This design comes from an exercise in tuning for small area on the open sky130 flow, not from production work.
The RTL was checked by simulation tests, not by an equivalence proof against the original design.
The series may have gaps, and a smaller design here may also do less where the tests do not look.

## design/flow/constraint.sdc

```tcl
create_clock -name core_clock -period 10.0 [get_ports {clk}]
set_input_delay 2.0000 -clock core_clock [delete_from_list [all_inputs] [get_ports {clk}]]
set_output_delay 2.0000 -clock core_clock [all_outputs]
set_load 0.01 [all_outputs]
```

## design/flow/design.v

```verilog
`timescale 1ns / 1ps
module fifo #(
    parameter DATA_W = 8,
    parameter DEPTH = 8
)(
    input clk,
    input rst,
    input wr_en,
    input rd_en,
    input [0:DATA_W-1] data_i,
    output empty,
    output almost_full,
    output [0:DATA_W-1] data_o
    );
localparam ADDR_W = $clog2(DEPTH);
reg [0:DATA_W-1] fifo_memory [0 : DEPTH-1];
reg [0:ADDR_W-1] wr_addr;
reg [0:ADDR_W-1] rd_addr;
wire [0:ADDR_W-1] wr_addr_plus_one, wr_addr_plus_two;
wire wr_valid, rd_valid, full;
assign wr_valid =(full) ? 0 : wr_en;
assign rd_valid =(empty) ? 0 : rd_en;
genvar i;
always@(posedge clk) begin
    if(rst) begin
        wr_addr <= 0;
        rd_addr <= 0;
    end
    else begin
        if(wr_valid) begin
            wr_addr <= wr_addr + 1; 
        end
        if(rd_valid) begin
            rd_addr <= rd_addr + 1;
        end
    end
end
generate begin
for(i = 0; i < DEPTH; i = i+1) begin
    always@(posedge clk)
        if(rst) begin
            fifo_memory[i] <= 0;        
        end
        else begin
            if((wr_addr == i) & (wr_valid)) begin
                fifo_memory[i] <= data_i;    
            end
        end
    end
end
endgenerate
assign data_o = fifo_memory[rd_addr];
assign empty = (wr_addr == rd_addr) ? 1:0;
assign wr_addr_plus_one = wr_addr + 1;
assign wr_addr_plus_two = wr_addr + 2;
assign full = (wr_addr_plus_one == rd_addr) ? 1:0;
assign almost_full = (wr_addr_plus_two == rd_addr) ? 1:full;
endmodule
`timescale 1ns / 1ps
module roundrobin_arbiter #(
    parameter INPORT = 5
)(
    input clk,
    input rst,
    input off_sig,
    input [0:INPORT-1] requests,
    output [0:INPORT-1] grants_out
    );
wire [0:INPORT-1] grants_raw, grants_masked, mask, requests_masked, grants;
reg [0:INPORT-1] grants_reg;
assign mask = ~((grants_reg - 1) | grants_reg );
assign requests_masked = requests & mask;
assign grants = (grants_masked == 0) ? grants_raw : grants_masked;
assign grants_out = (off_sig == 1'b1) ? 'd0 : grants;
always @ (posedge clk) begin
    if (rst) begin
        grants_reg <= 0;
    end
    else begin
        if(off_sig) begin
            grants_reg <= grants_reg;
        end
        else begin
            grants_reg <= grants;
        end
    end
end
assign grants_raw = requests & (-requests);
assign grants_masked = requests_masked & (-requests_masked);
endmodule
`timescale 1ns / 1ps
module route_compute #(
    parameter NODE_PER_ROW = 4,
    parameter NODE_PER_COL = 4,
    parameter DESTID_W = $clog2(NODE_PER_ROW*NODE_PER_ROW),
    parameter OUTPORT = NODE_PER_ROW + NODE_PER_COL -1,
    parameter curr_dim0 = 1,
    parameter curr_dim1 = 1
)(
    input valid,
    input [DESTID_W-1:0] dest_node,
    output reg [0:OUTPORT-1] request_vec
    );
localparam OUTPORT_IDX_W = $clog2(OUTPORT);
localparam DIM0_W = $clog2(NODE_PER_ROW);
localparam DIM1_W = $clog2(NODE_PER_COL);
wire [DIM0_W-1:0] dim0_idx;
wire [DIM1_W-1:0] dim1_idx;
reg [0: OUTPORT_IDX_W-1] outport_idx;
wire [0:OUTPORT-1] outport_onehot;
assign dim0_idx = dest_node[0 +: DIM0_W];
assign dim1_idx = dest_node[DIM0_W +: DIM1_W];
always@(*) begin
    if(dim0_idx < curr_dim0) begin
        outport_idx <= {{(OUTPORT_IDX_W - DIM0_W){1'b0}}, dim0_idx};  
    end
    else if (dim0_idx > curr_dim0) begin
        outport_idx <= {{(OUTPORT_IDX_W - DIM0_W){1'b0}}, (dim0_idx-1) };  
    end
    else begin
        if(dim1_idx < curr_dim1) begin
            outport_idx <= {{(OUTPORT_IDX_W - DIM1_W){1'b0}}, dim1_idx} + 2**DIM0_W - 1;  
        end
        else if (dim1_idx > curr_dim1) begin
            outport_idx <= {{(OUTPORT_IDX_W - DIM1_W){1'b0}}, dim1_idx} + 2**DIM0_W - 2;  
        end
        else begin
            outport_idx <= OUTPORT-1;  
        end
    end
end
always @ (*) begin
    if (~valid) begin
        request_vec <= 0;
    end
    else begin
        request_vec <= outport_onehot;
    end
end
to_onehot #(
    .IDX_W(OUTPORT_IDX_W),
    .OUTPORT(OUTPORT)
) to_onehot_inst (
    .idx_i(outport_idx),
    .onehot_o(outport_onehot)
    );
endmodule
module to_onehot #(
    parameter IDX_W = 3,
    parameter OUTPORT = 7
) (
    input [0:IDX_W-1] idx_i,
    output reg [0:OUTPORT-1] onehot_o
    );
genvar i;
for ( i=0; i<OUTPORT; i = i+1) begin
    always@(*)begin
        if(idx_i == i) begin
            onehot_o[i] <= 'b1;
        end
        else begin
            onehot_o[i] <= 'b0;
        end
    end
end
endmodule
`timescale 1ns / 1ps
module xbar #(
    parameter DATA_W = 8,
    parameter INPORT = 5,
    parameter OUTPORT = 5
) (
    input [0:OUTPORT*INPORT-1] select_array,
    input [0:INPORT*DATA_W-1] data_i_array,
    output [0:OUTPORT*DATA_W-1] data_o_array
    );
genvar i;
for (i = 0; i < OUTPORT; i = i+1) begin
    MUX #(
        .DATA_W(DATA_W),
        .INPORT(INPORT),
        .OUTPORT(OUTPORT)
    ) MUX_inst(
        .select(select_array[i*INPORT +: INPORT]), 
        .data_i(data_i_array), 
        .data_o(data_o_array[i*DATA_W +: DATA_W])
        );
end
endmodule
module MUX #(
    parameter DATA_W = 8,
    parameter INPORT = 5,
    parameter OUTPORT = 5
) (
    input [0:INPORT-1] select,
    input [0:INPORT*DATA_W-1] data_i,
    output reg [0:DATA_W-1] data_o
    );
integer i;
always @ (*) begin
    data_o = 'd0;
    for(i = 0; i < INPORT; i = i+1) begin
        if (select[i]) begin
            data_o = data_i[i*DATA_W +: DATA_W];
        end
    end
end
endmodule
`timescale 1ns / 1ps
module router #(
    parameter DATA_W = 8,
    parameter FIFO_DEPTH = 8,
    parameter NODE_PER_ROW = 4,
    parameter NODE_PER_COL = 4,
    parameter INPORT = 7,  
    parameter OUTPORT = 7,  
    parameter curr_dim0 = 0,
    parameter curr_dim1 = 0
) (
    input clk,
    input rst,
    input [0:INPORT-1] valid_i,
    input [0:INPORT*DATA_W-1] data_i,
    input [0:OUTPORT-1] off_sigs_i,
    output reg [0:OUTPORT-1] valid_o,
    output [0:OUTPORT*DATA_W-1] data_o,
    output [0:INPORT-1] off_sigs_o
    );
localparam DIM0_W = $clog2(NODE_PER_ROW);
localparam DIM1_W = $clog2(NODE_PER_COL);
wire [0:INPORT*DATA_W-1] fifo_o;
reg [0:INPORT-1] rd_en;
wire [0:INPORT-1] fifo_invalid;
wire [0:INPORT*OUTPORT-1] request_inport;
wire [0:OUTPORT*INPORT-1] request_outport, grant_outport;
genvar v, w;
integer i, j;
always@(*) begin
    for(i = 0; i<INPORT; i=i+1) begin
        rd_en[i] = 'd0;
        for(j = 0; j<OUTPORT; j=j+1) begin
            rd_en[i] = rd_en[i] | grant_outport[j*INPORT+i];
        end
    end
end
always@(*) begin
    for(i = 0; i<OUTPORT; i=i+1) begin
        valid_o[i] = 'd0;
        for(j = 0; j<INPORT; j=j+1) begin
            valid_o[i] = valid_o[i] | grant_outport[i*INPORT+j];
        end
    end
end
for(v = 0; v<OUTPORT; v=v+1) begin
    for(w = 0; w<INPORT; w=w+1) begin
        assign request_outport[INPORT*v + w] = request_inport[OUTPORT*w + v];
    end
end    
for(v = 0; v<INPORT; v=v+1) begin
    fifo #( .DATA_W(DATA_W), .DEPTH(FIFO_DEPTH)
    ) fifo_inst ( .clk(clk), .rst(rst),
        .wr_en(valid_i[v]),
        .rd_en(rd_en[v]),
        .data_i(data_i[DATA_W*v +: DATA_W]),
        .empty(fifo_invalid[v]),
        .almost_full(off_sigs_o[v]),
        .data_o(fifo_o[DATA_W*v +: DATA_W])
        );
end
for(v = 0; v<INPORT; v=v+1) begin
    route_compute #( 
        .NODE_PER_ROW(NODE_PER_ROW), .NODE_PER_COL(NODE_PER_COL),
        .curr_dim0(curr_dim0), .curr_dim1(curr_dim1)
    ) route_compute_inst (
        .valid(~fifo_invalid[v]),
        .dest_node(fifo_o[DATA_W*v +: DIM0_W+DIM1_W]), 
        .request_vec(request_inport[OUTPORT*v +: OUTPORT])
        );
end
for(v = 0; v<OUTPORT; v=v+1) begin
    roundrobin_arbiter #(
        .INPORT(INPORT)
    ) rr_arbiter_inst ( .clk(clk), .rst(rst),
        .off_sig(off_sigs_i[v]),
        .requests(request_outport[v*INPORT +: INPORT]),
        .grants_out(grant_outport[v*INPORT +: INPORT])
        );
end
xbar #( .DATA_W(DATA_W),
        .INPORT(INPORT),
        .OUTPORT(OUTPORT)
) xbar_inst (
    .select_array(grant_outport),
    .data_i_array(fifo_o),
    .data_o_array(data_o)
    );
endmodule
`timescale 1ns / 1ps
module NoC_flattened_butterfly #(
    parameter DATA_W = 8,
    parameter FIFO_DEPTH = 8,
    parameter NODE_PER_ROW = 4,
    parameter NODE_PER_COL = 4
) (
    input clk,
    input rst,
    input [0:NODE_PER_ROW*NODE_PER_COL-1] valid_i_NoC,
    input [0:DATA_W*NODE_PER_ROW*NODE_PER_COL-1] data_i_NoC,
    input [0:NODE_PER_ROW*NODE_PER_COL-1] off_sigs_i_NoC,
    output [0:NODE_PER_ROW*NODE_PER_COL-1] valid_o_NoC,
    output [0:DATA_W*NODE_PER_ROW*NODE_PER_COL-1] data_o_NoC,
    output [0:NODE_PER_ROW*NODE_PER_COL-1] off_sigs_o_NoC
    );
localparam INPORT = NODE_PER_ROW + NODE_PER_COL -1;  
localparam OUTPORT = NODE_PER_ROW + NODE_PER_COL -1;  
localparam L_I = INPORT - 1;  
localparam L_O = OUTPORT - 1;  
localparam TOTAL_NODES = NODE_PER_ROW*NODE_PER_COL;
genvar i, j, k, m, n;
wire[0:INPORT-1] valid_i[0:TOTAL_NODES-1];
wire[0:INPORT*DATA_W-1] data_i[0:TOTAL_NODES-1];
wire[0:OUTPORT-1] off_sigs_i[0:TOTAL_NODES-1];
wire[0:OUTPORT-1] valid_o[0:TOTAL_NODES-1];
wire[0:OUTPORT*DATA_W-1] data_o[0:TOTAL_NODES-1];
wire[0:INPORT-1] off_sigs_o[0:TOTAL_NODES-1];
for (i = 0; i < TOTAL_NODES; i = i+1) begin
    assign off_sigs_i[i][L_O] = off_sigs_i_NoC[i];
    assign valid_i[i][L_I] = valid_i_NoC[i];
    assign data_i[i][L_I*DATA_W +: DATA_W] = data_i_NoC[DATA_W*i +: DATA_W];
    assign off_sigs_o_NoC[i] = off_sigs_o[i][L_I];
    assign valid_o_NoC[i] = valid_o[i][L_O];
    assign data_o_NoC[DATA_W*i +: DATA_W] = data_o[i][L_O*DATA_W +: DATA_W];
end
for (j = 0; j < NODE_PER_COL; j = j+1) begin
    for (i = 0; i < NODE_PER_ROW; i = i+1) begin  
        for (k = 0; k < NODE_PER_ROW; k = k+1) begin  
            if (k < i) begin
                localparam i_idx = k;
                localparam o_idx = i - 1;
                assign off_sigs_i[j*NODE_PER_ROW+i][i_idx] = off_sigs_o[j*NODE_PER_ROW+k][o_idx];
                assign valid_i[j*NODE_PER_ROW+i][i_idx] = valid_o[j*NODE_PER_ROW+k][o_idx];
                assign data_i[j*NODE_PER_ROW+i][i_idx*DATA_W +: DATA_W] = data_o[j*NODE_PER_ROW+k][o_idx*DATA_W +: DATA_W];
            end
            else if (k > i) begin
                localparam i_idx = k - 1;
                localparam o_idx = i;
                assign off_sigs_i[j*NODE_PER_ROW+i][i_idx] = off_sigs_o[j*NODE_PER_ROW+k][o_idx];
                assign valid_i[j*NODE_PER_ROW+i][i_idx] = valid_o[j*NODE_PER_ROW+k][o_idx];
                assign data_i[j*NODE_PER_ROW+i][i_idx*DATA_W +: DATA_W] = data_o[j*NODE_PER_ROW+k][o_idx*DATA_W +: DATA_W];
            end
        end
        for (k = 0; k < NODE_PER_COL; k = k+1) begin  
            if (k < j) begin
                localparam i_idx = k + NODE_PER_ROW - 1;
                localparam o_idx = j + NODE_PER_ROW - 2;
                assign off_sigs_i[j*NODE_PER_ROW+i][i_idx] = off_sigs_o[k*NODE_PER_ROW+i][o_idx];
                assign valid_i[j*NODE_PER_ROW+i][i_idx] = valid_o[k*NODE_PER_ROW+i][o_idx];
                assign data_i[j*NODE_PER_ROW+i][i_idx*DATA_W +: DATA_W] = data_o[k*NODE_PER_ROW+i][o_idx*DATA_W +: DATA_W];
            end
            else if (k > j) begin
                localparam i_idx = k + NODE_PER_ROW - 2;
                localparam o_idx = j + NODE_PER_ROW - 1;
                assign off_sigs_i[j*NODE_PER_ROW+i][i_idx] = off_sigs_o[k*NODE_PER_ROW+i][o_idx];
                assign valid_i[j*NODE_PER_ROW+i][i_idx] = valid_o[k*NODE_PER_ROW+i][o_idx];
                assign data_i[j*NODE_PER_ROW+i][i_idx*DATA_W +: DATA_W] = data_o[k*NODE_PER_ROW+i][o_idx*DATA_W +: DATA_W];
            end
        end
    end
end
for (j = 0; j < NODE_PER_COL; j = j+1) begin
    for (i = 0; i < NODE_PER_ROW; i = i+1) begin
        router #( 
            .DATA_W(DATA_W),
            .FIFO_DEPTH(FIFO_DEPTH),
            .NODE_PER_ROW(NODE_PER_ROW),
            .NODE_PER_COL(NODE_PER_COL),
            .INPORT(INPORT),
            .OUTPORT(OUTPORT),
            .curr_dim0(i), .curr_dim1(j)
        ) router_inst
            ( .clk(clk), .rst(rst),
            .valid_i(valid_i[j*NODE_PER_ROW+i]), 
            .data_i(data_i[j*NODE_PER_ROW+i]), 
            .off_sigs_i(off_sigs_i[j*NODE_PER_ROW+i]),
            .valid_o(valid_o[j*NODE_PER_ROW+i]), 
            .data_o(data_o[j*NODE_PER_ROW+i]), 
            .off_sigs_o(off_sigs_o[j*NODE_PER_ROW+i])
            );
    end
end
endmodule
```

## design/flow/run.sh

```bash
#!/bin/bash
# synth_recipe.tcl (not shown) runs the flow's synth.tcl, then flattens the netlist and writes it again
# the make line also repeats each setting of config.mk as NAME=value (left out here)
make -C /OpenROAD-flow-scripts/flow DESIGN_CONFIG=/design/flow/config.mk WORK_HOME=/design/flow/orfs CLKGATE_MAP_FILE= SYNTH_SCRIPT=/design/flow/synth_recipe.tcl finish
```

## design/flow/config.mk

```make
export PLATFORM = sky130hd
export DESIGN_NAME = NoC_flattened_butterfly
export DESIGN_NICKNAME = NoC_flattened_butterfly
export VERILOG_FILES = /design/flow/design.v
export SDC_FILE = /design/flow/constraint.sdc
export NUM_CORES = 8
export LEC_CHECK = 0
export CAP_MARGIN = 20
export CORE_MARGIN = 2
export CORE_UTILIZATION = 40
export SLEW_MARGIN = 20
```

==> run_1/metal_stack.png <==
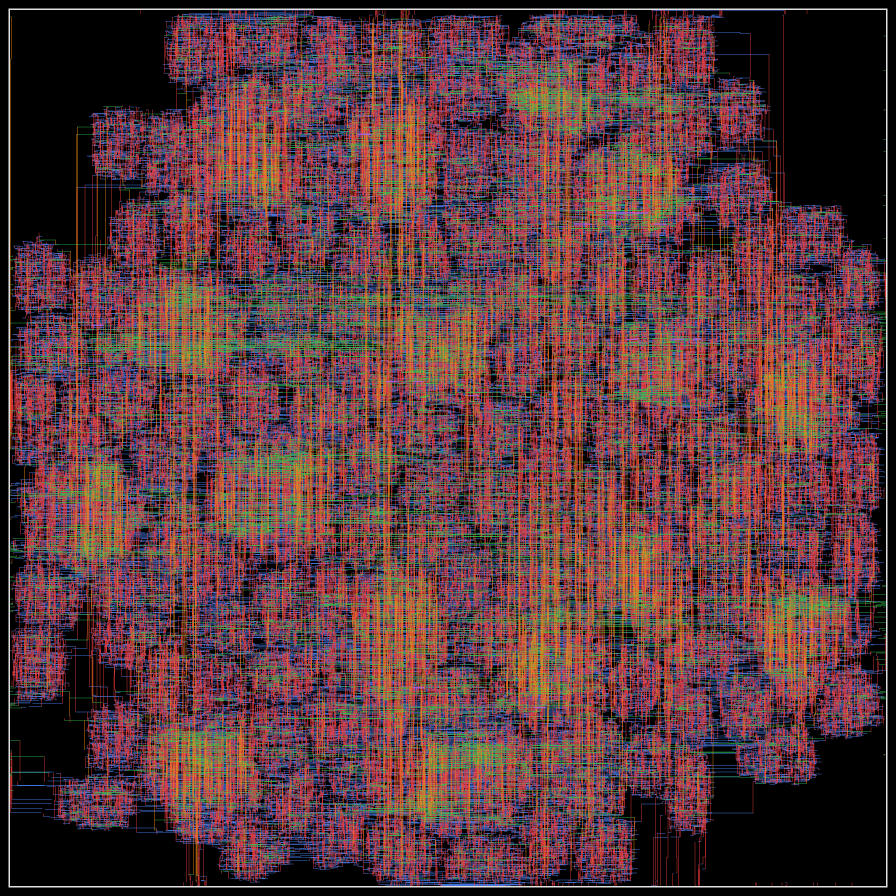
green -> met3  # wire length 173 mm
red -> met2  # wire length 792 mm
blue -> met1  # wire length 806 mm
purple -> met5  # wire length 296 um
orange -> met4  # wire length 118 mm
via count: 428000
overall global routing resource usage: 31.7%
Avg WL per Cell: 27.5 um
Routed WL: 1890 mm

==> run_1/wire_density.png <==
The die is cut into 26 by 26 equal tiles; black is low, pale yellow is high, scaled to the fullest tile. Values are wire area over tile area, all layers added.
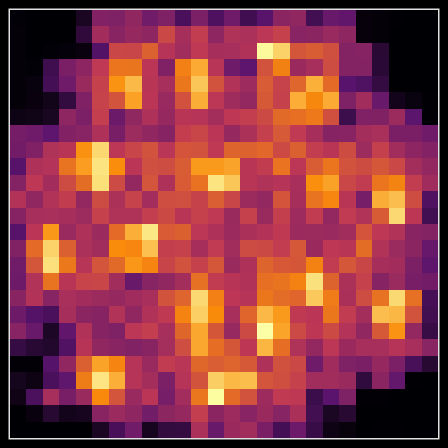
nearly empty tiles = 9.2%
fullest tile = 0.66
tiles over half the peak = 37%
mean over tiles = 0.29

==> flow_metrics.env, run 1 <==
export IMPL_dieArea_mm2=1.12
export IMPL_synth_top_family_by_area="compound AO/OA/AOI/OAI gates"
export IMPL_synth_xor_area_share_pct=1.48
export IMPL_crit_fanout=13
export IMPL_synthFlopType="dfxtp_1"
export IMPL_grt_overflow_total=0
export IMPL_synthArstFlopShare_pct=0
export IMPL_ant_nets=0
export IMPL_outcome="no timing/DRC/antenna violations"
export IMPL_tns_ns=0
export IMPL_fin_area_mm2=0.501
export IMPL_fp_dieW_mm=1.06
export IMPL_multi_input_area_mm2=0.255
export IMPL_slowest_stage="o211ai_1"
export IMPL_synthTopCellsByCount="dfxtp_1 (8624), nor2_1 (5561), nand2_1 (4564)"
export IMPL_multi_input_area_share_pct=50.9
export IMPL_dp_slack_ns=1.04
export IMPL_buffers=1863
export IMPL_netlist_area_leader_share_pct=38.7
export IMPL_inv_count=1670
export IMPL_synth_compound_area_share_pct=25.0
export IMPL_vias_per_cell=6.23
export IMPL_grt_pass1_wl_mm=2730
export IMPL_die_h_mm=1.06
export IMPL_antenna_found_initial=84
export IMPL_buf_share_pct=3.04
export IMPL_synth_area_top_cells="dfxtp_1 (39%), nor2_1 (4.7%), a21oi_1 (4.6%)"
export IMPL_start_util_pct=40.1
export IMPL_fmax_ghz=0.102
export IMPL_hold_class="flop to flop"
export IMPL_drtPass1Iterations=14
export IMPL_crit_chain="ha_1 -> ha_1 -> or4_4 -> or2_1 -> o22ai_4 -> inv_2 -> ha_1 -> or4_4 -> o21a_1 -> nand4_1 -> o22ai_1 -> o21a_1 -> or3_1 -> or3_4 -> o211ai_1 -> clkdlybuf4s50_1"
export IMPL_startpoint_type="flop"
export IMPL_drive_above_1_share_pct=8.78
export IMPL_place_gp_congestion=1.05
export IMPL_fin_crit_ns=9.84
export IMPL_tightest_slew_ns=1.36
export IMPL_cp_depth=16
export IMPL_seqCellArea_mm2=0.173
export IMPL_drv_slew=0
export IMPL_seq_cells=8624
export IMPL_synth_edf_count=0
export IMPL_clk_share_pct=6.64
export IMPL_crit_path_frequent_cell="ha_1"
export IMPL_largest_reg_flops=7168
export IMPL_clk_latency_ns=1.25
export IMPL_critPathBufInv=2
export IMPL_synthAdderAreaFrac_pct=4.33
export IMPL_dominant_cell_class="multi-input gates"
export IMPL_min_path_cells=2
export IMPL_cp_required_ns=8.00
export IMPL_ff2ff_path_depth=21
export IMPL_synthesis_area_mm2=0.446
export IMPL_cts_sinks=8624
export IMPL_critPathTopFamily="simple AND/OR/NAND/NOR gates"
export IMPL_io_pins=322
export IMPL_yosysTopAreaCell="dfxtp_1"
export IMPL_cts_tree="built"
export IMPL_post_route_util_pct=45.1
export IMPL_rrSetupSlack_ns=1.96
export IMPL_max_stage_delay_ns=0.84
export IMPL_nMultiInputCombCells=39900
export IMPL_dpl_cell_area_mm2=0.467
export IMPL_grt_max_degree=192
export IMPL_nFillCells=110000
export IMPL_endpoint="data_o_NoC[116]"
export IMPL_setup_viol=0
export IMPL_critPathCaptureType="output pin"
export IMPL_clkTransAtPathRegs_ns=0.06
export IMPL_netlist_instances=53900
export IMPL_yosys_register_bits=8624
==> run_1/clock_map.png <==
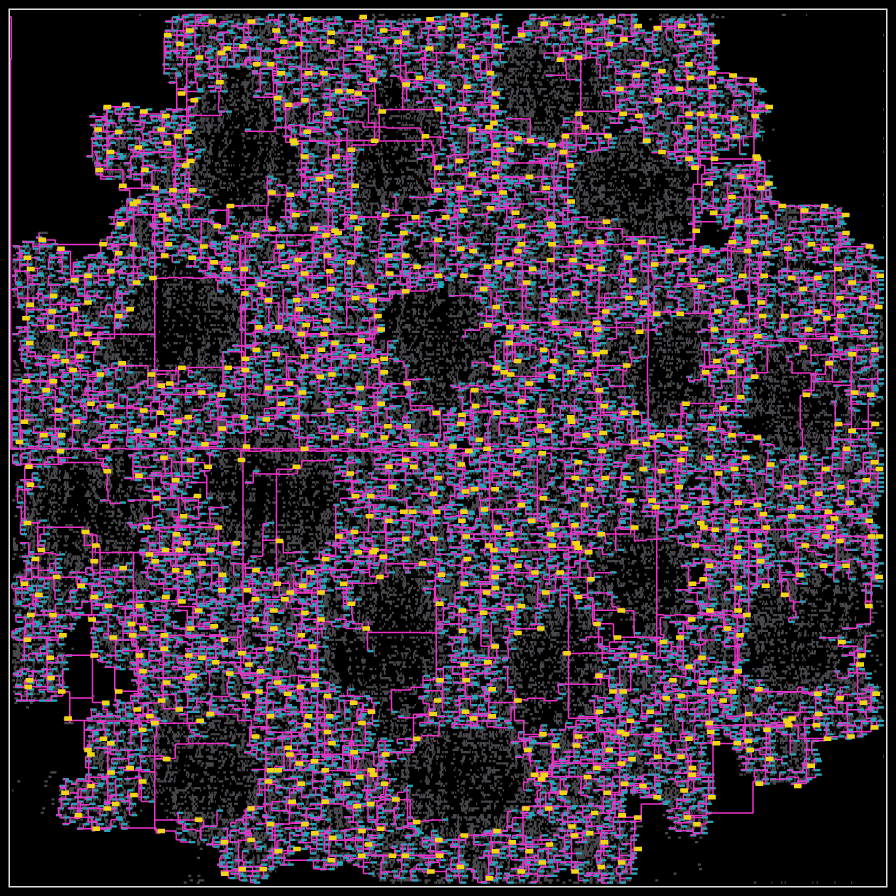
cyan -> flip-flops  # count 8624
yellow -> cells driving clock nets  # count 938
magenta -> clock wires  # length 117 mm
routed clock nets = 939
clk_skew: 0.150 ns

-- run 1: layer usage --
metal	vias to the layer above	wire, um	GRT usage, %
met4	40	118000	16.5
met3	4152	173000	6.93
met1	207000	806000	43.0
met2	18800	792000	47.2
li1	198000	-	-
met5	-	296	0
-- run 1: what timing repair did --
action | CTS | global route
pin swaps | 0 | 4
gates cloned | 0 | 0
setup buffers | 0 | 7
resized for setup | 13 | 58
hold endpoints to repair | 0 | 0
setup endpoints to repair | 17 | 75
hold buffers | 0 | 0
-- run 1: worst reg2reg max path, cell delays in order (launching register included) --
cell      delay [ns]
dfxtp_1         0.80
inv_1           0.31
ha_1            0.38
a222oi_1        0.37
nand3_1         0.14
o21a_1          0.29
inv_1           0.35
ha_1            0.33
inv_1           0.11
o311ai_0        0.25
or3_1           0.41
nor4_1          0.48
o21bai_1        0.22
nand4b_1        0.20
mux2i_1         0.11
nor4b_2         0.88
or4_1           0.24
buf_4           0.41
inv_1           0.62
a211oi_4        0.37
buf_4           0.40
a311oi_1        0.16
-- run 1: placed cells by master (no fill, tap or decap), types with 170 or more instances in the layout --
| master | count |
|---|---|
| dfxtp_1 | 8611 |
| nor2_1 | 5536 |
| nand2_1 | 4563 |
| a21oi_1 | 4097 |
| nand3_1 | 2798 |
| o21ai_0 | 2266 |
| mux2i_1 | 1865 |
| inv_1 | 1630 |
| ha_1 | 1543 |
| buf_4 | 1514 |
| a211oi_1 | 1066 |
| nor3_1 | 1050 |
| clkbuf_16 | 943 |
| a221oi_1 | 896 |
| a22oi_1 | 893 |
| o22ai_1 | 845 |
| and3_1 | 829 |
| a22o_1 | 679 |
| a222oi_1 | 671 |
| and2_1 | 645 |
| xnor2_1 | 579 |
| a31oi_1 | 522 |
| nor2b_1 | 486 |
| nand4_1 | 471 |
| o211ai_1 | 437 |
| or3_1 | 403 |
| mux2_2 | 387 |
| nor4_1 | 377 |
| o21a_1 | 329 |
| nand2b_1 | 322 |
| o221ai_1 | 317 |
| o21ai_1 | 310 |
| clkdlybuf4s50_1 | 297 |
| nor3b_1 | 275 |
| o32ai_1 | 250 |
| or4_1 | 242 |
| or2_2 | 241 |
| clkbuf_8 | 203 |
| xor2_1 | 175 |
| clkinv_2 | 170 |
==> run_1/final_placement.png <==
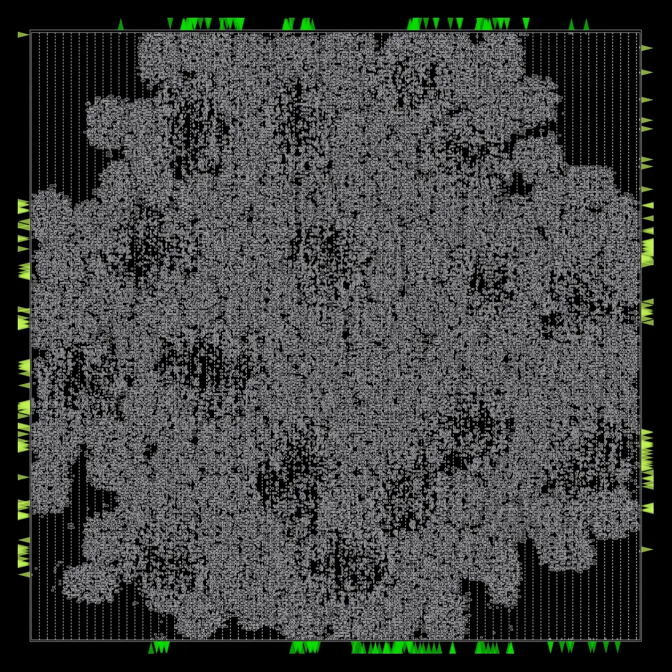

## Run 2: files that changed since run 1, shown whole
==> design/flow/design.v <==
module fifo #(
    parameter DATA_W = 8
)(
    input clk,
    input rst,
    input wr_en,
    input rd_en,
    input [DATA_W-1:0] data_i,
    output empty,
    output almost_full,
    output reg [DATA_W-1:0] data_o
    );
reg [2:0] cnt;
reg [DATA_W-1:0] m0, m1, m2, m3, m4, m5;
always @(posedge clk) begin
    if (rst)
        cnt <= 3'd0;
    else if (wr_en & ~rd_en)
        cnt <= cnt + 3'd1;
    else if (rd_en & ~wr_en)
        cnt <= cnt - 3'd1;
end
always @(posedge clk) begin
    if (wr_en) begin
        m0 <= data_i;
        m1 <= m0;
        m2 <= m1;
        m3 <= m2;
        m4 <= m3;
        m5 <= m4;
    end
end
always @(*) begin
    case (cnt[1:0])
        2'd0: data_o = m3;
        2'd1: data_o = cnt[2] ? m4 : m0;
        2'd2: data_o = cnt[2] ? m5 : m1;
        default: data_o = m2;
    endcase
end
assign empty = (cnt == 3'd0);
assign almost_full = cnt[2] & cnt[1];
endmodule
module roundrobin_arbiter #(
    parameter N = 7,
    parameter PW = 3
)(
    input clk,
    input rst,
    input off_sig,
    input [N-1:0] requests,
    output [N-1:0] grants_out
    );
reg [PW-1:0] last;
reg [N-1:0] masked, grants;
reg [PW-1:0] idx;
integer k;
always @(*) begin
    for (k = 0; k < N; k = k + 1)
        masked[k] = requests[k] & (k < last);
    grants = {N{1'b0}};
    idx = {PW{1'b0}};
    if (|masked) begin
        for (k = 0; k < N; k = k + 1)
            if (masked[k]) begin
                grants = {N{1'b0}};
                grants[k] = 1'b1;
                idx = k;
            end
    end else begin
        for (k = 0; k < N; k = k + 1)
            if (requests[k]) begin
                grants = {N{1'b0}};
                grants[k] = 1'b1;
                idx = k;
            end
    end
end
assign grants_out = off_sig ? {N{1'b0}} : grants;
always @(posedge clk) begin
    if (rst)
        last <= {PW{1'b0}};
    else if (~off_sig)
        last <= idx;
end
endmodule
module router #(
    parameter ROW = 0,
    parameter COL = 0
) (
    input clk,
    input rst,
    input  [2:0]  row_v_i,
    input  [17:0] row_d_i,
    output [2:0]  row_af_o,
    input  [2:0]  col_v_i,
    input  [11:0] col_d_i,
    output [2:0]  col_af_o,
    input         loc_v_i,
    input  [7:0]  loc_d_i,
    output        loc_af_o,
    output [2:0]  row_v_o,
    output [5:0]  row_d_o,
    input  [2:0]  row_off_i,
    output [2:0]  col_v_o,
    output [11:0] col_d_o,
    input  [2:0]  col_off_i,
    output        loc_v_o,
    output [7:0]  loc_d_o,
    input         loc_off_i
    );
genvar p;
wire [2:0] row_empty, row_rd;
wire [17:0] row_head;
wire [2:0] col_empty, col_rd;
wire [11:0] col_head;
wire loc_empty, loc_rd;
wire [7:0] loc_head;
for (p = 0; p < 3; p = p + 1) begin : g_rowq
    fifo #(.DATA_W(6)) q (.clk(clk), .rst(rst),
        .wr_en(row_v_i[p]), .rd_en(row_rd[p]), .data_i(row_d_i[6*p +: 6]),
        .empty(row_empty[p]), .almost_full(row_af_o[p]),
        .data_o(row_head[6*p +: 6]));
end
for (p = 0; p < 3; p = p + 1) begin : g_colq
    fifo #(.DATA_W(4)) q (.clk(clk), .rst(rst),
        .wr_en(col_v_i[p]), .rd_en(col_rd[p]), .data_i(col_d_i[4*p +: 4]),
        .empty(col_empty[p]), .almost_full(col_af_o[p]),
        .data_o(col_head[4*p +: 4]));
end
fifo #(.DATA_W(8)) loc_q (.clk(clk), .rst(rst),
    .wr_en(loc_v_i), .rd_en(loc_rd), .data_i(loc_d_i),
    .empty(loc_empty), .almost_full(loc_af_o), .data_o(loc_head));
wire [1:0] loc_dr = loc_head[7:6];
wire [1:0] loc_dc = loc_head[5:4];
wire [2:0] loc_req_row, loc_req_col;
wire loc_req_loc;
for (p = 0; p < 3; p = p + 1) begin : g_lreq
    localparam integer NC = (p < COL) ? p : p + 1;
    localparam integer NR = (p < ROW) ? p : p + 1;
    assign loc_req_row[p] = ~loc_empty & (loc_dc == NC);
    assign loc_req_col[p] = ~loc_empty & (loc_dc == COL) & (loc_dr == NR);
end
assign loc_req_loc = ~loc_empty & (loc_dc == COL) & (loc_dr == ROW);
wire [2:0] row_req_loc;
wire [2:0] row_req_col [0:2];    
for (p = 0; p < 3; p = p + 1) begin : g_rreq
    wire [1:0] dr = row_head[6*p+4 +: 2];
    assign row_req_loc[p] = ~row_empty[p] & (dr == ROW);
    assign row_req_col[p][0] = ~row_empty[p] & (dr == ((0 < ROW) ? 0 : 1));
    assign row_req_col[p][1] = ~row_empty[p] & (dr == ((1 < ROW) ? 1 : 2));
    assign row_req_col[p][2] = ~row_empty[p] & (dr == ((2 < ROW) ? 2 : 3));
end
assign row_v_o = loc_req_row & ~row_off_i;
assign row_d_o = {loc_head[7:6], loc_head[3:0]};
wire [3:0] cg [0:2];
for (p = 0; p < 3; p = p + 1) begin : g_carb
    roundrobin_arbiter #(.N(4), .PW(2)) arb (.clk(clk), .rst(rst),
        .off_sig(col_off_i[p]),
        .requests({loc_req_col[p], row_req_col[2][p], row_req_col[1][p], row_req_col[0][p]}),
        .grants_out(cg[p]));
    assign col_v_o[p] = |cg[p];
    assign col_d_o[4*p +: 4] =
        ({4{cg[p][0]}} & row_head[3:0]) |
        ({4{cg[p][1]}} & row_head[9:6]) |
        ({4{cg[p][2]}} & row_head[15:12]) |
        ({4{cg[p][3]}} & loc_head[3:0]);
end
wire [6:0] lg;
roundrobin_arbiter #(.N(7), .PW(3)) loc_arb (.clk(clk), .rst(rst),
    .off_sig(loc_off_i),
    .requests({loc_req_loc, ~col_empty, row_req_loc}),
    .grants_out(lg));
assign loc_v_o = |lg;
wire [1:0] rowid = ROW;
wire [1:0] colid = COL;
assign loc_d_o[7:4] = {rowid, colid};
assign loc_d_o[3:0] =
    ({4{lg[0]}} & row_head[3:0]) |
    ({4{lg[1]}} & row_head[9:6]) |
    ({4{lg[2]}} & row_head[15:12]) |
    ({4{lg[3]}} & col_head[3:0]) |
    ({4{lg[4]}} & col_head[7:4]) |
    ({4{lg[5]}} & col_head[11:8]) |
    ({4{lg[6]}} & loc_head[3:0]);
assign col_rd = lg[5:3];
assign row_rd[0] = lg[0] | cg[0][0] | cg[1][0] | cg[2][0];
assign row_rd[1] = lg[1] | cg[0][1] | cg[1][1] | cg[2][1];
assign row_rd[2] = lg[2] | cg[0][2] | cg[1][2] | cg[2][2];
assign loc_rd = (|row_v_o) | cg[0][3] | cg[1][3] | cg[2][3] | lg[6];
endmodule
module NoC_flattened_butterfly #(
    parameter DATA_W = 8,
    parameter FIFO_DEPTH = 8,
    parameter NODE_PER_ROW = 4,
    parameter NODE_PER_COL = 4
) (
    input clk,
    input rst,
    input [0:NODE_PER_ROW*NODE_PER_COL-1] valid_i_NoC,
    input [0:DATA_W*NODE_PER_ROW*NODE_PER_COL-1] data_i_NoC,
    input [0:NODE_PER_ROW*NODE_PER_COL-1] off_sigs_i_NoC,
    output [0:NODE_PER_ROW*NODE_PER_COL-1] valid_o_NoC,
    output [0:DATA_W*NODE_PER_ROW*NODE_PER_COL-1] data_o_NoC,
    output [0:NODE_PER_ROW*NODE_PER_COL-1] off_sigs_o_NoC
    );
genvar r, c, p;
wire [2:0]  row_v_o  [0:15];
wire [5:0]  row_d_o  [0:15];
wire [2:0]  row_af_o [0:15];
wire [2:0]  col_v_o  [0:15];
wire [11:0] col_d_o  [0:15];
wire [2:0]  col_af_o [0:15];
wire [2:0]  row_v_i  [0:15];
wire [17:0] row_d_i  [0:15];
wire [2:0]  row_off_i[0:15];
wire [2:0]  col_v_i  [0:15];
wire [11:0] col_d_i  [0:15];
wire [2:0]  col_off_i[0:15];
for (r = 0; r < 4; r = r + 1) begin : g_r
    for (c = 0; c < 4; c = c + 1) begin : g_c
        localparam integer N = 4*r + c;
        for (p = 0; p < 3; p = p + 1) begin : g_p
            localparam integer NC = (p < c) ? p : p + 1;
            localparam integer BC = (c < NC) ? c : c - 1;
            localparam integer NR = (p < r) ? p : p + 1;
            localparam integer BR = (r < NR) ? r : r - 1;
            assign row_v_i[N][p]       = row_v_o[4*r + NC][BC];
            assign row_d_i[N][6*p +: 6] = row_d_o[4*r + NC];
            assign row_off_i[N][p]     = row_af_o[4*r + NC][BC];
            assign col_v_i[N][p]       = col_v_o[4*NR + c][BR];
            assign col_d_i[N][4*p +: 4] = col_d_o[4*NR + c][4*BR +: 4];
            assign col_off_i[N][p]     = col_af_o[4*NR + c][BR];
        end
        router #(.ROW(r), .COL(c)) router_inst (
            .clk(clk), .rst(rst),
            .row_v_i(row_v_i[N]), .row_d_i(row_d_i[N]), .row_af_o(row_af_o[N]),
            .col_v_i(col_v_i[N]), .col_d_i(col_d_i[N]), .col_af_o(col_af_o[N]),
            .loc_v_i(valid_i_NoC[N]), .loc_d_i(data_i_NoC[8*N +: 8]),
            .loc_af_o(off_sigs_o_NoC[N]),
            .row_v_o(row_v_o[N]), .row_d_o(row_d_o[N]), .row_off_i(row_off_i[N]),
            .col_v_o(col_v_o[N]), .col_d_o(col_d_o[N]), .col_off_i(col_off_i[N]),
            .loc_v_o(valid_o_NoC[N]), .loc_d_o(data_o_NoC[8*N +: 8]),
            .loc_off_i(off_sigs_i_NoC[N])
            );
    end
end
endmodule
==> design/flow/config.mk <==
export PLATFORM = sky130hd
export DESIGN_NAME = NoC_flattened_butterfly
export DESIGN_NICKNAME = NoC_flattened_butterfly
export VERILOG_FILES = /design/flow/design.v
export SDC_FILE = /design/flow/constraint.sdc
export NUM_CORES = 8
export LEC_CHECK = 0
export ABC_AREA = 1
export CAP_MARGIN = 20
export CORE_MARGIN = 2
export CORE_UTILIZATION = 40
export SLEW_MARGIN = 20
==> run_2/final_placement.png <==
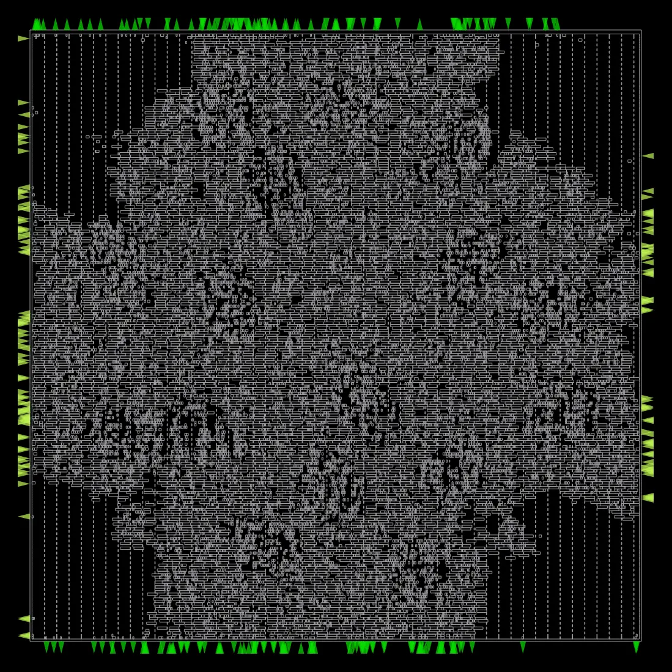
sequential share of cell area: 56.1%
Finished Core Util: 45.7%
Placement Rows: 250
filler cell count: 43100

==> run_2/clock_map.png <==
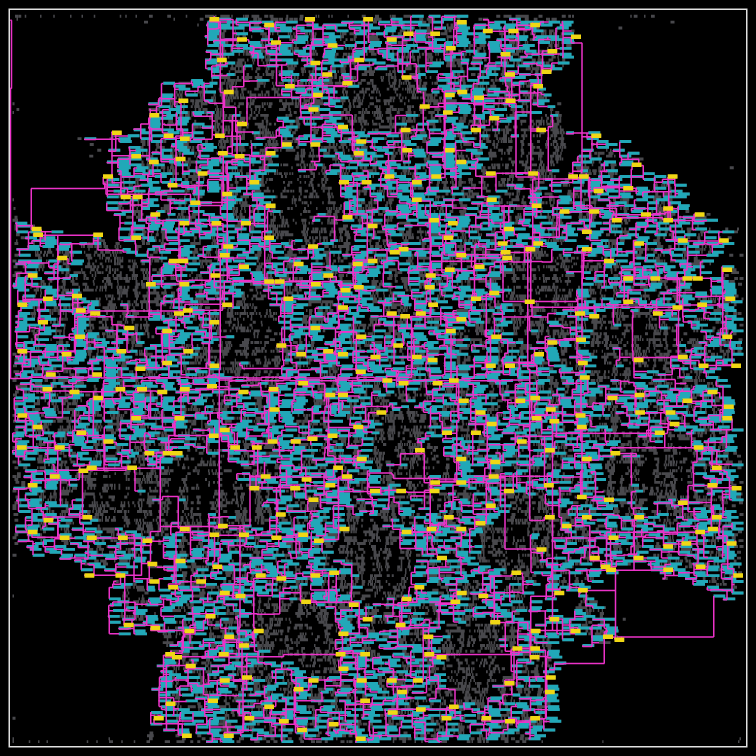
cyan -> flip-flops  # count 4128
yellow -> cells driving clock nets  # count 439
magenta -> clock wires  # length 54.0 mm
flops lie = all over the die
routed clock nets = 440
clk_skew: 0.103 ns

==> flow_metrics.env, run 2 <==
export IMPL_synthFlopType="edfxtp_1"
export IMPL_start_util_pct=40.2
export IMPL_drtPass1Iterations=8
export IMPL_synth_xor_area_share_pct=0.239
export IMPL_clkTransAtPathRegs_ns=0.06
export IMPL_tightest_slew_ns=1.30
export IMPL_yosysTopAreaCell="edfxtp_1"
export IMPL_slowest_stage="dfxtp_1"
export IMPL_crit_fanout=21
export IMPL_place_gp_congestion=0.957
export IMPL_vias_per_cell=5.43
export IMPL_synth_cell_types=65
export IMPL_drive_above_1_share_pct=7.09
export IMPL_fin_area_mm2=0.212
export IMPL_netlist_instances=18400
export IMPL_outcome="no timing/DRC/antenna violations"
export IMPL_dieArea_mm2=0.472
export IMPL_final_common_cell="nand2_1"
export IMPL_grt_pass1_wl_mm=830
export IMPL_io_pins=322
export IMPL_cts_tree="built"
export IMPL_cts_hold_buffers=0
export IMPL_synthArstFlopShare_pct=0
export IMPL_rrSetupSlack_ns=4.77
export IMPL_startpoint_type="flop"
export IMPL_netlist_area_leader_share_pct=58.7
export IMPL_ant_nets=0
export IMPL_antenna_found_initial=67
export IMPL_dpl_cell_area_mm2=0.197
export IMPL_grt_overflow_total=0
export IMPL_ff2ff_path_depth=21
export IMPL_fmax_ghz=0.137
export IMPL_tns_ns=0
export IMPL_fp_dieW_um=687
export IMPL_synth_top_family_by_area="simple AND/OR/NAND/NOR gates"
export IMPL_routedWlPerCell_um=22.3
export IMPL_yosys_register_bits=4128
export IMPL_fin_crit_ns=7.30
export IMPL_cts_sinks=4128
export IMPL_post_cts_setup_buffer_count=0
export IMPL_synth_compound_area_share_pct=9.76
export IMPL_post_cts_resized=0
export IMPL_synthTopCellsByCount="nand2_1 (4094), edfxtp_1 (3648), nor2_1 (2276)"
export IMPL_grt_max_degree=141
export IMPL_synthAdderAreaFrac_pct=1.95
export IMPL_final_cell_mix="nand2_1 (4094), edfxtp_1 (3648), nor2_1 (2270), inv_1 (1587), o21ai_0 (1510)"
export IMPL_endpoint="data_o_NoC[47]"
export IMPL_crit_chain="inv_1 -> nand2_1 -> nand2_1 -> nand2_1 -> nand2_1 -> inv_1 -> nand3_1 -> nor2_1 -> nand2_1 -> nand2_1 -> nor2_1 -> nand2_1 -> nand2_1 -> nand3_1 -> nand2_1 -> nor2_1 -> nand2_1 -> clkdlybuf4s50_1"
export IMPL_critPathCaptureType="output pin"
export IMPL_die_h_um=687
export IMPL_clk_latency_ns=1.05
export IMPL_cp_required_ns=8.00
export IMPL_synth_area_top_cells="edfxtp_1 (59%), nand2_1 (8.2%), dfxtp_1 (5.1%)"
export IMPL_synthesis_area_mm2=0.187
export IMPL_synth_edf_count=3648
export IMPL_crit_path_frequent_cell="nand2_1"
export IMPL_max_stage_delay_ns=0.75
export IMPL_hold_class="flop to flop"
export IMPL_min_path_cells=0
export IMPL_setup_viol=0
==> run_2/wire_density.png <==
The die is cut into 34 by 34 equal tiles; black is low, pale yellow is high, scaled to the fullest tile. Values are wire area over tile area, all layers added.
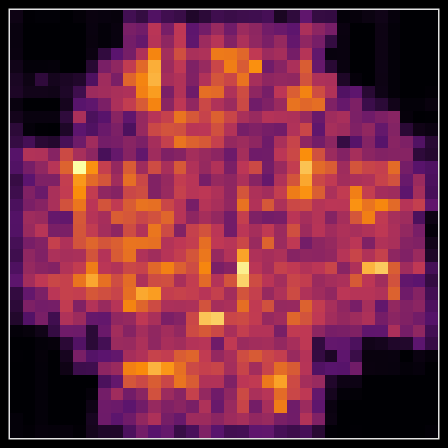
tiles over half the peak = 25%
nearly empty tiles = 15%
mean over tiles = 0.20
fullest tile = 0.58
overall global routing resource usage: 23.2%
via count: 139000
Routed WL: 568 mm

## run 2: cell count changes after synthesis, moves of 1056 or more
cell,delta
ha_1,-1432
nor2_1,-3285
a21oi_1,-3305
a211oi_1,-1056
dfxtp_1,-8144
edfxtp_1,+3648
clkbuf_1,-2670
nand3_1,-1314
mux2i_1,-1865
## run 2: critical path, delay by kind of cell, from the launching register on
family | cells | cell delay (ns)
DFF | 1 | 0.75
and+or+nand+nor | 15 | 2.43
buffers and inverters | 3 | 1.04
## run 2: metal layers
layer	up-vias	GRT usage, %	part of all wire, %
li1	65300	-	-
met1	66900	33.4	44
met2	5452	35.7	44
met3	906	3.09	7.4
met4	18	8.86	4.1
met5	-	0	0.022
## run 2: stage by stage
stage | utilization, % | std cells | hold slack [ns] | setup WS [ns]
after global routing | 45.7 | 25500 | 0.373 | 2.25
after CTS | 45.7 | 25500 | 0.353 | 2.59
after floorplan | - | 18400 | 0.417 | 1.27
after global placement | 42.4 | 24700 | 0.420 | 3.49
after detailed placement | 42.4 | 24700 | 0.424 | 3.53
final | 45.7 | 25500 | 0.360 | 2.70
## run 2: cell type report
cell class | instances | area, um2 | area share [%]
well taps | 6174 | 7720 | 3.64
clock buffers | 562 | 12000 | 5.63
repair buffers | 463 | 4070 | 1.92
inverters | 1677 | 6300 | 2.97
clock inverters | 271 | 3310 | 1.56
flip-flops and latches | 4128 | 119000 | 56.1
diodes | 23 | 57.6 | 0.0271
multi-input cells | 12200 | 59700 | 28.1
## run 2: cell families (layout without fill, tap and decap cells)
group | after synthesis | count (layout)
xor+xnor | 51 | 51
other cells | 2 | 87
fa+ha+maj | 224 | 224
compound gates | 3195 | 3195
buf+inv | 2100 | 2973
flops | 4128 | 4128
mux | 9 | 9
simple gates | 8668 | 8668
==> inputs of run 3 (changes only) <==
--- a/design/flow/design.v
+++ b/design/flow/design.v
@@ -1,43 +1,25 @@
-module fifo #(
-    parameter DATA_W = 8
-)(
-    input clk,
-    input rst,
-    input wr_en,
-    input rd_en,
-    input [DATA_W-1:0] data_i,
-    output empty,
-    output almost_full,
-    output reg [DATA_W-1:0] data_o
-    );
-reg [2:0] cnt;
+module fifo #(parameter DATA_W = 8)(input clk, input rst, input wr_en, input rd_en, input [DATA_W-1:0] data_i,
+    output empty, output almost_full, output [DATA_W-1:0] data_o);
+reg [2:0] b;
 reg [DATA_W-1:0] m0, m1, m2, m3, m4, m5;
+wire u = wr_en & ~rd_en;
+wire d = rd_en & ~wr_en;
+wire n0 = b[0] ? (b[1] ? ~u : ~d) : (b[1] ? (~b[2] & d) : u);
+wire n1 = b[1] ? ((b[0] & ~d) | (~b[0] & ~b[2]) | (b[2] & ~u)) : ((~b[2] & b[0] & u) | (b[2] & ~b[0] & d));
+wire n2 = (b[2] & ~(b[1] & d)) | (~b[2] & b[1] & ~b[0] & u);
 always @(posedge clk) begin
-    if (rst)
-        cnt <= 3'd0;
-    else if (wr_en & ~rd_en)
-        cnt <= cnt + 3'd1;
-    else if (rd_en & ~wr_en)
-        cnt <= cnt - 3'd1;
-end
-always @(posedge clk) begin
-    if (wr_en) begin
-        m0 <= data_i;
-        m1 <= m0;
-        m2 <= m1;
-        m3 <= m2;
-        m4 <= m3;
-        m5 <= m4;
-    end
-end
-always @(*) begin
-    case (cnt[1:0])
-        2'd0: data_o = m3;
-        2'd1: data_o = cnt[2] ? m4 : m0;
-        2'd2: data_o = cnt[2] ? m5 : m1;
-        default: data_o = m2;
-    endcase
-end
-assign empty = (cnt == 3'd0);
-assign almost_full = cnt[2] & cnt[1];
+    if (rst) b <= 3'b000;
+    else b <= {n2, n1, n0};
+end
+always @(posedge clk) if (wr_en) begin m0 <= data_i; m1 <= m0; m2 <= m1; m3 <= m2; m4 <= m3; m5 <= m4; end
+wire s0 = ~b[2] & ~b[1];
+wire s1 = b[1] & b[0];
+wire s2 = ~b[2] & ~b[0];
+wire s3 = b[2] & b[1];
+wire s4 = ~b[1] & ~b[0];
+wire s5 = b[2] & b[0];
+assign data_o = ({DATA_W{s0}} & m0) | ({DATA_W{s1}} & m1) | ({DATA_W{s2}} & m2) |
+                ({DATA_W{s3}} & m3) | ({DATA_W{s4}} & m4) | ({DATA_W{s5}} & m5);
+assign empty = ~|b;
+assign almost_full = b[2] & b[0];
 endmodule
@@ -54,27 +36,27 @@
 reg [PW-1:0] last;
-reg [N-1:0] masked, grants;
+wire [N-1:0] req = requests & {N{~off_sig}};
+wire [N-1:0] m, sm, h, g;
 reg [PW-1:0] idx;
-integer k;
+genvar k;
+for (k = 0; k < N; k = k + 1) begin : g_k
+    assign m[k] = req[k] & (k < last);
+    if (k == N-1) begin
+        assign sm[k] = 1'b0;
+        assign h[k] = 1'b0;
+    end else begin
+        assign sm[k] = sm[k+1] | m[k+1];
+        assign h[k] = h[k+1] | req[k+1];
+    end
+end
+wire a = sm[0] | m[0];
+for (k = 0; k < N; k = k + 1) begin : g_g
+    assign g[k] = (m[k] & ~sm[k]) | (req[k] & ~a & ~h[k]);
+end
+integer i;
 always @(*) begin
-    for (k = 0; k < N; k = k + 1)
-        masked[k] = requests[k] & (k < last);
-    grants = {N{1'b0}};
     idx = {PW{1'b0}};
-    if (|masked) begin
-        for (k = 0; k < N; k = k + 1)
-            if (masked[k]) begin
-                grants = {N{1'b0}};
-                grants[k] = 1'b1;
-                idx = k;
-            end
-    end else begin
-        for (k = 0; k < N; k = k + 1)
-            if (requests[k]) begin
-                grants = {N{1'b0}};
-                grants[k] = 1'b1;
-                idx = k;
-            end
-    end
-end
-assign grants_out = off_sig ? {N{1'b0}} : grants;
+    for (i = 0; i < N; i = i + 1)
+        if (g[i]) idx = idx | i;
+end
+assign grants_out = g;
 always @(posedge clk) begin
==> design/flow/flow/run.sh (new file) <==
#!/bin/bash
# Layout flow: the standard ORFS flow (standard.sh), with two changes:
#  - Yosys maps the logic with an area-oriented ABC script (flow/area.abc);
#    the synthesis script, flip-flop mapping, flattening and renaming are
#    the standard flow's own.
#  - extra ORFS variables from flow/make.args are added to the make call
#    (clock tree buffers, port buffer cell).
# Each tool's full output is in orfs/logs/; make's own output is in flow.log.
set -euo pipefail
here=$(pwd)

# Synthesis script: the standard flow's, with abc's -script argument replaced.
{
  head -n 1 synth_recipe.tcl
  cat <<TCL
proc abc {args} {
  set i [lsearch -exact \$args -script]
  if {\$i >= 0} { lset args [expr {\$i + 1}] $here/flow/area.abc }
  puts "abc called with script $here/flow/area.abc"
  yosys abc {*}\$args
}
TCL
  tail -n +2 synth_recipe.tcl
} > my_synth.tcl

extra=""
if [[ -f flow/make.args ]]; then
  extra=$(grep -v '^#' flow/make.args | tr '\n' ' ')
fi
sed "s#SYNTH_SCRIPT=[^ ]*#SYNTH_SCRIPT=$here/my_synth.tcl $extra#" standard.sh > my_standard.sh
grep -q "SYNTH_SCRIPT=$here/my_synth.tcl" my_standard.sh

bash my_standard.sh "$@" > flow.log 2>&1
==> design/flow/flow/area.abc (new file) <==
strash
dch -f
amap
topo
==> design/flow/flow/make.args (new file) <==
CTS_ARGS='-sink_clustering_enable -repair_clock_nets -dont_use_dummy_load -sink_clustering_size 15 -sink_clustering_max_diameter 65 -buf_list {sky130_fd_sc_hd__clkbuf_8}'
BUFFER_PORTS_ARGS='-buffer_cell sky130_fd_sc_hd__buf_1'
==> design/flow/standard.sh (new file) <==
#!/bin/bash
# synth_recipe.tcl (not shown) runs the flow's synth.tcl, then flattens the netlist and writes it again
# the make line also repeats each setting of config.mk as NAME=value (left out here)
make -C /OpenROAD-flow-scripts/flow DESIGN_CONFIG=/design/flow/config.mk WORK_HOME=/design/flow/orfs CLKGATE_MAP_FILE= SYNTH_SCRIPT=/design/flow/synth_recipe.tcl "${@:-finish}"
--- a/design/flow/config.mk
+++ b/design/flow/config.mk
@@ -8,5 +8,5 @@
 export ABC_AREA = 1
-export CAP_MARGIN = 20
+export CAP_MARGIN = 10
 export CORE_MARGIN = 2
 export CORE_UTILIZATION = 40
-export SLEW_MARGIN = 20
+export SLEW_MARGIN = 10
removed: design/flow/run.sh
==> run_3/final_placement.png <==
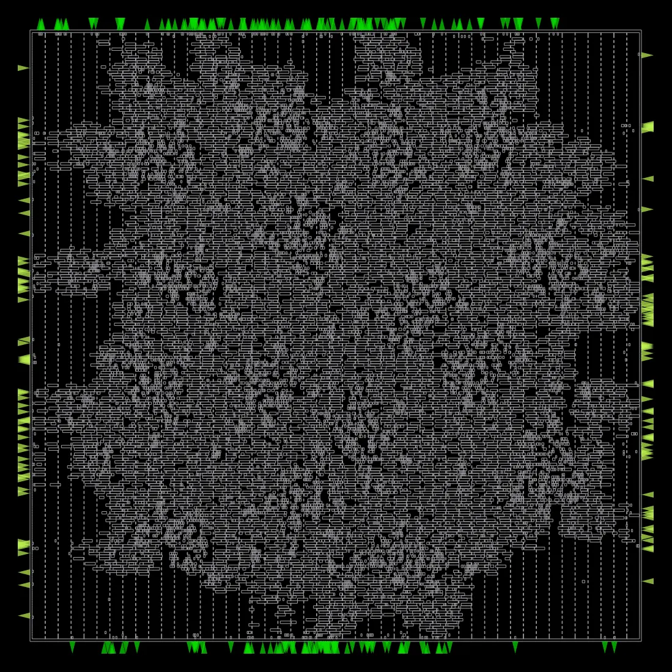
Placement Rows: 238
tap cells: 5520
Finished Layout Cells: 19300
FFs & Latches: 4128
filler cell count: 38100

==> run_3/final_routing.png <==
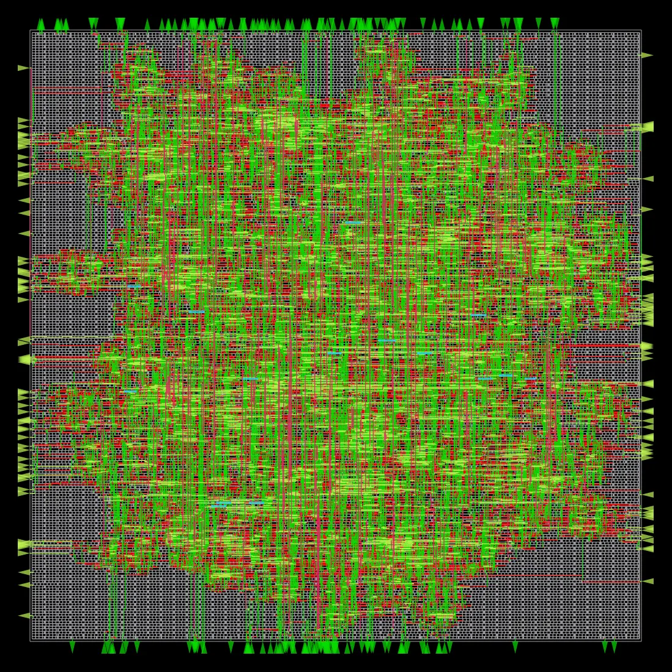
met3 WL: 45.0 mm
Routed WL: 505 mm

==> run_3/metal_stack.png <==
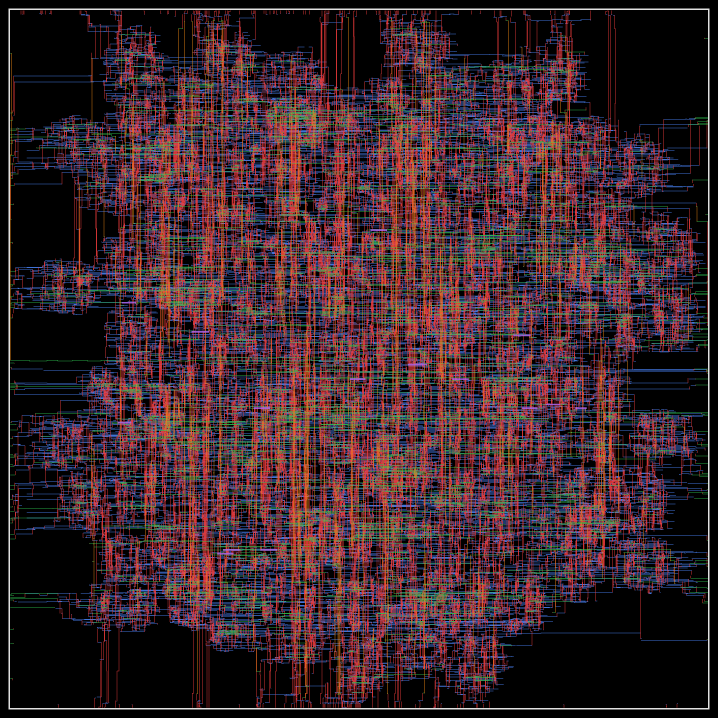
blue -> met1  # wire length 213 mm
purple -> met5  # wire length 199 um
red -> met2  # wire length 221 mm
orange -> met4  # wire length 25.6 mm
green -> met3  # wire length 45.0 mm
overall global routing resource usage: 22.7%
via count: 119000
Avg WL per Cell: 26.2 um

==> flow_metrics.env, run 3 <==
export IMPL_outcome="no timing/DRC/antenna violations"
export IMPL_netlist_area_leader_share_pct=65.0
export IMPL_cts_sinks=4128
export IMPL_dieArea_mm2=0.426
export IMPL_drive_above_1_share_pct=5.84
export IMPL_rsz0062_at_grt="no"
export IMPL_rrSetupSlack_ns=3.62
export IMPL_drtPass1Iterations=9
export IMPL_synth_most_common_cell="edfxtp_1"
export IMPL_h_tree_depth=5
export IMPL_fmax_ghz=0.109
export IMPL_fin_area_mm2=0.184
export IMPL_max_stage_delay_ns=0.92
export IMPL_clk_latency_ns=1.19
export IMPL_die_h_um=653
export IMPL_yosysTopAreaCell="edfxtp_1"
export IMPL_fin_crit_ns=9.18
export IMPL_drv_cap=0
export IMPL_worst_slack_ns=0.825
export IMPL_clock_skew_ns=0.173
export IMPL_tightest_slew_ns=1.32
export IMPL_yosys_register_bits=4128
export IMPL_tns_ns=0
export IMPL_io_pins=322
export IMPL_synth_warnings=22
export IMPL_finalHoldViolCount=0
export IMPL_place_gp_congestion=0.962
export IMPL_synthArstFlopShare_pct=0
export IMPL_reg2reg_from="g_r[0].g_c[2].router_inst.loc_q.b[1]$_SDFF_PP0_"
export IMPL_dp_slack_ns=1.87
export IMPL_vias_per_cell=6.15
export IMPL_arrival_ns=7.18
export IMPL_synthesis_area_mm2=0.168
export IMPL_critical_path_class="flop to output pin"
export IMPL_cts_buffers=355
export IMPL_r2r_end="g_r[0].g_c[2].router_inst.loc_q.b[1]$_SDFF_PP0_"
export IMPL_drt_iter0_drc=17200
export IMPL_synth_area_top_cells="edfxtp_1 (65%), dfxtp_1 (5.7%), nor2_1 (3.7%)"
export IMPL_clkTransAtPathRegs_ns=0.09
export IMPL_min_from="g_r[3].g_c[1].router_inst.g_colq[1].q.m2[3]$_DFFE_PP_"
export IMPL_slew_headroom_pct=9.88
export IMPL_core_mm2=0.420
export IMPL_syn_area_per_cell_um2=13.2
export IMPL_fin_crit_sh_pct=91.8
export IMPL_cp_required_ns=8.00
export IMPL_post_cts_setup_buffer_count=0
export IMPL_cts_tree="built"
export IMPL_hold_slack_ns=0.292
export IMPL_startpoint_type="flop"
export IMPL_fp_dieW_um=653
export IMPL_io_buffers=257
export IMPL_final_cell_mix="edfxtp_1 (3648), nor2_1 (1647), nand2_1 (1149), clkinv_1 (1067), a21oi_1 (550)"
export IMPL_post_cts_resized=0
export IMPL_first_global_vias=109000
export IMPL_grt_pass1_wl_mm=728
export IMPL_synthFlopType="edfxtp_1"
export IMPL_grt_overflow_total=0
export IMPL_synthTopCellsByCount="edfxtp_1 (3648), nor2_1 (1649), nand2_1 (1149)"
export IMPL_critPathCaptureType="output pin"
export IMPL_root_buffer="clkbuf_8"
export IMPL_hold_class="flop to flop"
export IMPL_setup_viol=0
export IMPL_seqCellArea_mm2=0.119
export IMPL_min_path_cells=0
export IMPL_cts_hold_buffers=0
export IMPL_synthToLayoutAreaGrowth_pct=9.21
export IMPL_ys_seq_area_share_pct=70.7
export IMPL_crit_path_frequent_cell="or2_0"
export IMPL_final_common_cell="edfxtp_1"
export IMPL_netlist_instances=12800
export IMPL_crit_fanout=8
export IMPL_dpl_cell_area_mm2=0.179
export IMPL_critPathTopFamily="simple AND/OR/NAND/NOR gates"
export IMPL_clock_path_buffers=4
export IMPL_grt_max_degree=134
export IMPL_multi_input_area_mm2=0.0451
export IMPL_start_util_pct=40.1
export IMPL_drv_slew=0
export IMPL_synth_edf_count=3648
export IMPL_dp_hpwl_mm=360
export IMPL_hold_path_end="g_r[3].g_c[1].router_inst.g_colq[1].q.m3[3]$_DFFE_PP_"
export IMPL_drc=0
export IMPL_ant_nets=0
export IMPL_antenna_found_initial=68
export IMPL_final_nets=13900
export IMPL_slowest_stage="o211ai_1"
export IMPL_crit_chain="clkinv_1 -> nor2_1 -> a222oi_1 -> and2_0 -> o21ai_0 -> or2_0 -> nor4_1 -> and3_1 -> or2_0 -> nand2b_1 -> or2_0 -> nand2b_1 -> or2_0 -> nor2_1 -> clkinv_1 -> o32ai_1 -> clkinv_1 -> o211ai_1 -> buf_1"
export IMPL_synth_cell_types=49
export IMPL_ff2ff_path_depth=20
export IMPL_critPathBufInv=4
-- run 3: changes by cell type after synthesis, sizes merged, moves of 224 or more --
cell	delta
nand3	-1346
clkbuf	-270
a221oi	+353
nor3	+249
a222oi	+479
clkinv	+1058
inv	-1667
a21oi	-279
o21ai	-1415
nor2	-771
nand4	-224
a32oi	+277
nand2	-2985
-- run 3: layout make-up --
class                           instances  share of cell area, %
Timing Repair Buffer                  630                   2.07
Inverter                             1068                   2.18
Clock buffer                          355                   2.66
Antenna cell                           33                 0.0449
Tap cell                             5520                   3.75
Multi-Input combinational cell       7541                   24.5
Sequential cell                      4128                   64.8
-- run 3: kinds of logic (layout without fill, tap and decap cells) --
kind of cell    count (synthesis)  after routing  share of synthesized area [%]
compound gates               3393           3393                           15.8
simple gates                 4084           4084                           10.7
other cells                     2             97                        0.00446
buf+inv                      1164           2053                           2.81
flops                        4128           4128                           70.7
-- run 3: worst max path at each step --
stage / start / cells after the start / end
2_1_floorplan: g_r[2].g_c[0].router_inst.loc_q.b[1]$_SDFF_PP0_ / 13 / g_r[2].g_c[0].router_inst.loc_q.b[1]$_SDFF_PP0_
3_3_place_gp: off_sigs_i_NoC[14] / 15 / data_o_NoC[118]
3_5_place_dp: off_sigs_i_NoC[14] / 15 / data_o_NoC[118]
4_1_cts: g_r[0].g_c[1].router_inst.loc_q.b[1]$_SDFF_PP0_ / 21 / data_o_NoC[14]
5_1_grt: g_r[0].g_c[1].router_inst.loc_q.b[1]$_SDFF_PP0_ / 21 / data_o_NoC[14]
6_report: g_r[3].g_c[2].router_inst.loc_q.b[1]$_SDFF_PP0_ / 19 / data_o_NoC[118]
-- run 3: metrics by stage --
| step | utilization (%) | instances |
|---|---|---|
| 2_1_floorplan | - | 12800 |
| 6_report | 43.8 | 19300 |
| 5_1_grt | 43.8 | 19200 |
| 3_3_place_gp | 42.6 | 18900 |
| 4_1_cts | 43.8 | 19200 |
| 3_5_place_dp | 42.6 | 18900 |
-- run 3: layer usage --
metal,track usage [%],routed length [um]
met1,32.3,213000
met2,34.0,221000
met3,3.82,45000
met4,10.2,25600
met5,0,198
==> inputs of run 4 (changes only) <==
--- a/design/flow/design.v
+++ b/design/flow/design.v
@@ -1,25 +1,45 @@
-module fifo #(parameter DATA_W = 8)(input clk, input rst, input wr_en, input rd_en, input [DATA_W-1:0] data_i,
-    output empty, output almost_full, output [DATA_W-1:0] data_o);
+module fifo #(
+    parameter DATA_W = 8
+)(
+    input clk,
+    input rst,
+    input wr_en,
+    input rd_en,
+    input [DATA_W-1:0] data_i,
+    output empty,
+    output almost_full,
+    output [DATA_W-1:0] data_o
+    );
 reg [2:0] b;
 reg [DATA_W-1:0] m0, m1, m2, m3, m4, m5;
-wire u = wr_en & ~rd_en;
-wire d = rd_en & ~wr_en;
-wire n0 = b[0] ? (b[1] ? ~u : ~d) : (b[1] ? (~b[2] & d) : u);
-wire n1 = b[1] ? ((b[0] & ~d) | (~b[0] & ~b[2]) | (b[2] & ~u)) : ((~b[2] & b[0] & u) | (b[2] & ~b[0] & d));
-wire n2 = (b[2] & ~(b[1] & d)) | (~b[2] & b[1] & ~b[0] & u);
+wire n0 = wr_en ? (rd_en ? b[0] : ~b[1]) : (rd_en ? b[1] : b[0]);
+wire n1 = wr_en ? (rd_en ? b[1] : b[0]) : (rd_en ? ~b[0] : b[1]);
+wire n2 = wr_en ? (b[2] | (~rd_en & b[1] & ~b[0])) : (b[2] & ~(rd_en & ~b[0]));
 always @(posedge clk) begin
-    if (rst) b <= 3'b000;
-    else b <= {n2, n1, n0};
-end
-always @(posedge clk) if (wr_en) begin m0 <= data_i; m1 <= m0; m2 <= m1; m3 <= m2; m4 <= m3; m5 <= m4; end
-wire s0 = ~b[2] & ~b[1];
-wire s1 = b[1] & b[0];
-wire s2 = ~b[2] & ~b[0];
-wire s3 = b[2] & b[1];
-wire s4 = ~b[1] & ~b[0];
-wire s5 = b[2] & b[0];
-assign data_o = ({DATA_W{s0}} & m0) | ({DATA_W{s1}} & m1) | ({DATA_W{s2}} & m2) |
-                ({DATA_W{s3}} & m3) | ({DATA_W{s4}} & m4) | ({DATA_W{s5}} & m5);
-assign empty = ~|b;
-assign almost_full = b[2] & b[0];
+    if (rst)
+        b <= 3'b000;
+    else
+        b <= {n2, n1, n0};
+end
+always @(posedge clk) begin
+    if (wr_en) begin
+        m0 <= data_i;
+        m1 <= m0;
+        m2 <= m1;
+        m3 <= m2;
+        m4 <= m3;
+        m5 <= m4;
+    end
+end
+wire s0 = ~b[2] & ~b[1];                 
+wire s1 = ~b[2] & b[1] & b[0];           
+wire s2 = b[1] & ~b[0];                  
+wire s3 = ~b[1] & ~b[0];                 
+wire s4 = b[2] & ~b[1] & b[0];           
+wire s5 = b[2] & b[1];                   
+wire [DATA_W-1:0] t0 = ~(({DATA_W{s0}} & m0) | ({DATA_W{s1}} & m1) | ({DATA_W{s2}} & m2));
+wire [DATA_W-1:0] t1 = ~(({DATA_W{s3}} & m3) | ({DATA_W{s4}} & m4) | ({DATA_W{s5}} & m5));
+assign data_o = ~(t0 & t1);
+assign empty = ~(b[2] | b[1] | b[0]);
+assign almost_full = b[2] & b[1];
 endmodule
==> flow_metrics.env, run 4 <==
export IMPL_fin_crit_ns=9.60
export IMPL_ff2ff_path_depth=24
export IMPL_synth_cell_types=51
export IMPL_post_cts_setup_buffer_count=0
export IMPL_startpoint="g_r[0].g_c[1].router_inst.loc_q.b[0]$_SDFFE_PP0P_"
export IMPL_synth_area_top_cells="edfxtp_1 (66%), a222oi_1 (5.9%), dfxtp_1 (5.8%)"
export IMPL_synthFlopType="edfxtp_1"
export IMPL_arrival_ns=7.60
export IMPL_critPathCaptureType="output pin"
export IMPL_cts_buffers=357
export IMPL_drv_cap=0
export IMPL_place_gp_congestion=0.973
export IMPL_dp_hpwl_mm=351
export IMPL_post_place_cells=18300
export IMPL_final_nets=13300
export IMPL_clkTransAtPathRegs_ns=0.10
export IMPL_h_tree_depth=5
export IMPL_cp_required_ns=8.00
export IMPL_first_global_vias=105000
export IMPL_synthTopCellsByCount="edfxtp_1 (3648), nor2_1 (1581), clkinv_1 (1110)"
export IMPL_synthArstFlopShare_pct=0
export IMPL_fin_crit_sh_pct=96.0
export IMPL_grt_max_degree=110
export IMPL_fmax_ghz=0.104
export IMPL_critical_path_class="flop to output pin"
export IMPL_netlist_instances=12300
export IMPL_hold_slack_ns=0.382
export IMPL_post_cts_resized=0
export IMPL_io_pins=322
export IMPL_grt_pass1_wl_mm=709
export IMPL_synth_edf_count=3648
export IMPL_final_cell_mix="edfxtp_1 (3648), nor2_1 (1573), clkinv_1 (1109), a222oi_1 (986), nand2_1 (621)"
export IMPL_slew_headroom_pct=10.8
export IMPL_start_util_pct=40.2
export IMPL_drtPass1Iterations=13
export IMPL_drc=0
export IMPL_die_h_um=649
export IMPL_r2r_end="g_r[2].g_c[3].router_inst.loc_q.b[0]$_SDFFE_PP0P_"
export IMPL_setup_viol=0
export IMPL_antenna_found_initial=54
export IMPL_hold_path_end="g_r[0].g_c[1].router_inst.g_rowq[2].q.m5[2]$_DFFE_PP_"
export IMPL_yosys_register_bits=4128
export IMPL_syn_area_per_cell_um2=13.5
export IMPL_root_buffer="clkbuf_8"
export IMPL_rrSetupSlack_ns=3.30
export IMPL_fp_dieW_um=649
export IMPL_fin_area_mm2=0.181
export IMPL_outcome="no timing/DRC/antenna violations"
export IMPL_startpoint_type="flop"
export IMPL_dpl_cell_area_mm2=0.176
export IMPL_cts_hold_buffers=0
export IMPL_ys_seq_area_share_pct=71.6
export IMPL_ant_nets=0
export IMPL_tns_ns=0
export IMPL_synth_warnings=22
export IMPL_endpoint="data_o_NoC[13]"
export IMPL_yosysTopAreaCell="edfxtp_1"
export IMPL_drive_above_1_share_pct=5.53
export IMPL_min_from="g_r[0].g_c[1].router_inst.g_rowq[2].q.m4[2]$_DFFE_PP_"
export IMPL_final_common_cell="edfxtp_1"
export IMPL_reg2reg_from="g_r[2].g_c[3].router_inst.loc_q.b[1]$_SDFFE_PP0P_"
export IMPL_synth_most_common_cell="edfxtp_1"
export IMPL_clock_path_buffers=4
export IMPL_netlist_area_leader_share_pct=65.8
export IMPL_tightest_slew_ns=1.34
export IMPL_synthToLayoutAreaGrowth_pct=8.94
export IMPL_min_path_cells=0
export IMPL_synthesis_area_mm2=0.166
export IMPL_cts_tree="built"
export IMPL_hold_class="flop to flop"
export IMPL_drt_iter0_drc=19000
export IMPL_finalHoldViolCount=0
export IMPL_grt_overflow_total=0
export IMPL_cts_sinks=4128
export IMPL_vias_per_cell=6.14
export IMPL_drv_slew=0
export IMPL_dieArea_mm2=0.421
export IMPL_track_usage_pct=22.2
export IMPL_io_buffers=257
export IMPL_crit_fanout=8
## run 4: cell count changes after synthesis, moves of 70 or more
cell,delta
a221oi_1,-287
and2_0,+127
a211oi_1,+73
a31oi_1,+70
and3_1,+173
nand3_1,-100
a22o_1,-77
a222oi_1,+507
a32o_1,-130
nand2_1,-528
a32oi_1,-212
a2111oi_0,-116
## run 4: stage by stage
stage	utilization (%)	worst slack, ns
after floorplan	-	2.65
after global placement	42.6	1.57
after detailed placement	42.6	1.37
after CTS	43.8	0.156
after global routing	43.8	-0.000354
final	43.8	0.401
## run 4: worst max-delay path, stage by stage (launching register included)
cell and delay [ns]:
dfxtp_1 0.48, clkinv_1 0.16, nor3_1 0.81, a222oi_1 0.21, and2_0 0.27, o21ai_0 0.15
or2_0 0.46, nor4_1 0.20, and3_1 0.26, or2_0 0.26, nand2b_1 0.18, o21bai_1 0.18
nand2b_1 0.19, or2_0 0.23, nor2_1 0.20, clkinv_1 0.19, o32ai_1 0.62, clkinv_1 0.43
a21oi_1 0.25, nor2_1 0.09, o2111ai_1 0.38, buf_1 0.23
## run 4: cell families after synthesis
family          after synthesis  share of synthesized area (%)
compound gates             3265                           15.2
flops                      4128                           71.6
buf+inv                    1206                           2.94
other cells                   2                        0.00451
simple gates               3714                           10.3
## run 4: cell type report
class | instances | area [um2]
fill | 37100 | 232000
sequential | 4128 | 119000
multi-input combinational | 7043 | 43100
tap | 5474 | 6850
clock buffer | 357 | 4910
inverter | 1110 | 4170
timing repair buffer | 542 | 3140
antenna | 31 | 77.6
## run 4: layer usage
metal | vias up | wire length (um) | track usage, %
met4 | 24 | 25700 | 10.5
met2 | 5742 | 217000 | 33.4
met5 | - | 149 | 0
li1 | 51300 | - | -
met1 | 56800 | 206000 | 31.5
met3 | 959 | 42600 | 3.55
==> run_4/wire_density.png <==
The die is cut into 32 by 32 equal tiles; black is low, pale yellow is high, scaled to the fullest tile. Values are wire area over tile area, all layers added.
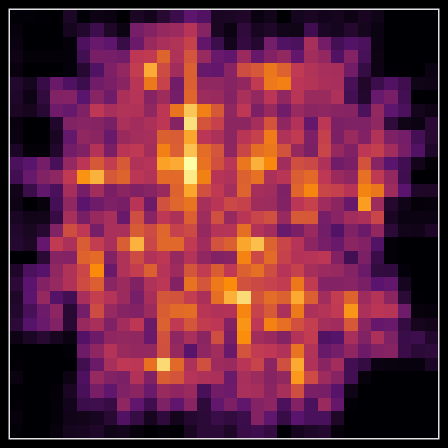
tiles over half the peak = 21%
fullest tile = 0.61
densest ninth of the die = middle
mean over tiles = 0.20
nearly empty tiles = 14%
Avg WL per Cell: 26.3 um
Routed WL: 491 mm
via count: 115000

==> run_4/clock_map.png <==
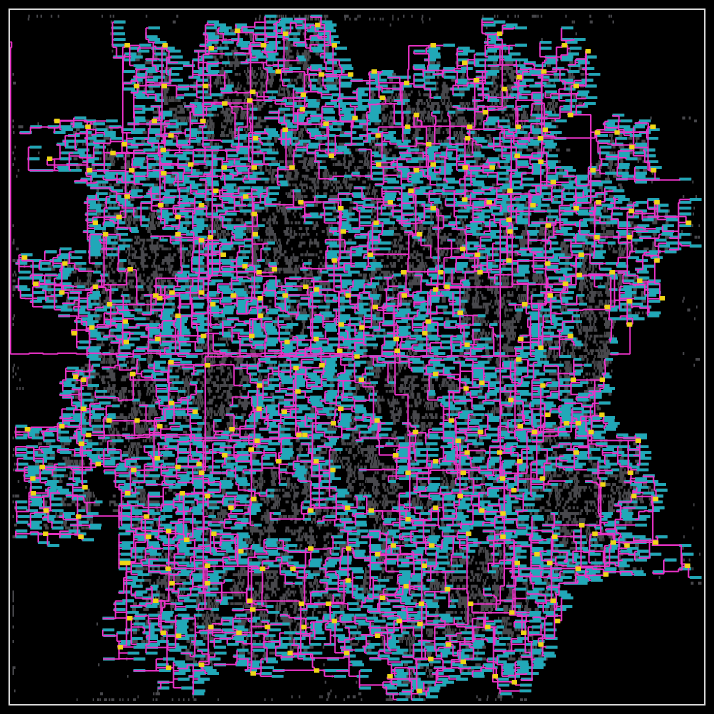
magenta -> clock wires  # length 49.5 mm
cyan -> flip-flops  # count 4128
yellow -> cells driving clock nets  # count 357
flops lie = all over the die
routed clock nets = 358
clk_skew: 0.142 ns
clock latency (worst-skew pair): 1.16 ns

==> run_4/final_placement.png <==
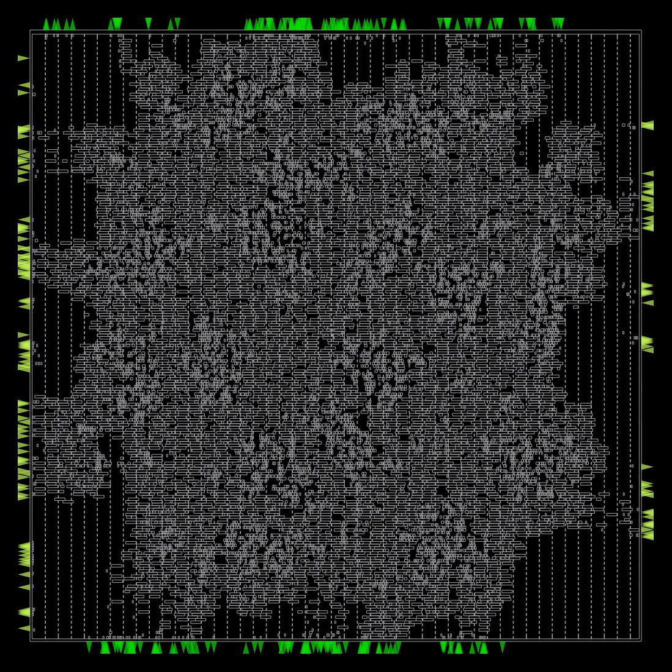
Placement Rows: 236
Finished Layout Cells: 18700
Placeable Area: 0.414 mm2
tap cells: 5474
sequential share of cell area: 65.7%

==> inputs of run 5 (changes only) <==
==> design/flow/flow/area.abc (replaced) <==
strash
dch -f
amap -F 16 -A 16 -C 2000
topo
--- a/design/flow/config.mk
+++ b/design/flow/config.mk
@@ -10,3 +10,4 @@
 export CORE_MARGIN = 2
-export CORE_UTILIZATION = 40
+export CORE_UTILIZATION = 70
+export PLACE_DENSITY = 0.8
 export SLEW_MARGIN = 10
==> run_5/gate_families.png <==
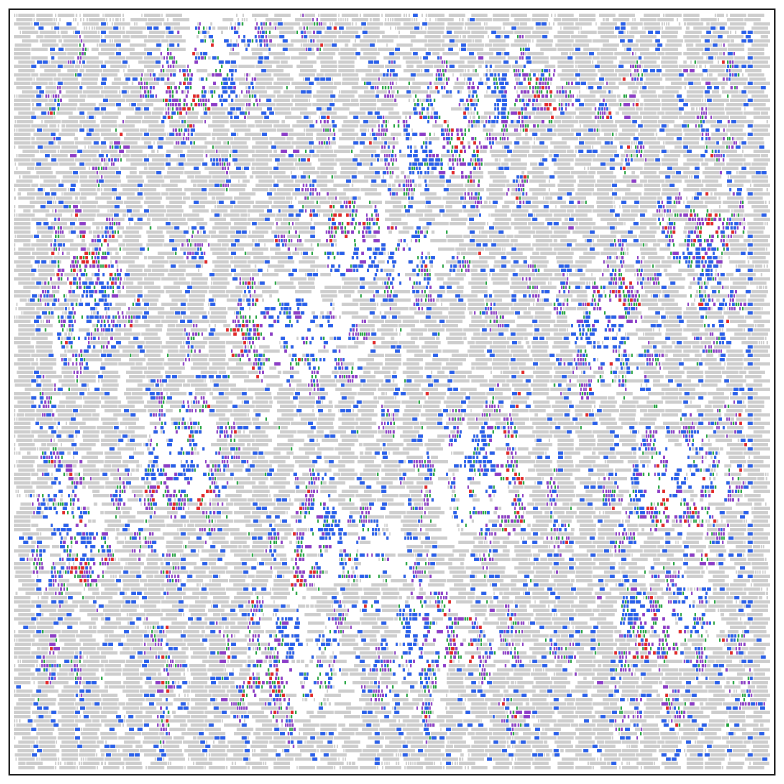
blue -> inverting AOI/OAI gates  # cells 2845, where all over the die
red -> AND and OR gates  # cells 296, where all over the die
purple -> NOR gates  # cells 2346, where all over the die
green -> inverters  # cells 1172, where all over the die
most common cell after layout, fill and taps aside: edfxtp_1
fraction of area in multi-input gates: 23.4%

==> run_5/metal_stack.png <==
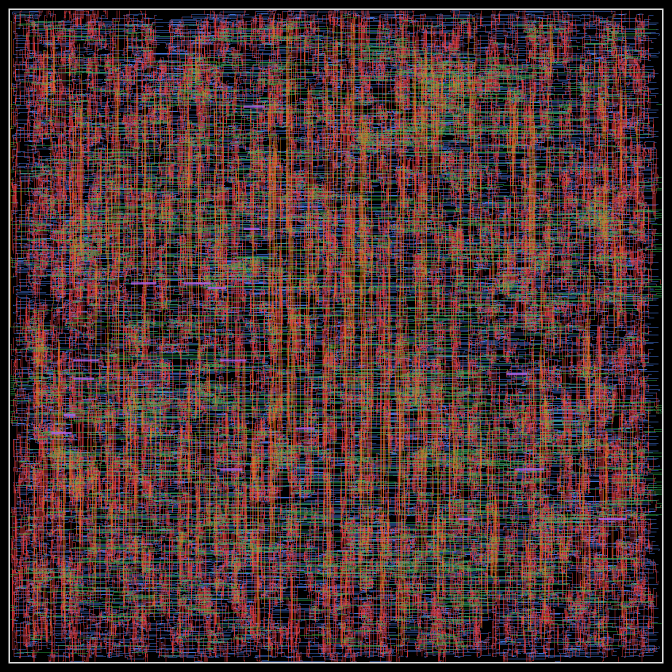
orange -> met4  # wire length 34.4 mm
purple -> met5  # wire length 231 um
green -> met3  # wire length 67.0 mm
blue -> met1  # wire length 168 mm
red -> met2  # wire length 209 mm
via count: 119000
Routed WL: 479 mm
Avg WL per Cell: 30.0 um
overall global routing resource usage: 39.0%

==> run_5/final_placement.png <==
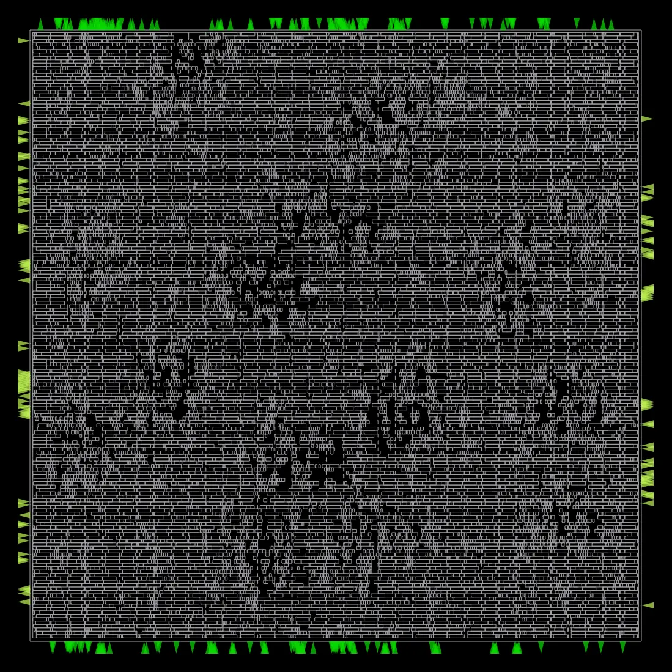
sequential share of cell area: 67.7%
tap cells: 3150
filler cell count: 14100
Placeable Area: 0.235 mm2

==> flow_metrics.env, run 5 <==
export IMPL_syn_area_per_cell_um2=13.7
export IMPL_drt_iter0_drc=26200
export IMPL_io_pins=322
export IMPL_synth_warnings=22
export IMPL_use_met3_pct=10.5
export IMPL_clock_path_buffers=4
export IMPL_crit_chain="clkinv_1 -> nor3_1 -> a222oi_1 -> nand2_1 -> clkinv_1 -> or3_1 -> nor4_1 -> a31oi_1 -> o211ai_1 -> nand2b_1 -> nor2b_1 -> nand2b_1 -> nor3_1 -> a21oi_1 -> clkinv_1 -> a21oi_1 -> o2111ai_1 -> buf_1"
export IMPL_arrival_ns=7.21
export IMPL_final_nets=12900
export IMPL_synth_most_common_cell="edfxtp_1"
export IMPL_fin_crit_ns=9.21
export IMPL_start_util_pct=70.2
export IMPL_dp_slack_ns=2.13
export IMPL_dieArea_mm2=0.239
export IMPL_place_gp_congestion=1.01
export IMPL_clock_skew_ns=0.113
export IMPL_ant_nets=0
export IMPL_synthFlopType="edfxtp_1"
export IMPL_synthArstFlopShare_pct=0
export IMPL_startpoint_type="flop"
export IMPL_post_route_util_pct=75.1
export IMPL_critPathTopFamily="simple AND/OR/NAND/NOR gates"
export IMPL_io_buffers=257
export IMPL_rsz0062_at_grt="no"
export IMPL_fp_dieW_um=489
export IMPL_fin_area_mm2=0.176
export IMPL_hold_class="flop to flop"
export IMPL_grt_overflow_total=0
export IMPL_rrSetupSlack_ns=3.18
export IMPL_synthesis_area_mm2=0.165
export IMPL_synth_cell_types=44
export IMPL_final_cell_mix="edfxtp_1 (3648), a222oi_1 (1457), nor2_1 (1398), clkinv_1 (1171), nand2_1 (826)"
export IMPL_synth_area_top_cells="edfxtp_1 (67%), a222oi_1 (8.9%), dfxtp_1 (5.8%)"
export IMPL_clkTransAtPathRegs_ns=0.10
export IMPL_grt_pass1_wl_mm=694
export IMPL_finalHoldViolCount=0
export IMPL_netlist_instances=12000
export IMPL_setup_viol=0
export IMPL_dpl_cell_area_mm2=0.171
export IMPL_tightest_slew_ns=1.35
export IMPL_h_tree_depth=5
export IMPL_cts_buffers=332
export IMPL_drtPass1Iterations=15
export IMPL_cts_tree="built"
export IMPL_drc=0
export IMPL_crit_fanout=8
export IMPL_max_stage_delay_ns=0.84
export IMPL_yosys_register_bits=4128
export IMPL_outcome="no timing/DRC/antenna violations"
export IMPL_slew_headroom_pct=9.54
export IMPL_slowest_stage="nor3_1"
export IMPL_antenna_found_initial=58
export IMPL_grtUsageMet1_pct=52.7
export IMPL_fmax_ghz=0.109
export IMPL_vias_per_cell=7.46
export IMPL_drive_above_1_share_pct=5.37
export IMPL_yosysTopAreaCell="edfxtp_1"
export IMPL_cts_sinks=4128
export IMPL_tns_ns=0
export IMPL_synth_edf_count=3648
export IMPL_netlist_area_leader_share_pct=66.5
export IMPL_dp_hpwl_mm=350
export IMPL_ys_seq_area_share_pct=72.4
export IMPL_fin_crit_sh_pct=92.1
export IMPL_cp_required_ns=8.00
export IMPL_synthTopCellsByCount="edfxtp_1 (3648), a222oi_1 (1457), nor2_1 (1409)"
export IMPL_critPathBufInv=4
export IMPL_root_buffer="clkbuf_8"
export IMPL_critPathCaptureType="output pin"
export IMPL_drv_slew=0
export IMPL_post_cts_resized=0
export IMPL_clk_latency_ns=1.15
export IMPL_die_h_um=489
## run 5: cell families after synthesis
family	synth area share, %
flops	72.4
simple gates	9.97
compound gates	14.5
buf+inv	3.11
other cells	0.00456
## run 5: final timing paths
check	to	startpoint	cells past startpoint
setup / recovery	data_o_NoC[12]	g_r[0].g_c[1].router_inst.loc_q.b[1]$_SDFFE_PP0P_	18
hold / removal	g_r[0].g_c[0].router_inst.g_colq[1].q.m3[2]$_DFFE_PN_	g_r[0].g_c[0].router_inst.g_colq[1].q.m2[2]$_DFFE_PN_	0
setup reg to reg	g_r[0].g_c[1].router_inst.g_rowq[2].q.b[0]$_SDFFE_PP0P_	g_r[0].g_c[1].router_inst.loc_q.b[1]$_SDFFE_PP0P_	19
hold reg to reg	g_r[0].g_c[0].router_inst.g_colq[1].q.m3[2]$_DFFE_PN_	g_r[0].g_c[0].router_inst.g_colq[1].q.m2[2]$_DFFE_PN_	0
## run 5: final cells by class
class | instances | area, um2
fill | 14100 | 58400
sequential | 4128 | 119000
timing repair buffer | 486 | 2710
antenna | 51 | 128
tap | 3150 | 3940
clock buffer | 332 | 4570
inverter | 1172 | 4400
multi-input combinational | 6645 | 41200
## run 5: layer usage
metal  vias up  wire length, um
met3      1596            67000
li1      50400                -
met1     57500           168000
met5         -              230
met2      9599           209000
met4        32            34400
## run 5: per-stage QoR
step | instances | hold slack [ns]
4_1_cts | 15900 | 0.391
6_report | 16000 | 0.403
5_1_grt | 15900 | 0.408
3_3_place_gp | 15600 | 0.427
3_5_place_dp | 15600 | 0.432
2_1_floorplan | 12000 | 0.425
==> inputs of run 6 (changes only) <==
--- a/design/flow/design.v
+++ b/design/flow/design.v
@@ -58,6 +58,21 @@
 wire [N-1:0] m, sm, h, g;
-reg [PW-1:0] idx;
+wire [PW-1:0] idx;
+generate if (N == 7) begin : g_n7
+    assign m[0] = req[0] & ((last[2]) | (last[0]) | (last[1]));
+    assign m[1] = req[1] & ((last[2]) | (last[1]));
+    assign m[2] = req[2] & ((~last[0] & last[1]) | (last[2]));
+    assign m[3] = req[3] & ((~last[0] & last[1]) | (~last[0] & last[2]));
+    assign m[4] = req[4] & ((~last[0] & last[2]));
+    assign m[5] = req[5] & ((~last[0] & ~last[1] & last[2]));
+    assign m[6] = 1'b0;
+    assign idx = {(g[3] | g[5] | g[6]), (g[2] | g[4] | g[5]), (g[1] | g[2] | g[3])};
+ end else begin : g_n4
+    assign m[0] = req[0] & ((last[0]) | (last[1]));
+    assign m[1] = req[1] & ((last[1]));
+    assign m[2] = req[2] & ((last[0] & last[1]));
+    assign m[3] = 1'b0;
+    assign idx = {(g[2] | g[3]), (g[1] | g[3])};
+ end endgenerate
 genvar k;
 for (k = 0; k < N; k = k + 1) begin : g_k
-    assign m[k] = req[k] & (k < last);
     if (k == N-1) begin
@@ -73,8 +88,2 @@
     assign g[k] = (m[k] & ~sm[k]) | (req[k] & ~a & ~h[k]);
-end
-integer i;
-always @(*) begin
-    idx = {PW{1'b0}};
-    for (i = 0; i < N; i = i + 1)
-        if (g[i]) idx = idx | i;
 end
==> run_6/final_routing.png <==
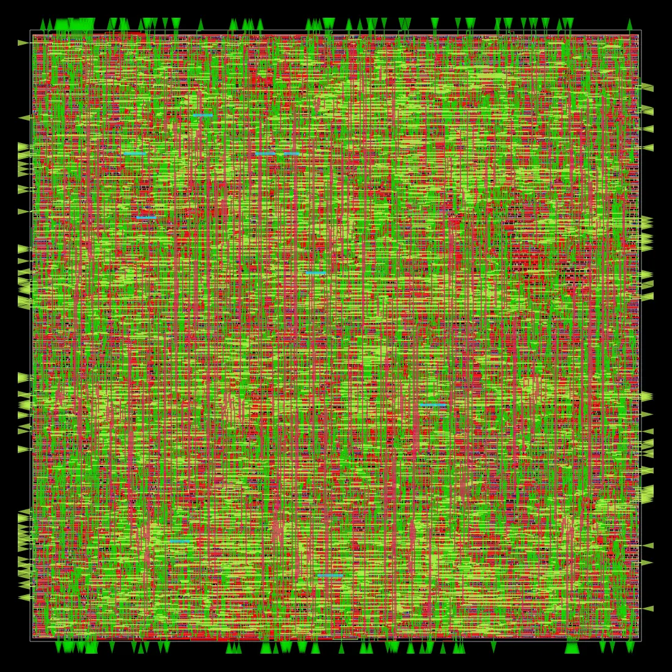
Avg WL per Cell: 29.8 um
Routed WL: 470 mm

==> run_6/gate_families.png <==
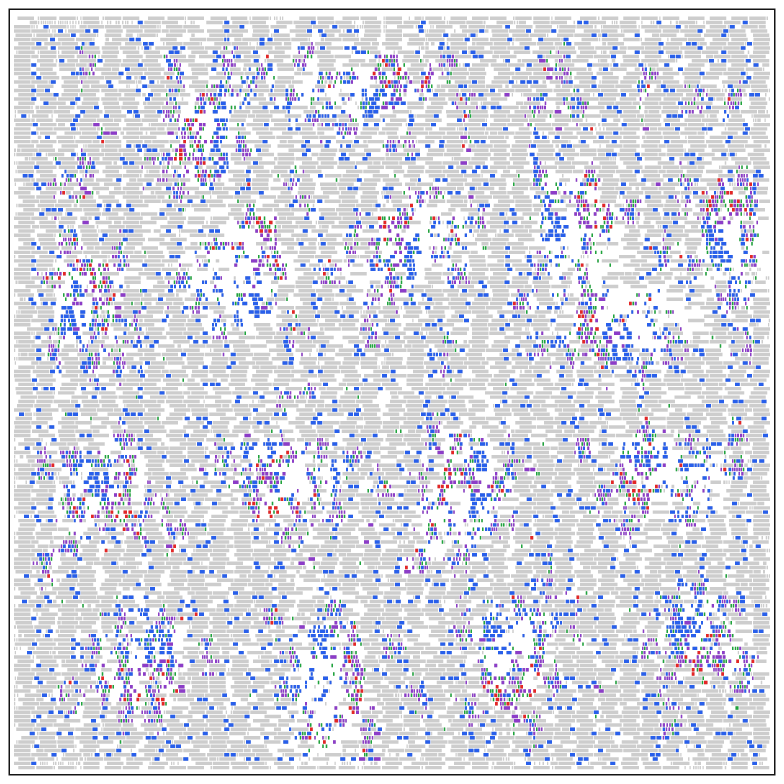
purple -> NOR gates  # cells 2283, where all over the die
blue -> inverting AOI/OAI gates  # cells 2836, where all over the die
red -> AND and OR gates  # cells 269, where all over the die
green -> inverters  # cells 1182, where all over the die
fraction of area in multi-input gates: 23.1%
Finished Layout Cells: 15800

==> flow_metrics.env, run 6 <==
export IMPL_outcome="no timing/DRC/antenna violations"
export IMPL_crit_path_frequent_cell="clkinv_1"
export IMPL_critPathTopFamily="simple AND/OR/NAND/NOR gates"
export IMPL_clock_path_buffers=4
export IMPL_grt_pass1_wl_mm=683
export IMPL_clkTransAtPathRegs_ns=0.11
export IMPL_final_nets=12700
export IMPL_fin_crit_ns=8.59
export IMPL_crit_fanout=8
export IMPL_drv_slew=0
export IMPL_critical_path_class="flop to output pin"
export IMPL_drt_iter0_drc=26800
export IMPL_synth_cell_types=49
export IMPL_cts_tree="built"
export IMPL_slew_headroom_pct=10.2
export IMPL_synthesis_area_mm2=0.164
export IMPL_io_pins=322
export IMPL_synth_edf_count=3648
export IMPL_drtPass1Iterations=17
export IMPL_die_h_um=488
export IMPL_clock_skew_ns=0.118
export IMPL_root_buffer="clkbuf_8"
export IMPL_ys_seq_area_share_pct=72.7
export IMPL_dpl_cell_area_mm2=0.170
export IMPL_dp_hpwl_mm=342
export IMPL_synth_most_common_cell="edfxtp_1"
export IMPL_netlist_instances=11800
export IMPL_synthFlopType="edfxtp_1"
export IMPL_clk_latency_ns=1.10
export IMPL_place_gp_congestion=1.02
export IMPL_startpoint_type="flop"
export IMPL_antenna_found_initial=67
export IMPL_vias_per_cell=7.47
export IMPL_synthToLayoutAreaGrowth_pct=6.79
export IMPL_fmax_ghz=0.116
export IMPL_yosys_register_bits=4128
export IMPL_first_global_vias=109000
export IMPL_rows=177
export IMPL_synth_warnings=22
export IMPL_syn_area_per_cell_um2=13.9
export IMPL_post_cts_resized=0
export IMPL_rsz0062_at_grt="no"
export IMPL_drc=0
export IMPL_post_cts_setup_buffer_count=0
export IMPL_h_tree_depth=5
export IMPL_fp_dieW_um=488
export IMPL_slowest_stage="nor3_1"
export IMPL_post_route_util_pct=75.2
export IMPL_setup_viol=0
export IMPL_max_stage_delay_ns=0.85
export IMPL_final_common_cell="edfxtp_1"
export IMPL_dieArea_mm2=0.238
export IMPL_io_buffers=257
export IMPL_finalHoldViolCount=0
export IMPL_arrival_ns=6.59
export IMPL_critPathBufInv=4
export IMPL_fin_crit_sh_pct=85.9
export IMPL_start_util_pct=70.5
export IMPL_synth_area_top_cells="edfxtp_1 (67%), a222oi_1 (9.0%), dfxtp_1 (5.9%)"
export IMPL_cp_required_ns=8.00
export IMPL_grt_overflow_total=0
export IMPL_yosysTopAreaCell="edfxtp_1"
export IMPL_cts_sinks=4128
export IMPL_crit_chain="clkinv_1 -> nor3_1 -> a222oi_1 -> nand2_1 -> clkinv_1 -> or2_0 -> nor4_1 -> clkinv_1 -> nand3_1 -> nor3_1 -> a31oi_1 -> a21oi_1 -> a2111oi_0 -> nand2_1 -> buf_1"
export IMPL_fin_area_mm2=0.175
export IMPL_post_place_cells=15400
export IMPL_synthArstFlopShare_pct=0
export IMPL_cts_buffers=330
export IMPL_ant_nets=0
export IMPL_final_cell_mix="edfxtp_1 (3648), a222oi_1 (1472), nor2_1 (1307), clkinv_1 (1181), nand2_1 (752)"
export IMPL_cts_hold_buffers=0
export IMPL_synthTopCellsByCount="edfxtp_1 (3648), a222oi_1 (1472), nor2_1 (1315)"
export IMPL_tns_ns=0
export IMPL_drive_above_1_share_pct=5.03
export IMPL_drv_cap=0
export IMPL_core_mm2=0.233
export IMPL_grt_max_degree=144
export IMPL_hold_class="flop to flop"
export IMPL_netlist_area_leader_share_pct=66.8
export IMPL_critPathCaptureType="output pin"
export IMPL_tightest_slew_ns=1.34
==> run_6/wire_density.png <==
The die is cut into 24 by 24 equal tiles; black is low, pale yellow is high, scaled to the fullest tile. Values are wire area over tile area, all layers added.
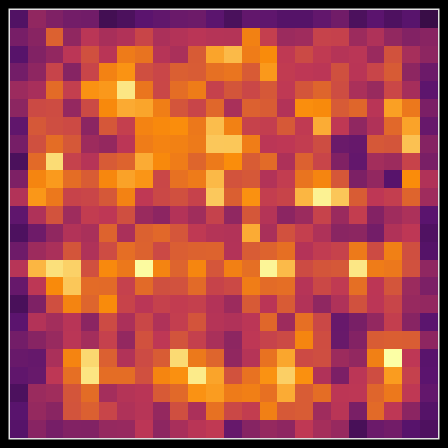
fullest tile = 0.67
tiles over half the peak = 57%
mean over tiles = 0.36
via count: 118000
overall global routing resource usage: 38.4%

==> run 6: path summary, 6_finish.rpt <==
kind | startpoint | endpoint | slack (ns) | cells after the start
max | g_r[3].g_c[3].router_inst.loc_q.b[1]$_SDFFE_PP0P_ | data_o_NoC[125] | 1.41 | 15
max reg2reg | g_r[2].g_c[1].router_inst.loc_q.b[1]$_SDFFE_PP0P_ | g_r[0].g_c[1].router_inst.g_colq[1].q.b[2]$_SDFF_PP0_ | 3.33 | 13
min reg2reg | g_r[1].g_c[1].router_inst.g_rowq[1].q.m0[0]$_DFFE_PP_ | g_r[1].g_c[1].router_inst.g_rowq[1].q.m1[0]$_DFFE_PP_ | 0.39 | 0
min | g_r[1].g_c[1].router_inst.g_rowq[1].q.m0[0]$_DFFE_PP_ | g_r[1].g_c[1].router_inst.g_rowq[1].q.m1[0]$_DFFE_PP_ | 0.39 | 0
==> run 6: kinds of logic (layout without fill, tap and decap cells) <==
group                  after synthesis  count (layout)  synth area share (%)
buffers and inverters             1278            1965                  3.15
AOI/OAI and AO/OA                 2950            2950                  14.7
other                                2             139               0.00458
and+or+nand+nor                   3446            3446                  9.49
DFF                               4128            4128                  72.7
==> run 6: through the flow <==
stage / hold WS (ns) / setup WS [ns]
global placement: 0.427 / 2.39
global route: 0.404 / 0.978
finish: 0.386 / 1.41
floorplan: 0.425 / 2.71
detailed placement: 0.432 / 2.30
CTS: 0.382 / 1.48
==> run 6: cell type report <==
type                    instances  area [um2]
diodes                         75         188
clock buffers                 330        4540
repair buffers                453        2470
well taps                    3132        3920
inverters                    1182        4440
multi-input cells            6460       40400
fillers                     13900       57600
flip-flops and latches       4128      119000
==> run 6: per-layer routing <==
layer / global-route usage [%] / part of all wire (%)
met1: 52.8 / 36
met4: 24.6 / 7.1
met5: 0 / 0.028
met3: 9.15 / 14
met2: 55.5 / 44
==> inputs of run 7 (changes only) <==
--- a/design/flow/design.v
+++ b/design/flow/design.v
@@ -14,5 +14,5 @@
 reg [DATA_W-1:0] m0, m1, m2, m3, m4, m5;
-wire n0 = wr_en ? (rd_en ? b[0] : ~b[1]) : (rd_en ? b[1] : b[0]);
-wire n1 = wr_en ? (rd_en ? b[1] : b[0]) : (rd_en ? ~b[0] : b[1]);
-wire n2 = wr_en ? (b[2] | (~rd_en & b[1] & ~b[0])) : (b[2] & ~(rd_en & ~b[0]));
+wire n0 = (b[1] & ~wr_en & rd_en) | (~b[1] & wr_en & ~rd_en) | (b[0] & wr_en & rd_en) | (b[0] & ~wr_en & ~rd_en);
+wire n1 = (b[1] & ~wr_en & ~rd_en) | (b[0] & wr_en & ~rd_en) | (b[1] & wr_en & rd_en) | (~b[0] & ~wr_en & rd_en);
+wire n2 = (b[2] & wr_en) | (b[0] & b[2]) | (~b[0] & b[1] & wr_en & ~rd_en) | (b[2] & ~rd_en);
 always @(posedge clk) begin
@@ -33,8 +33,8 @@
 end
-wire s0 = ~b[2] & ~b[1];                 
-wire s1 = ~b[2] & b[1] & b[0];           
-wire s2 = b[1] & ~b[0];                  
-wire s3 = ~b[1] & ~b[0];                 
-wire s4 = b[2] & ~b[1] & b[0];           
-wire s5 = b[2] & b[1];                   
+wire s0 = (~b[1] & ~b[2]);
+wire s1 = (b[0] & b[1] & ~b[2]);
+wire s2 = (~b[0] & b[1]);
+wire s3 = (~b[0] & ~b[1]);
+wire s4 = (b[0] & ~b[1] & b[2]);
+wire s5 = (b[1] & b[2]);
 wire [DATA_W-1:0] t0 = ~(({DATA_W{s0}} & m0) | ({DATA_W{s1}} & m1) | ({DATA_W{s2}} & m2));
@@ -42,4 +42,4 @@
 assign data_o = ~(t0 & t1);
-assign empty = ~(b[2] | b[1] | b[0]);
-assign almost_full = b[2] & b[1];
+assign empty = (~b[0] & ~b[1] & ~b[2]);
+assign almost_full = (b[1] & b[2]);
 endmodule
--- a/design/flow/config.mk
+++ b/design/flow/config.mk
@@ -10,4 +10,4 @@
 export CORE_MARGIN = 2
-export CORE_UTILIZATION = 70
-export PLACE_DENSITY = 0.8
+export CORE_UTILIZATION = 55
+export PLACE_DENSITY = 0.7
 export SLEW_MARGIN = 10
==> run_7/gate_families.png <==
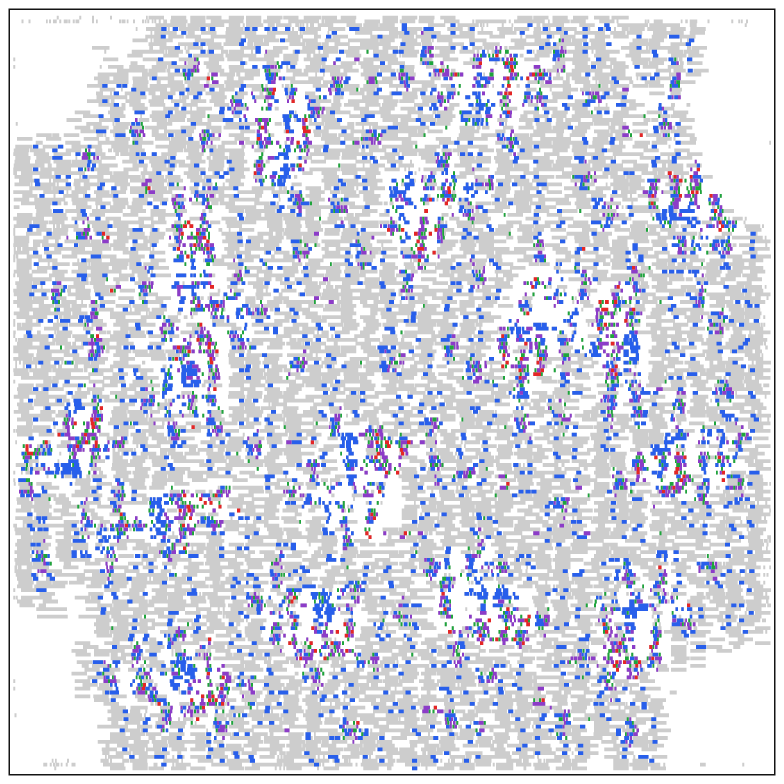
red -> AND and OR gates  # cells 254, where all over the die
purple -> NOR gates  # cells 1971, where all over the die
green -> inverters  # cells 1220, where all over the die
blue -> inverting AOI/OAI gates  # cells 2925, where all over the die
fraction of area in multi-input gates: 22.3%
Finished Layout Cells: 16200

==> run_7/clock_map.png <==
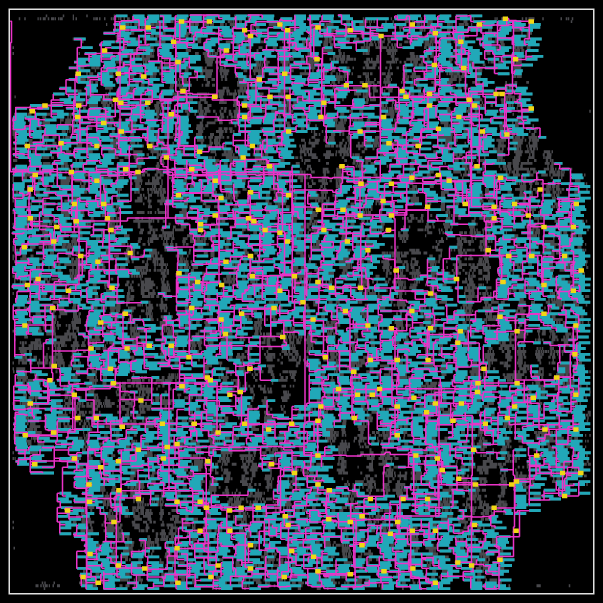
magenta -> clock wires  # length 44.2 mm
cyan -> flip-flops  # count 4128
yellow -> cells driving clock nets  # count 324
flops lie = all over the die
clock latency (worst-skew pair): 1.12 ns
clk_skew: 0.127 ns

==> run_7/final_placement.png <==
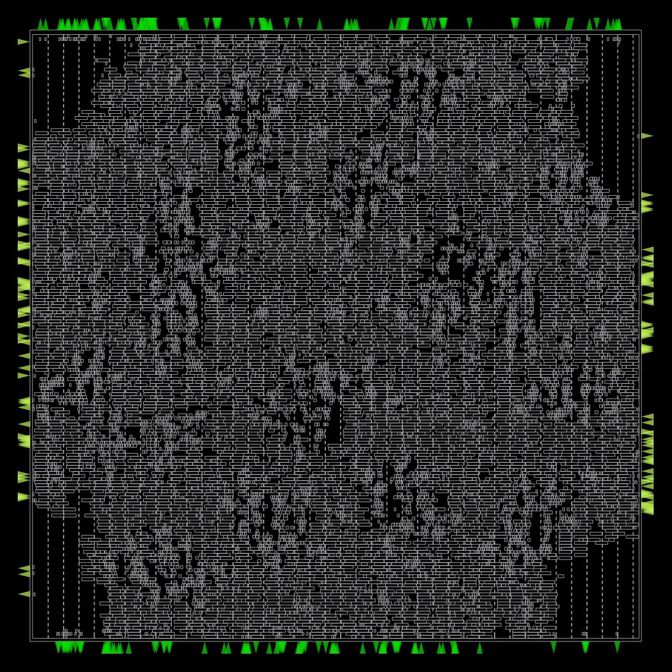
Placeable Area: 0.294 mm2
Placement Rows: 199
tap cells: 3919
sequential share of cell area: 68.1%
Finished Core Util: 59.5%

==> flow_metrics.env, run 7 <==
export IMPL_outcome="no timing/DRC/antenna violations"
export IMPL_rrSetupSlack_ns=3.15
export IMPL_synth_cell_types=42
export IMPL_crit_fanout=8
export IMPL_cp_required_ns=8.00
export IMPL_final_nets=12400
export IMPL_tns_ns=0
export IMPL_finalHoldViolCount=0
export IMPL_track_usage_pct=30.2
export IMPL_drt_iter0_drc=24100
export IMPL_netlist_instances=11500
export IMPL_synth_area_top_cells="edfxtp_1 (67%), a222oi_1 (9.0%), dfxtp_1 (5.9%)"
export IMPL_r2r_end="g_r[2].g_c[0].router_inst.g_colq[1].q.b[0]$_SDFF_PP0_"
export IMPL_routedWlPerCell_um=29.0
export IMPL_max_stage_delay_ns=0.93
export IMPL_nFillCells=22400
export IMPL_place_gp_congestion=1.01
export IMPL_synthArstFlopShare_pct=0
export IMPL_clkTransAtPathRegs_ns=0.09
export IMPL_synthFlopType="edfxtp_1"
export IMPL_fmax_ghz=0.116
export IMPL_hold_path_end="g_r[2].g_c[1].router_inst.g_colq[0].q.m5[3]$_DFFE_PN_"
export IMPL_synth_warnings=22
export IMPL_min_path_cells=0
export IMPL_drive_above_1_share_pct=5.31
export IMPL_cts_buffers=324
export IMPL_routed_wl_mm=471
export IMPL_min_from="g_r[2].g_c[1].router_inst.g_colq[0].q.m4[3]$_DFFE_PN_"
export IMPL_reg2reg_from="g_r[1].g_c[0].router_inst.loc_q.b[1]$_SDFF_PP0_"
export IMPL_synthTopCellsByCount="edfxtp_1 (3648), a222oi_1 (1470), clkinv_1 (1220)"
export IMPL_start_util_pct=55.3
export IMPL_dieArea_mm2=0.300
export IMPL_fp_dieW_um=548
export IMPL_clock_path_buffers=4
export IMPL_drc=0
export IMPL_syn_area_per_cell_um2=14.2
export IMPL_yosysTopAreaCell="edfxtp_1"
export IMPL_grt_overflow_total=0
export IMPL_netlist_area_leader_share_pct=67.3
export IMPL_first_global_vias=106000
export IMPL_via_count=114000
export IMPL_synth_edf_count=3648
export IMPL_critical_path_class="flop to output pin"
export IMPL_post_cts_setup_buffer_count=0
export IMPL_h_tree_depth=5
export IMPL_vias_per_cell=7.04
export IMPL_cts_tree="built"
export IMPL_crit_chain="clkinv_1 -> nor3_1 -> a222oi_1 -> nand2_1 -> clkinv_1 -> or2_0 -> nor4_1 -> or3_1 -> nor3_1 -> a31oi_1 -> clkinv_1 -> nor3_1 -> nand4b_1 -> buf_1"
export IMPL_yosys_register_bits=4128
export IMPL_drv_cap=0
export IMPL_final_cell_mix="edfxtp_1 (3648), a222oi_1 (1470), clkinv_1 (1219), nor2_1 (1084), nand2_1 (667)"
export IMPL_ff2ff_path_depth=15
export IMPL_synth_most_common_cell="edfxtp_1"
export IMPL_io_buffers=257
export IMPL_startpoint_type="flop"
export IMPL_tightest_slew_ns=1.38
export IMPL_rsz0062_at_grt="no"
export IMPL_grt_pass1_wl_mm=683
export IMPL_critPathCaptureType="output pin"
export IMPL_synthToLayoutAreaGrowth_pct=7.50
export IMPL_slowest_stage="nor3_1"
export IMPL_antenna_found_initial=64
export IMPL_synthesis_area_mm2=0.163
export IMPL_dp_hpwl_mm=340
export IMPL_setup_viol=0
export IMPL_ys_seq_area_share_pct=73.2
export IMPL_grt_max_degree=138
export IMPL_drtPass1Iterations=15
export IMPL_worst_slack_ns=1.40
export IMPL_final_common_cell="edfxtp_1"
export IMPL_root_buffer="clkbuf_8"
export IMPL_fin_crit_sh_pct=86.0
export IMPL_hold_class="flop to flop"
export IMPL_drv_slew=0
export IMPL_die_h_um=548
export IMPL_dp_slack_ns=1.87
export IMPL_io_pins=322
export IMPL_post_cts_resized=0
export IMPL_arrival_ns=6.60
export IMPL_cts_sinks=4128
export IMPL_slew_headroom_pct=7.07
export IMPL_cts_hold_buffers=0
export IMPL_ant_nets=0
export IMPL_fin_crit_ns=8.60
## run 7: logic make-up (layout without fill, tap and decap cells)
logic type      Yosys count  in the layout  share of synthesized area (%)
flops                  4128           4128                           73.2
simple gates           3094           3094                           8.68
compound gates         2947           2947                           14.9
buf+inv                1316           2032                           3.25
other cells               2            121                        0.00461
## run 7: through the flow
step / hold slack, ns / instances / instance area (um2)
floorplan: 0.425 / 11500 / 163000
global placement: 0.427 / 15900 / 170000
detailed placement: 0.431 / 15900 / 170000
CTS: 0.391 / 16200 / 175000
global route: 0.414 / 16200 / 175000
finish: 0.396 / 16200 / 175000
## run 7: cell type report
| cell class | instances | area [um2] | share of cell area [%] |
|---|---|---|---|
| Antenna cell | 57 | 143 | 0.0815 |
| Clock buffer | 324 | 4460 | 2.55 |
| Inverter | 1220 | 4580 | 2.62 |
| Multi-Input combinational cell | 6105 | 39100 | 22.3 |
| Sequential cell | 4128 | 119000 | 68.1 |
| Tap cell | 3919 | 4900 | 2.80 |
| Timing Repair Buffer | 488 | 2730 | 1.56 |
## run 7: routing by layer
metal,GRT usage [%],up-vias,wire length [um]
li1,-,48900,-
met1,42.9,56700,182000
met2,44.6,7698,207000
met3,5.78,1057,54200
met4,15.7,12,27200
met5,0,-,79
## run 7: worst max-delay path by stage
stage	startpoint	cells after the start	slack [ns]	to
after detailed placement	off_sigs_i_NoC[6]	15	1.87	data_o_NoC[53]
final	g_r[3].g_c[3].router_inst.loc_q.b[1]$_SDFF_PP0_	14	1.40	valid_o_NoC[15]
after global placement	off_sigs_i_NoC[6]	15	1.87	data_o_NoC[52]
after global routing	g_r[2].g_c[1].router_inst.loc_q.b[1]$_SDFF_PP0_	15	0.97	valid_o_NoC[9]
after CTS	g_r[3].g_c[3].router_inst.loc_q.b[0]$_SDFF_PP0_	14	1.46	valid_o_NoC[15]
after floorplan	g_r[2].g_c[1].router_inst.loc_q.b[1]$_SDFF_PP0_	11	3.20	g_r[2].g_c[1].router_inst.loc_q.b[2]$_SDFF_PP0_
## run 7: critical path: cells and delay by family (launching register included)
family | cells | cell delay [ns]
AOI/OAI and AO/OA | 2 | 0.90
and+or+nand+nor | 8 | 3.32
buffers and inverters | 4 | 0.86
DFF | 1 | 0.40
==> inputs of run 8 (changes only) <==
==> design/flow/flow/make.args (replaced) <==
CTS_ARGS='-sink_clustering_enable -repair_clock_nets -dont_use_dummy_load -sink_clustering_size 17 -sink_clustering_max_diameter 65 -buf_list {sky130_fd_sc_hd__clkbuf_8}'
BUFFER_PORTS_ARGS='-buffer_cell sky130_fd_sc_hd__buf_1'
--- a/design/flow/config.mk
+++ b/design/flow/config.mk
@@ -8,3 +8,3 @@
 export ABC_AREA = 1
-export CAP_MARGIN = 10
+export CAP_MARGIN = 20
 export CORE_MARGIN = 2
@@ -12,2 +12,2 @@
 export PLACE_DENSITY = 0.7
-export SLEW_MARGIN = 10
+export SLEW_MARGIN = 20
==> flow_metrics.env, run 8 <==
export IMPL_outcome="no timing/DRC/antenna violations"
export IMPL_post_place_cells=15900
export IMPL_synthFlopType="edfxtp_1"
export IMPL_critPathTopFamily="simple AND/OR/NAND/NOR gates"
export IMPL_cts_hold_buffers=0
export IMPL_fmax_ghz=0.116
export IMPL_grt_max_degree=138
export IMPL_synth_edf_count=3648
export IMPL_slew_headroom_pct=15.0
export IMPL_die_h_um=548
export IMPL_netlist_area_leader_share_pct=67.3
export IMPL_root_buffer="clkbuf_8"
export IMPL_cts_buffers=299
export IMPL_startpoint_type="flop"
export IMPL_post_cts_resized=0
export IMPL_grt_overflow_total=0
export IMPL_drt_iter0_drc=24300
export IMPL_synthesis_area_mm2=0.163
export IMPL_syn_area_per_cell_um2=14.2
export IMPL_crit_path_frequent_cell="clkinv_1"
export IMPL_fin_crit_sh_pct=86.1
export IMPL_drv_slew=0
export IMPL_max_stage_delay_ns=0.89
export IMPL_slowest_stage="nor3_1"
export IMPL_yosysTopAreaCell="edfxtp_1"
export IMPL_cp_depth=15
export IMPL_io_pins=322
export IMPL_post_cts_setup_buffer_count=0
export IMPL_clkTransAtPathRegs_ns=0.11
export IMPL_drtPass1Iterations=15
export IMPL_place_gp_congestion=1.01
export IMPL_tns_ns=0
export IMPL_hold_slack_ns=0.374
export IMPL_first_global_vias=106000
export IMPL_crit_chain="clkinv_1 -> nor3_1 -> a222oi_1 -> nand2_1 -> clkinv_1 -> or3_1 -> nor4_1 -> clkinv_1 -> nand3_1 -> nor3_1 -> a31oi_1 -> clkinv_1 -> nor3_1 -> nand4b_1 -> buf_1"
export IMPL_setup_viol=0
export IMPL_ant_nets=0
export IMPL_netlist_instances=11500
export IMPL_clock_path_buffers=4
export IMPL_routedLengthMet1_mm=181
export IMPL_met2WireLength_mm=206
export IMPL_drc=0
export IMPL_arrival_ns=6.61
export IMPL_critical_path_class="flop to output pin"
export IMPL_synthToLayoutAreaGrowth_pct=7.31
export IMPL_final_nets=12400
export IMPL_drv_cap=0
export IMPL_fin_crit_ns=8.61
export IMPL_synthTopCellsByCount="edfxtp_1 (3648), a222oi_1 (1470), clkinv_1 (1220)"
export IMPL_h_tree_depth=5
export IMPL_synth_most_common_cell="edfxtp_1"
export IMPL_nFillCells=22500
export IMPL_antenna_found_initial=60
export IMPL_min_path_cells=0
export IMPL_ff2ff_path_depth=16
export IMPL_dieArea_mm2=0.300
export IMPL_critPathCaptureType="output pin"
export IMPL_rsz0062_at_grt="no"
export IMPL_critPathBufInv=5
export IMPL_rows=199
export IMPL_grt_pass1_wl_mm=682
export IMPL_cts_sinks=4128
export IMPL_crit_fanout=8
export IMPL_drive_above_1_share_pct=5.24
export IMPL_yosys_register_bits=4128
export IMPL_fp_dieW_um=548
export IMPL_start_util_pct=55.3
export IMPL_clk_latency_ns=1.11
export IMPL_synth_cell_types=42
export IMPL_ys_seq_area_share_pct=73.2
export IMPL_synth_area_top_cells="edfxtp_1 (67%), a222oi_1 (9.0%), dfxtp_1 (5.9%)"
export IMPL_synthArstFlopShare_pct=0
export IMPL_finalHoldViolCount=0
export IMPL_tightest_slew_ns=1.26
export IMPL_io_buffers=257
export IMPL_dp_hpwl_mm=340
export IMPL_vias_per_cell=7.01
export IMPL_cts_tree="built"
export IMPL_core_mm2=0.294
export IMPL_post_route_util_pct=59.4
export IMPL_hold_class="flop to flop"
export IMPL_final_cell_mix="edfxtp_1 (3648), a222oi_1 (1470), clkinv_1 (1219), nor2_1 (1084), nand2_1 (667)"
export IMPL_synth_warnings=22
export IMPL_final_common_cell="edfxtp_1"
export IMPL_clock_skew_ns=0.138
export IMPL_cp_required_ns=8.00
run 8: cell counts after synthesis:
Identical to the previous run, type by type.
run 8: final timing paths:
| kind | from | slack [ns] | endpoint |
|---|---|---|---|
| min reg2reg | g_r[3].g_c[2].router_inst.g_colq[1].q.m1[0]$_DFFE_PN_ | 0.37 | g_r[3].g_c[2].router_inst.g_colq[1].q.m2[0]$_DFFE_PN_ |
| max | g_r[2].g_c[1].router_inst.loc_q.b[1]$_SDFF_PP0_ | 1.39 | valid_o_NoC[9] |
| max reg2reg | g_r[1].g_c[3].router_inst.loc_q.b[1]$_SDFF_PP0_ | 3.27 | g_r[0].g_c[3].router_inst.g_colq[0].q.b[0]$_SDFF_PP0_ |
| min | g_r[3].g_c[2].router_inst.g_colq[1].q.m1[0]$_DFFE_PN_ | 0.37 | g_r[3].g_c[2].router_inst.g_colq[1].q.m2[0]$_DFFE_PN_ |
run 8: layout make-up:
| class | count | area, um2 | area share, % |
|---|---|---|---|
| antenna | 28 | 70.1 | 0.0401 |
| clock buffer | 299 | 4120 | 2.35 |
| tap | 3919 | 4900 | 2.81 |
| inverter | 1220 | 4580 | 2.62 |
| multi-input combinational | 6105 | 39100 | 22.4 |
| timing repair buffer | 494 | 2780 | 1.59 |
| sequential | 4128 | 119000 | 68.2 |
run 8: logic make-up (layout without fill, tap and decap cells):
kind of cell           count (synthesis)  count (layout)  synth area share (%)
DFF                                 4128            4128                  73.2
other                                  2              92               0.00461
and+or+nand+nor                     3094            3094                  8.68
AOI/OAI and AO/OA                   2947            2947                  14.9
buffers and inverters               1316            2013                  3.25
run 8: through the flow:
| step | area (um2) | setup WS (ns) |
|---|---|---|
| finish | 175000 | 1.39 |
| global route | 175000 | 0.987 |
| CTS | 175000 | 1.42 |
| detailed placement | 170000 | 1.87 |
| global placement | 170000 | 1.87 |
| floorplan | 163000 | 3.20 |
run 8: per-layer routing:
layer  vias up  global-route usage [%]
met5         -                       0
met4        10                    16.5
met3      1007                    5.82
met2      7381                    44.2
met1     56300                    42.8
li1      48800                       -
==> run_8/final_routing.png <==
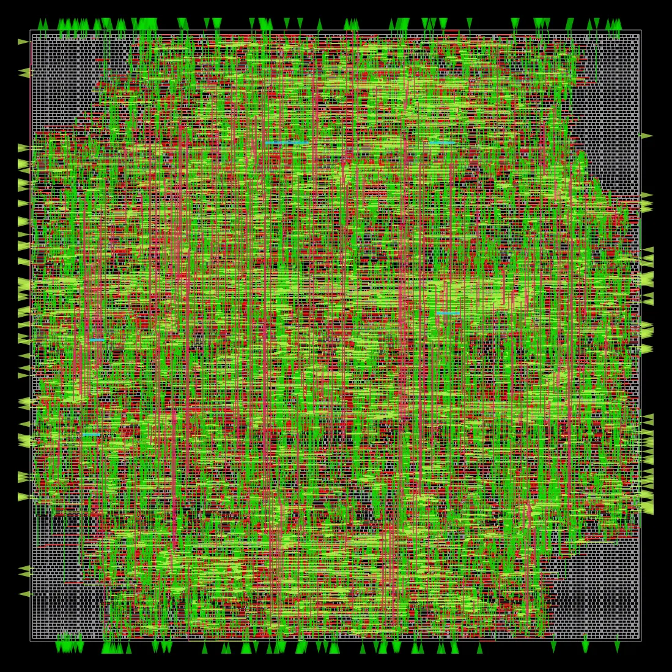
via count: 113000
Avg WL per Cell: 29.1 um
met3 WL: 54.8 mm
max layer used: met5
overall global routing resource usage: 30.2%

==> run_8/gate_families.png <==
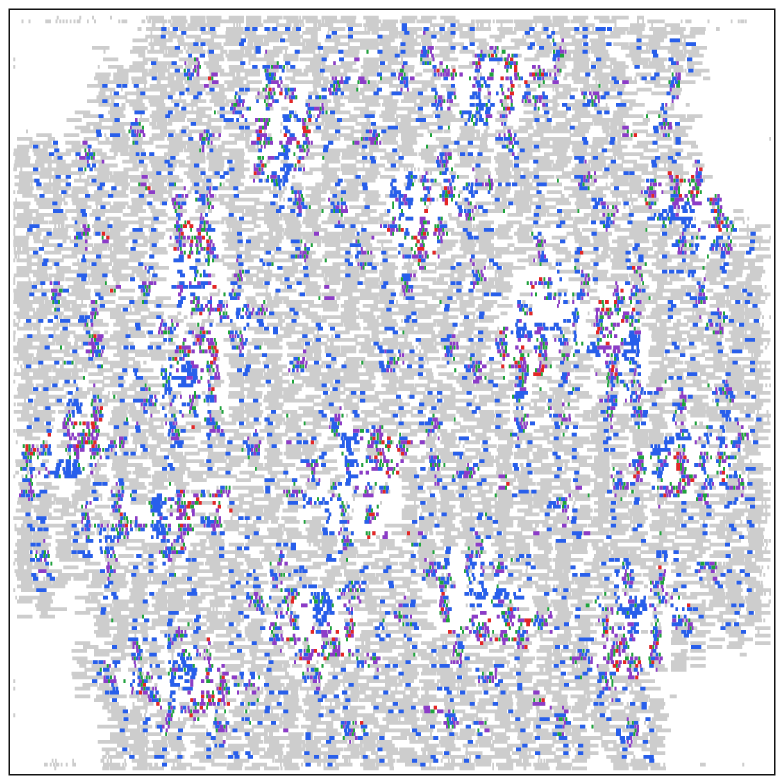
green -> inverters  # cells 1220, where all over the die
purple -> NOR gates  # cells 1971, where all over the die
red -> AND and OR gates  # cells 254, where all over the die
blue -> inverting AOI/OAI gates  # cells 2925, where all over the die
fraction of area in multi-input gates: 22.4%
Finished Layout Cells: 16200

==> run_8/wire_density.png <==
The die is cut into 27 by 27 equal tiles; black is low, pale yellow is high, scaled to the fullest tile. Values are wire area over tile area, all layers added.
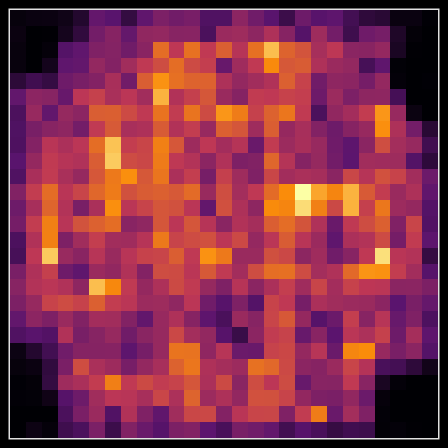
tiles over half the peak = 31%
mean over tiles = 0.27
nearly empty tiles = 6.2%
fullest tile = 0.68
Routed WL: 471 mm


==> notes/layouts.md <==
Pictures saved along the way, in no particular order.

Signal wires by layer.
picture 1
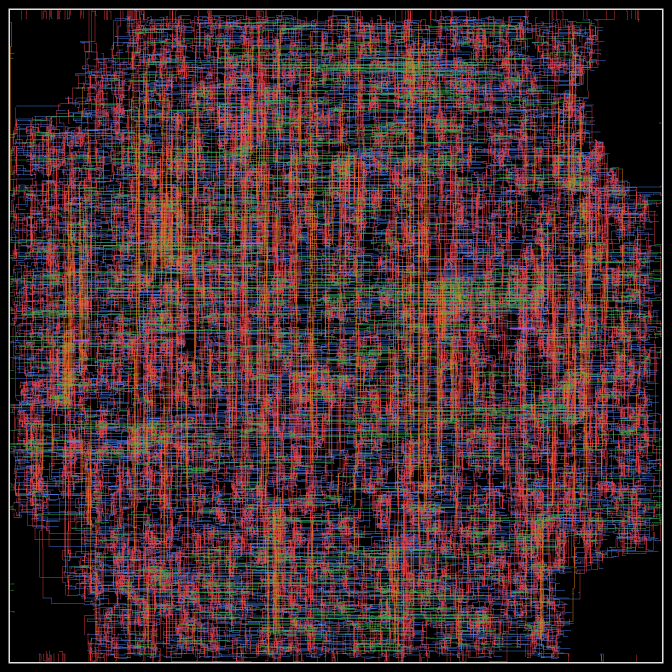
picture 2
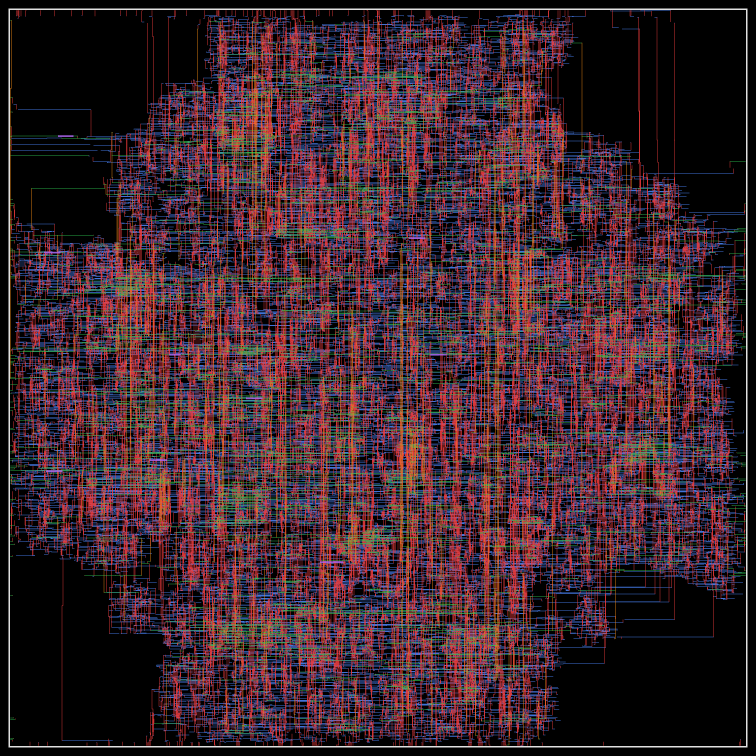
picture 3
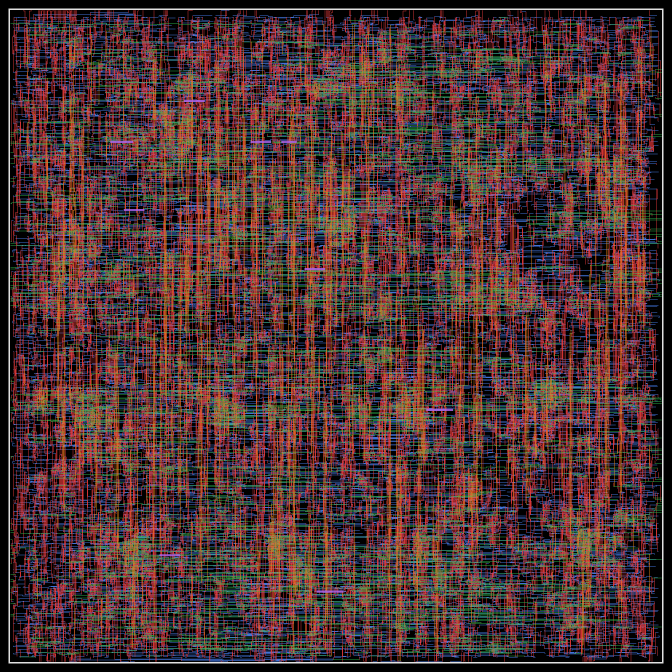
picture 4
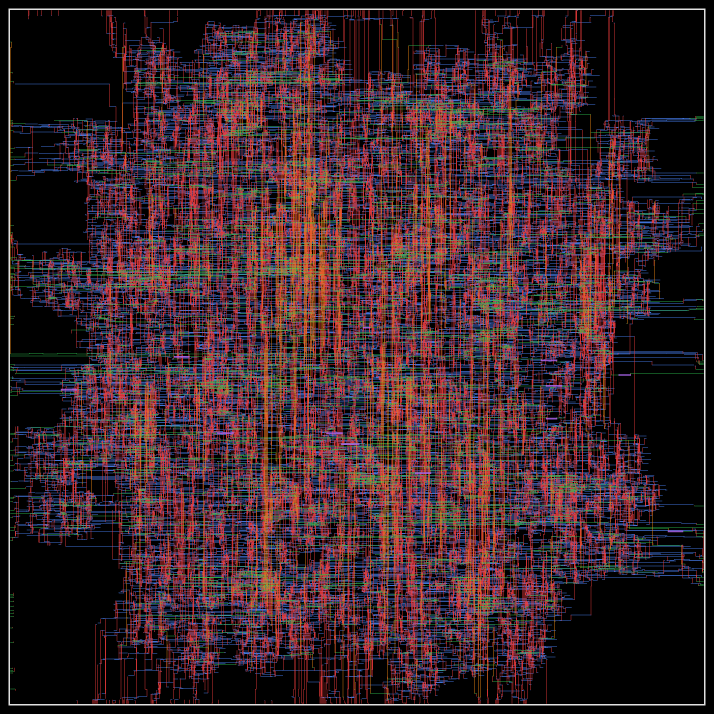
run 7: picture 1
run 6: picture 3
run 2: picture 2
run 4: picture 4
- most wire: picture 2


## Gallery

Routed clock nets over the placement.
Plate I
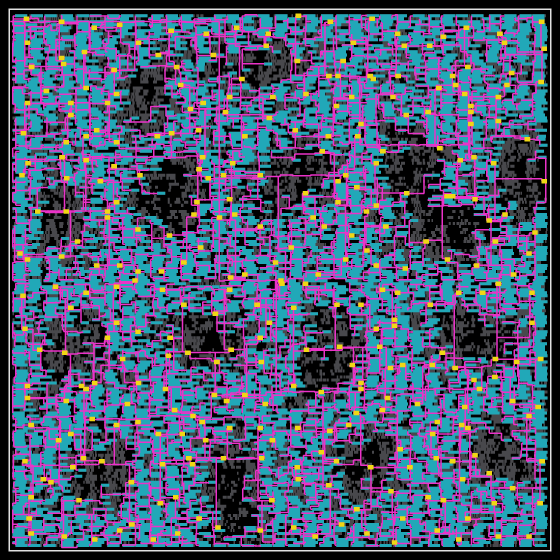
Plate II
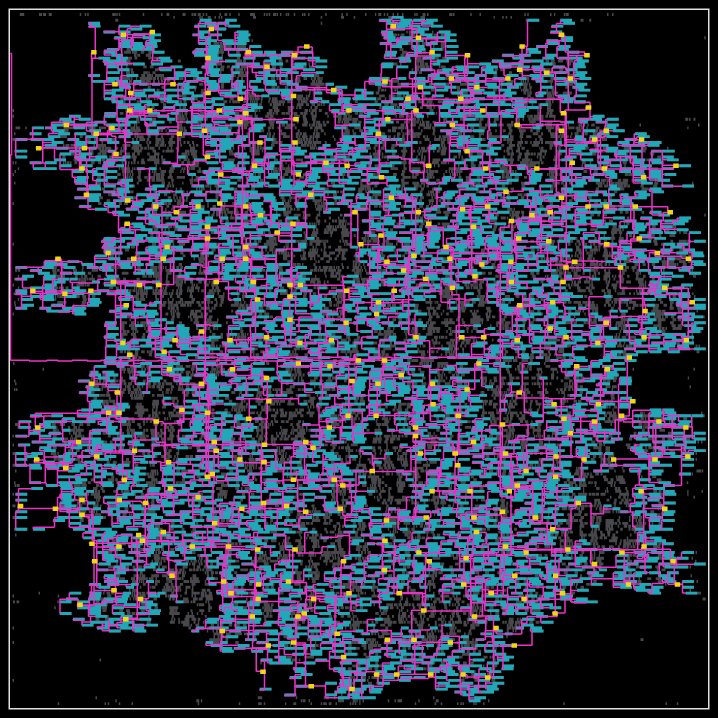
Plate III
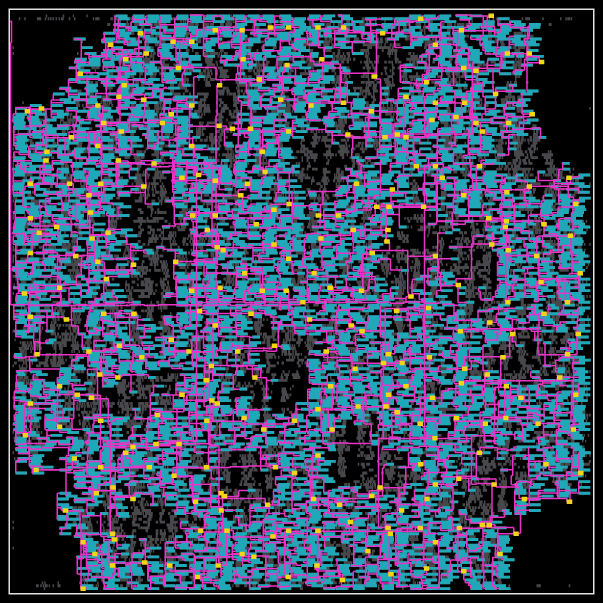
run 3 -> Plate II
run 8 -> Plate III
run 6 -> Plate I

## separate check: timing with driven ports
The flow's constraints put no driver on any port. The routed layouts listed below were extracted and timed again, unchanged, in two steps.
Step 1, drivers: a clkbuf_16 drives clk and a buf_2 each remaining input, both assumed.
Step 2, shift: input delay + t, output delay - t, t = (earliest + latest rising clock arrival at the registers) / 2. This alone moves slack from input paths to output paths.
Slacks: ideal / step 1 / step 2; pairs: ideal / step 1.
| run | t, ns | setup slack, ns | hold WS [ns] | clock arrival spread, ns | worst slew at a driven data input, ns |
|---|---|---|---|---|---|
| run 1 | 1.341 | 0.155 / -0.012 / 1.329 | 0.432 / 0.432 / 0.432 | 0.154 / 0.154 | 0.30 |
| run 2 | 1.119 | 2.701 / 2.581 / 3.378 | 0.360 / 0.360 / 0.360 | 0.105 / 0.105 | 0.19 |
| run 3 | 1.211 | 0.825 / 0.719 / 1.512 | 0.292 / 0.292 / 0.292 | 0.173 / 0.173 | 0.20 |
| run 4 | 1.192 | 0.401 / 0.294 / 1.357 | 0.382 / 0.382 / 0.382 | 0.142 / 0.142 | 0.23 |
| run 5 | 1.176 | 0.791 / 0.698 / 1.856 | 0.403 / 0.403 / 0.403 | 0.130 / 0.130 | 0.24 |
| run 6 | 1.143 | 1.406 / 1.305 / 2.056 | 0.386 / 0.386 / 0.386 | 0.120 / 0.119 | 0.15 |
| run 7 | 1.166 | 1.400 / 1.294 / 1.593 | 0.396 / 0.396 / 0.396 | 0.142 / 0.142 | 0.15 |
| run 8 | 1.130 | 1.391 / 1.290 / 1.629 | 0.374 / 0.374 / 0.374 | 0.167 / 0.167 | 0.16 |
After both steps setup and hold are still met in every run listed.
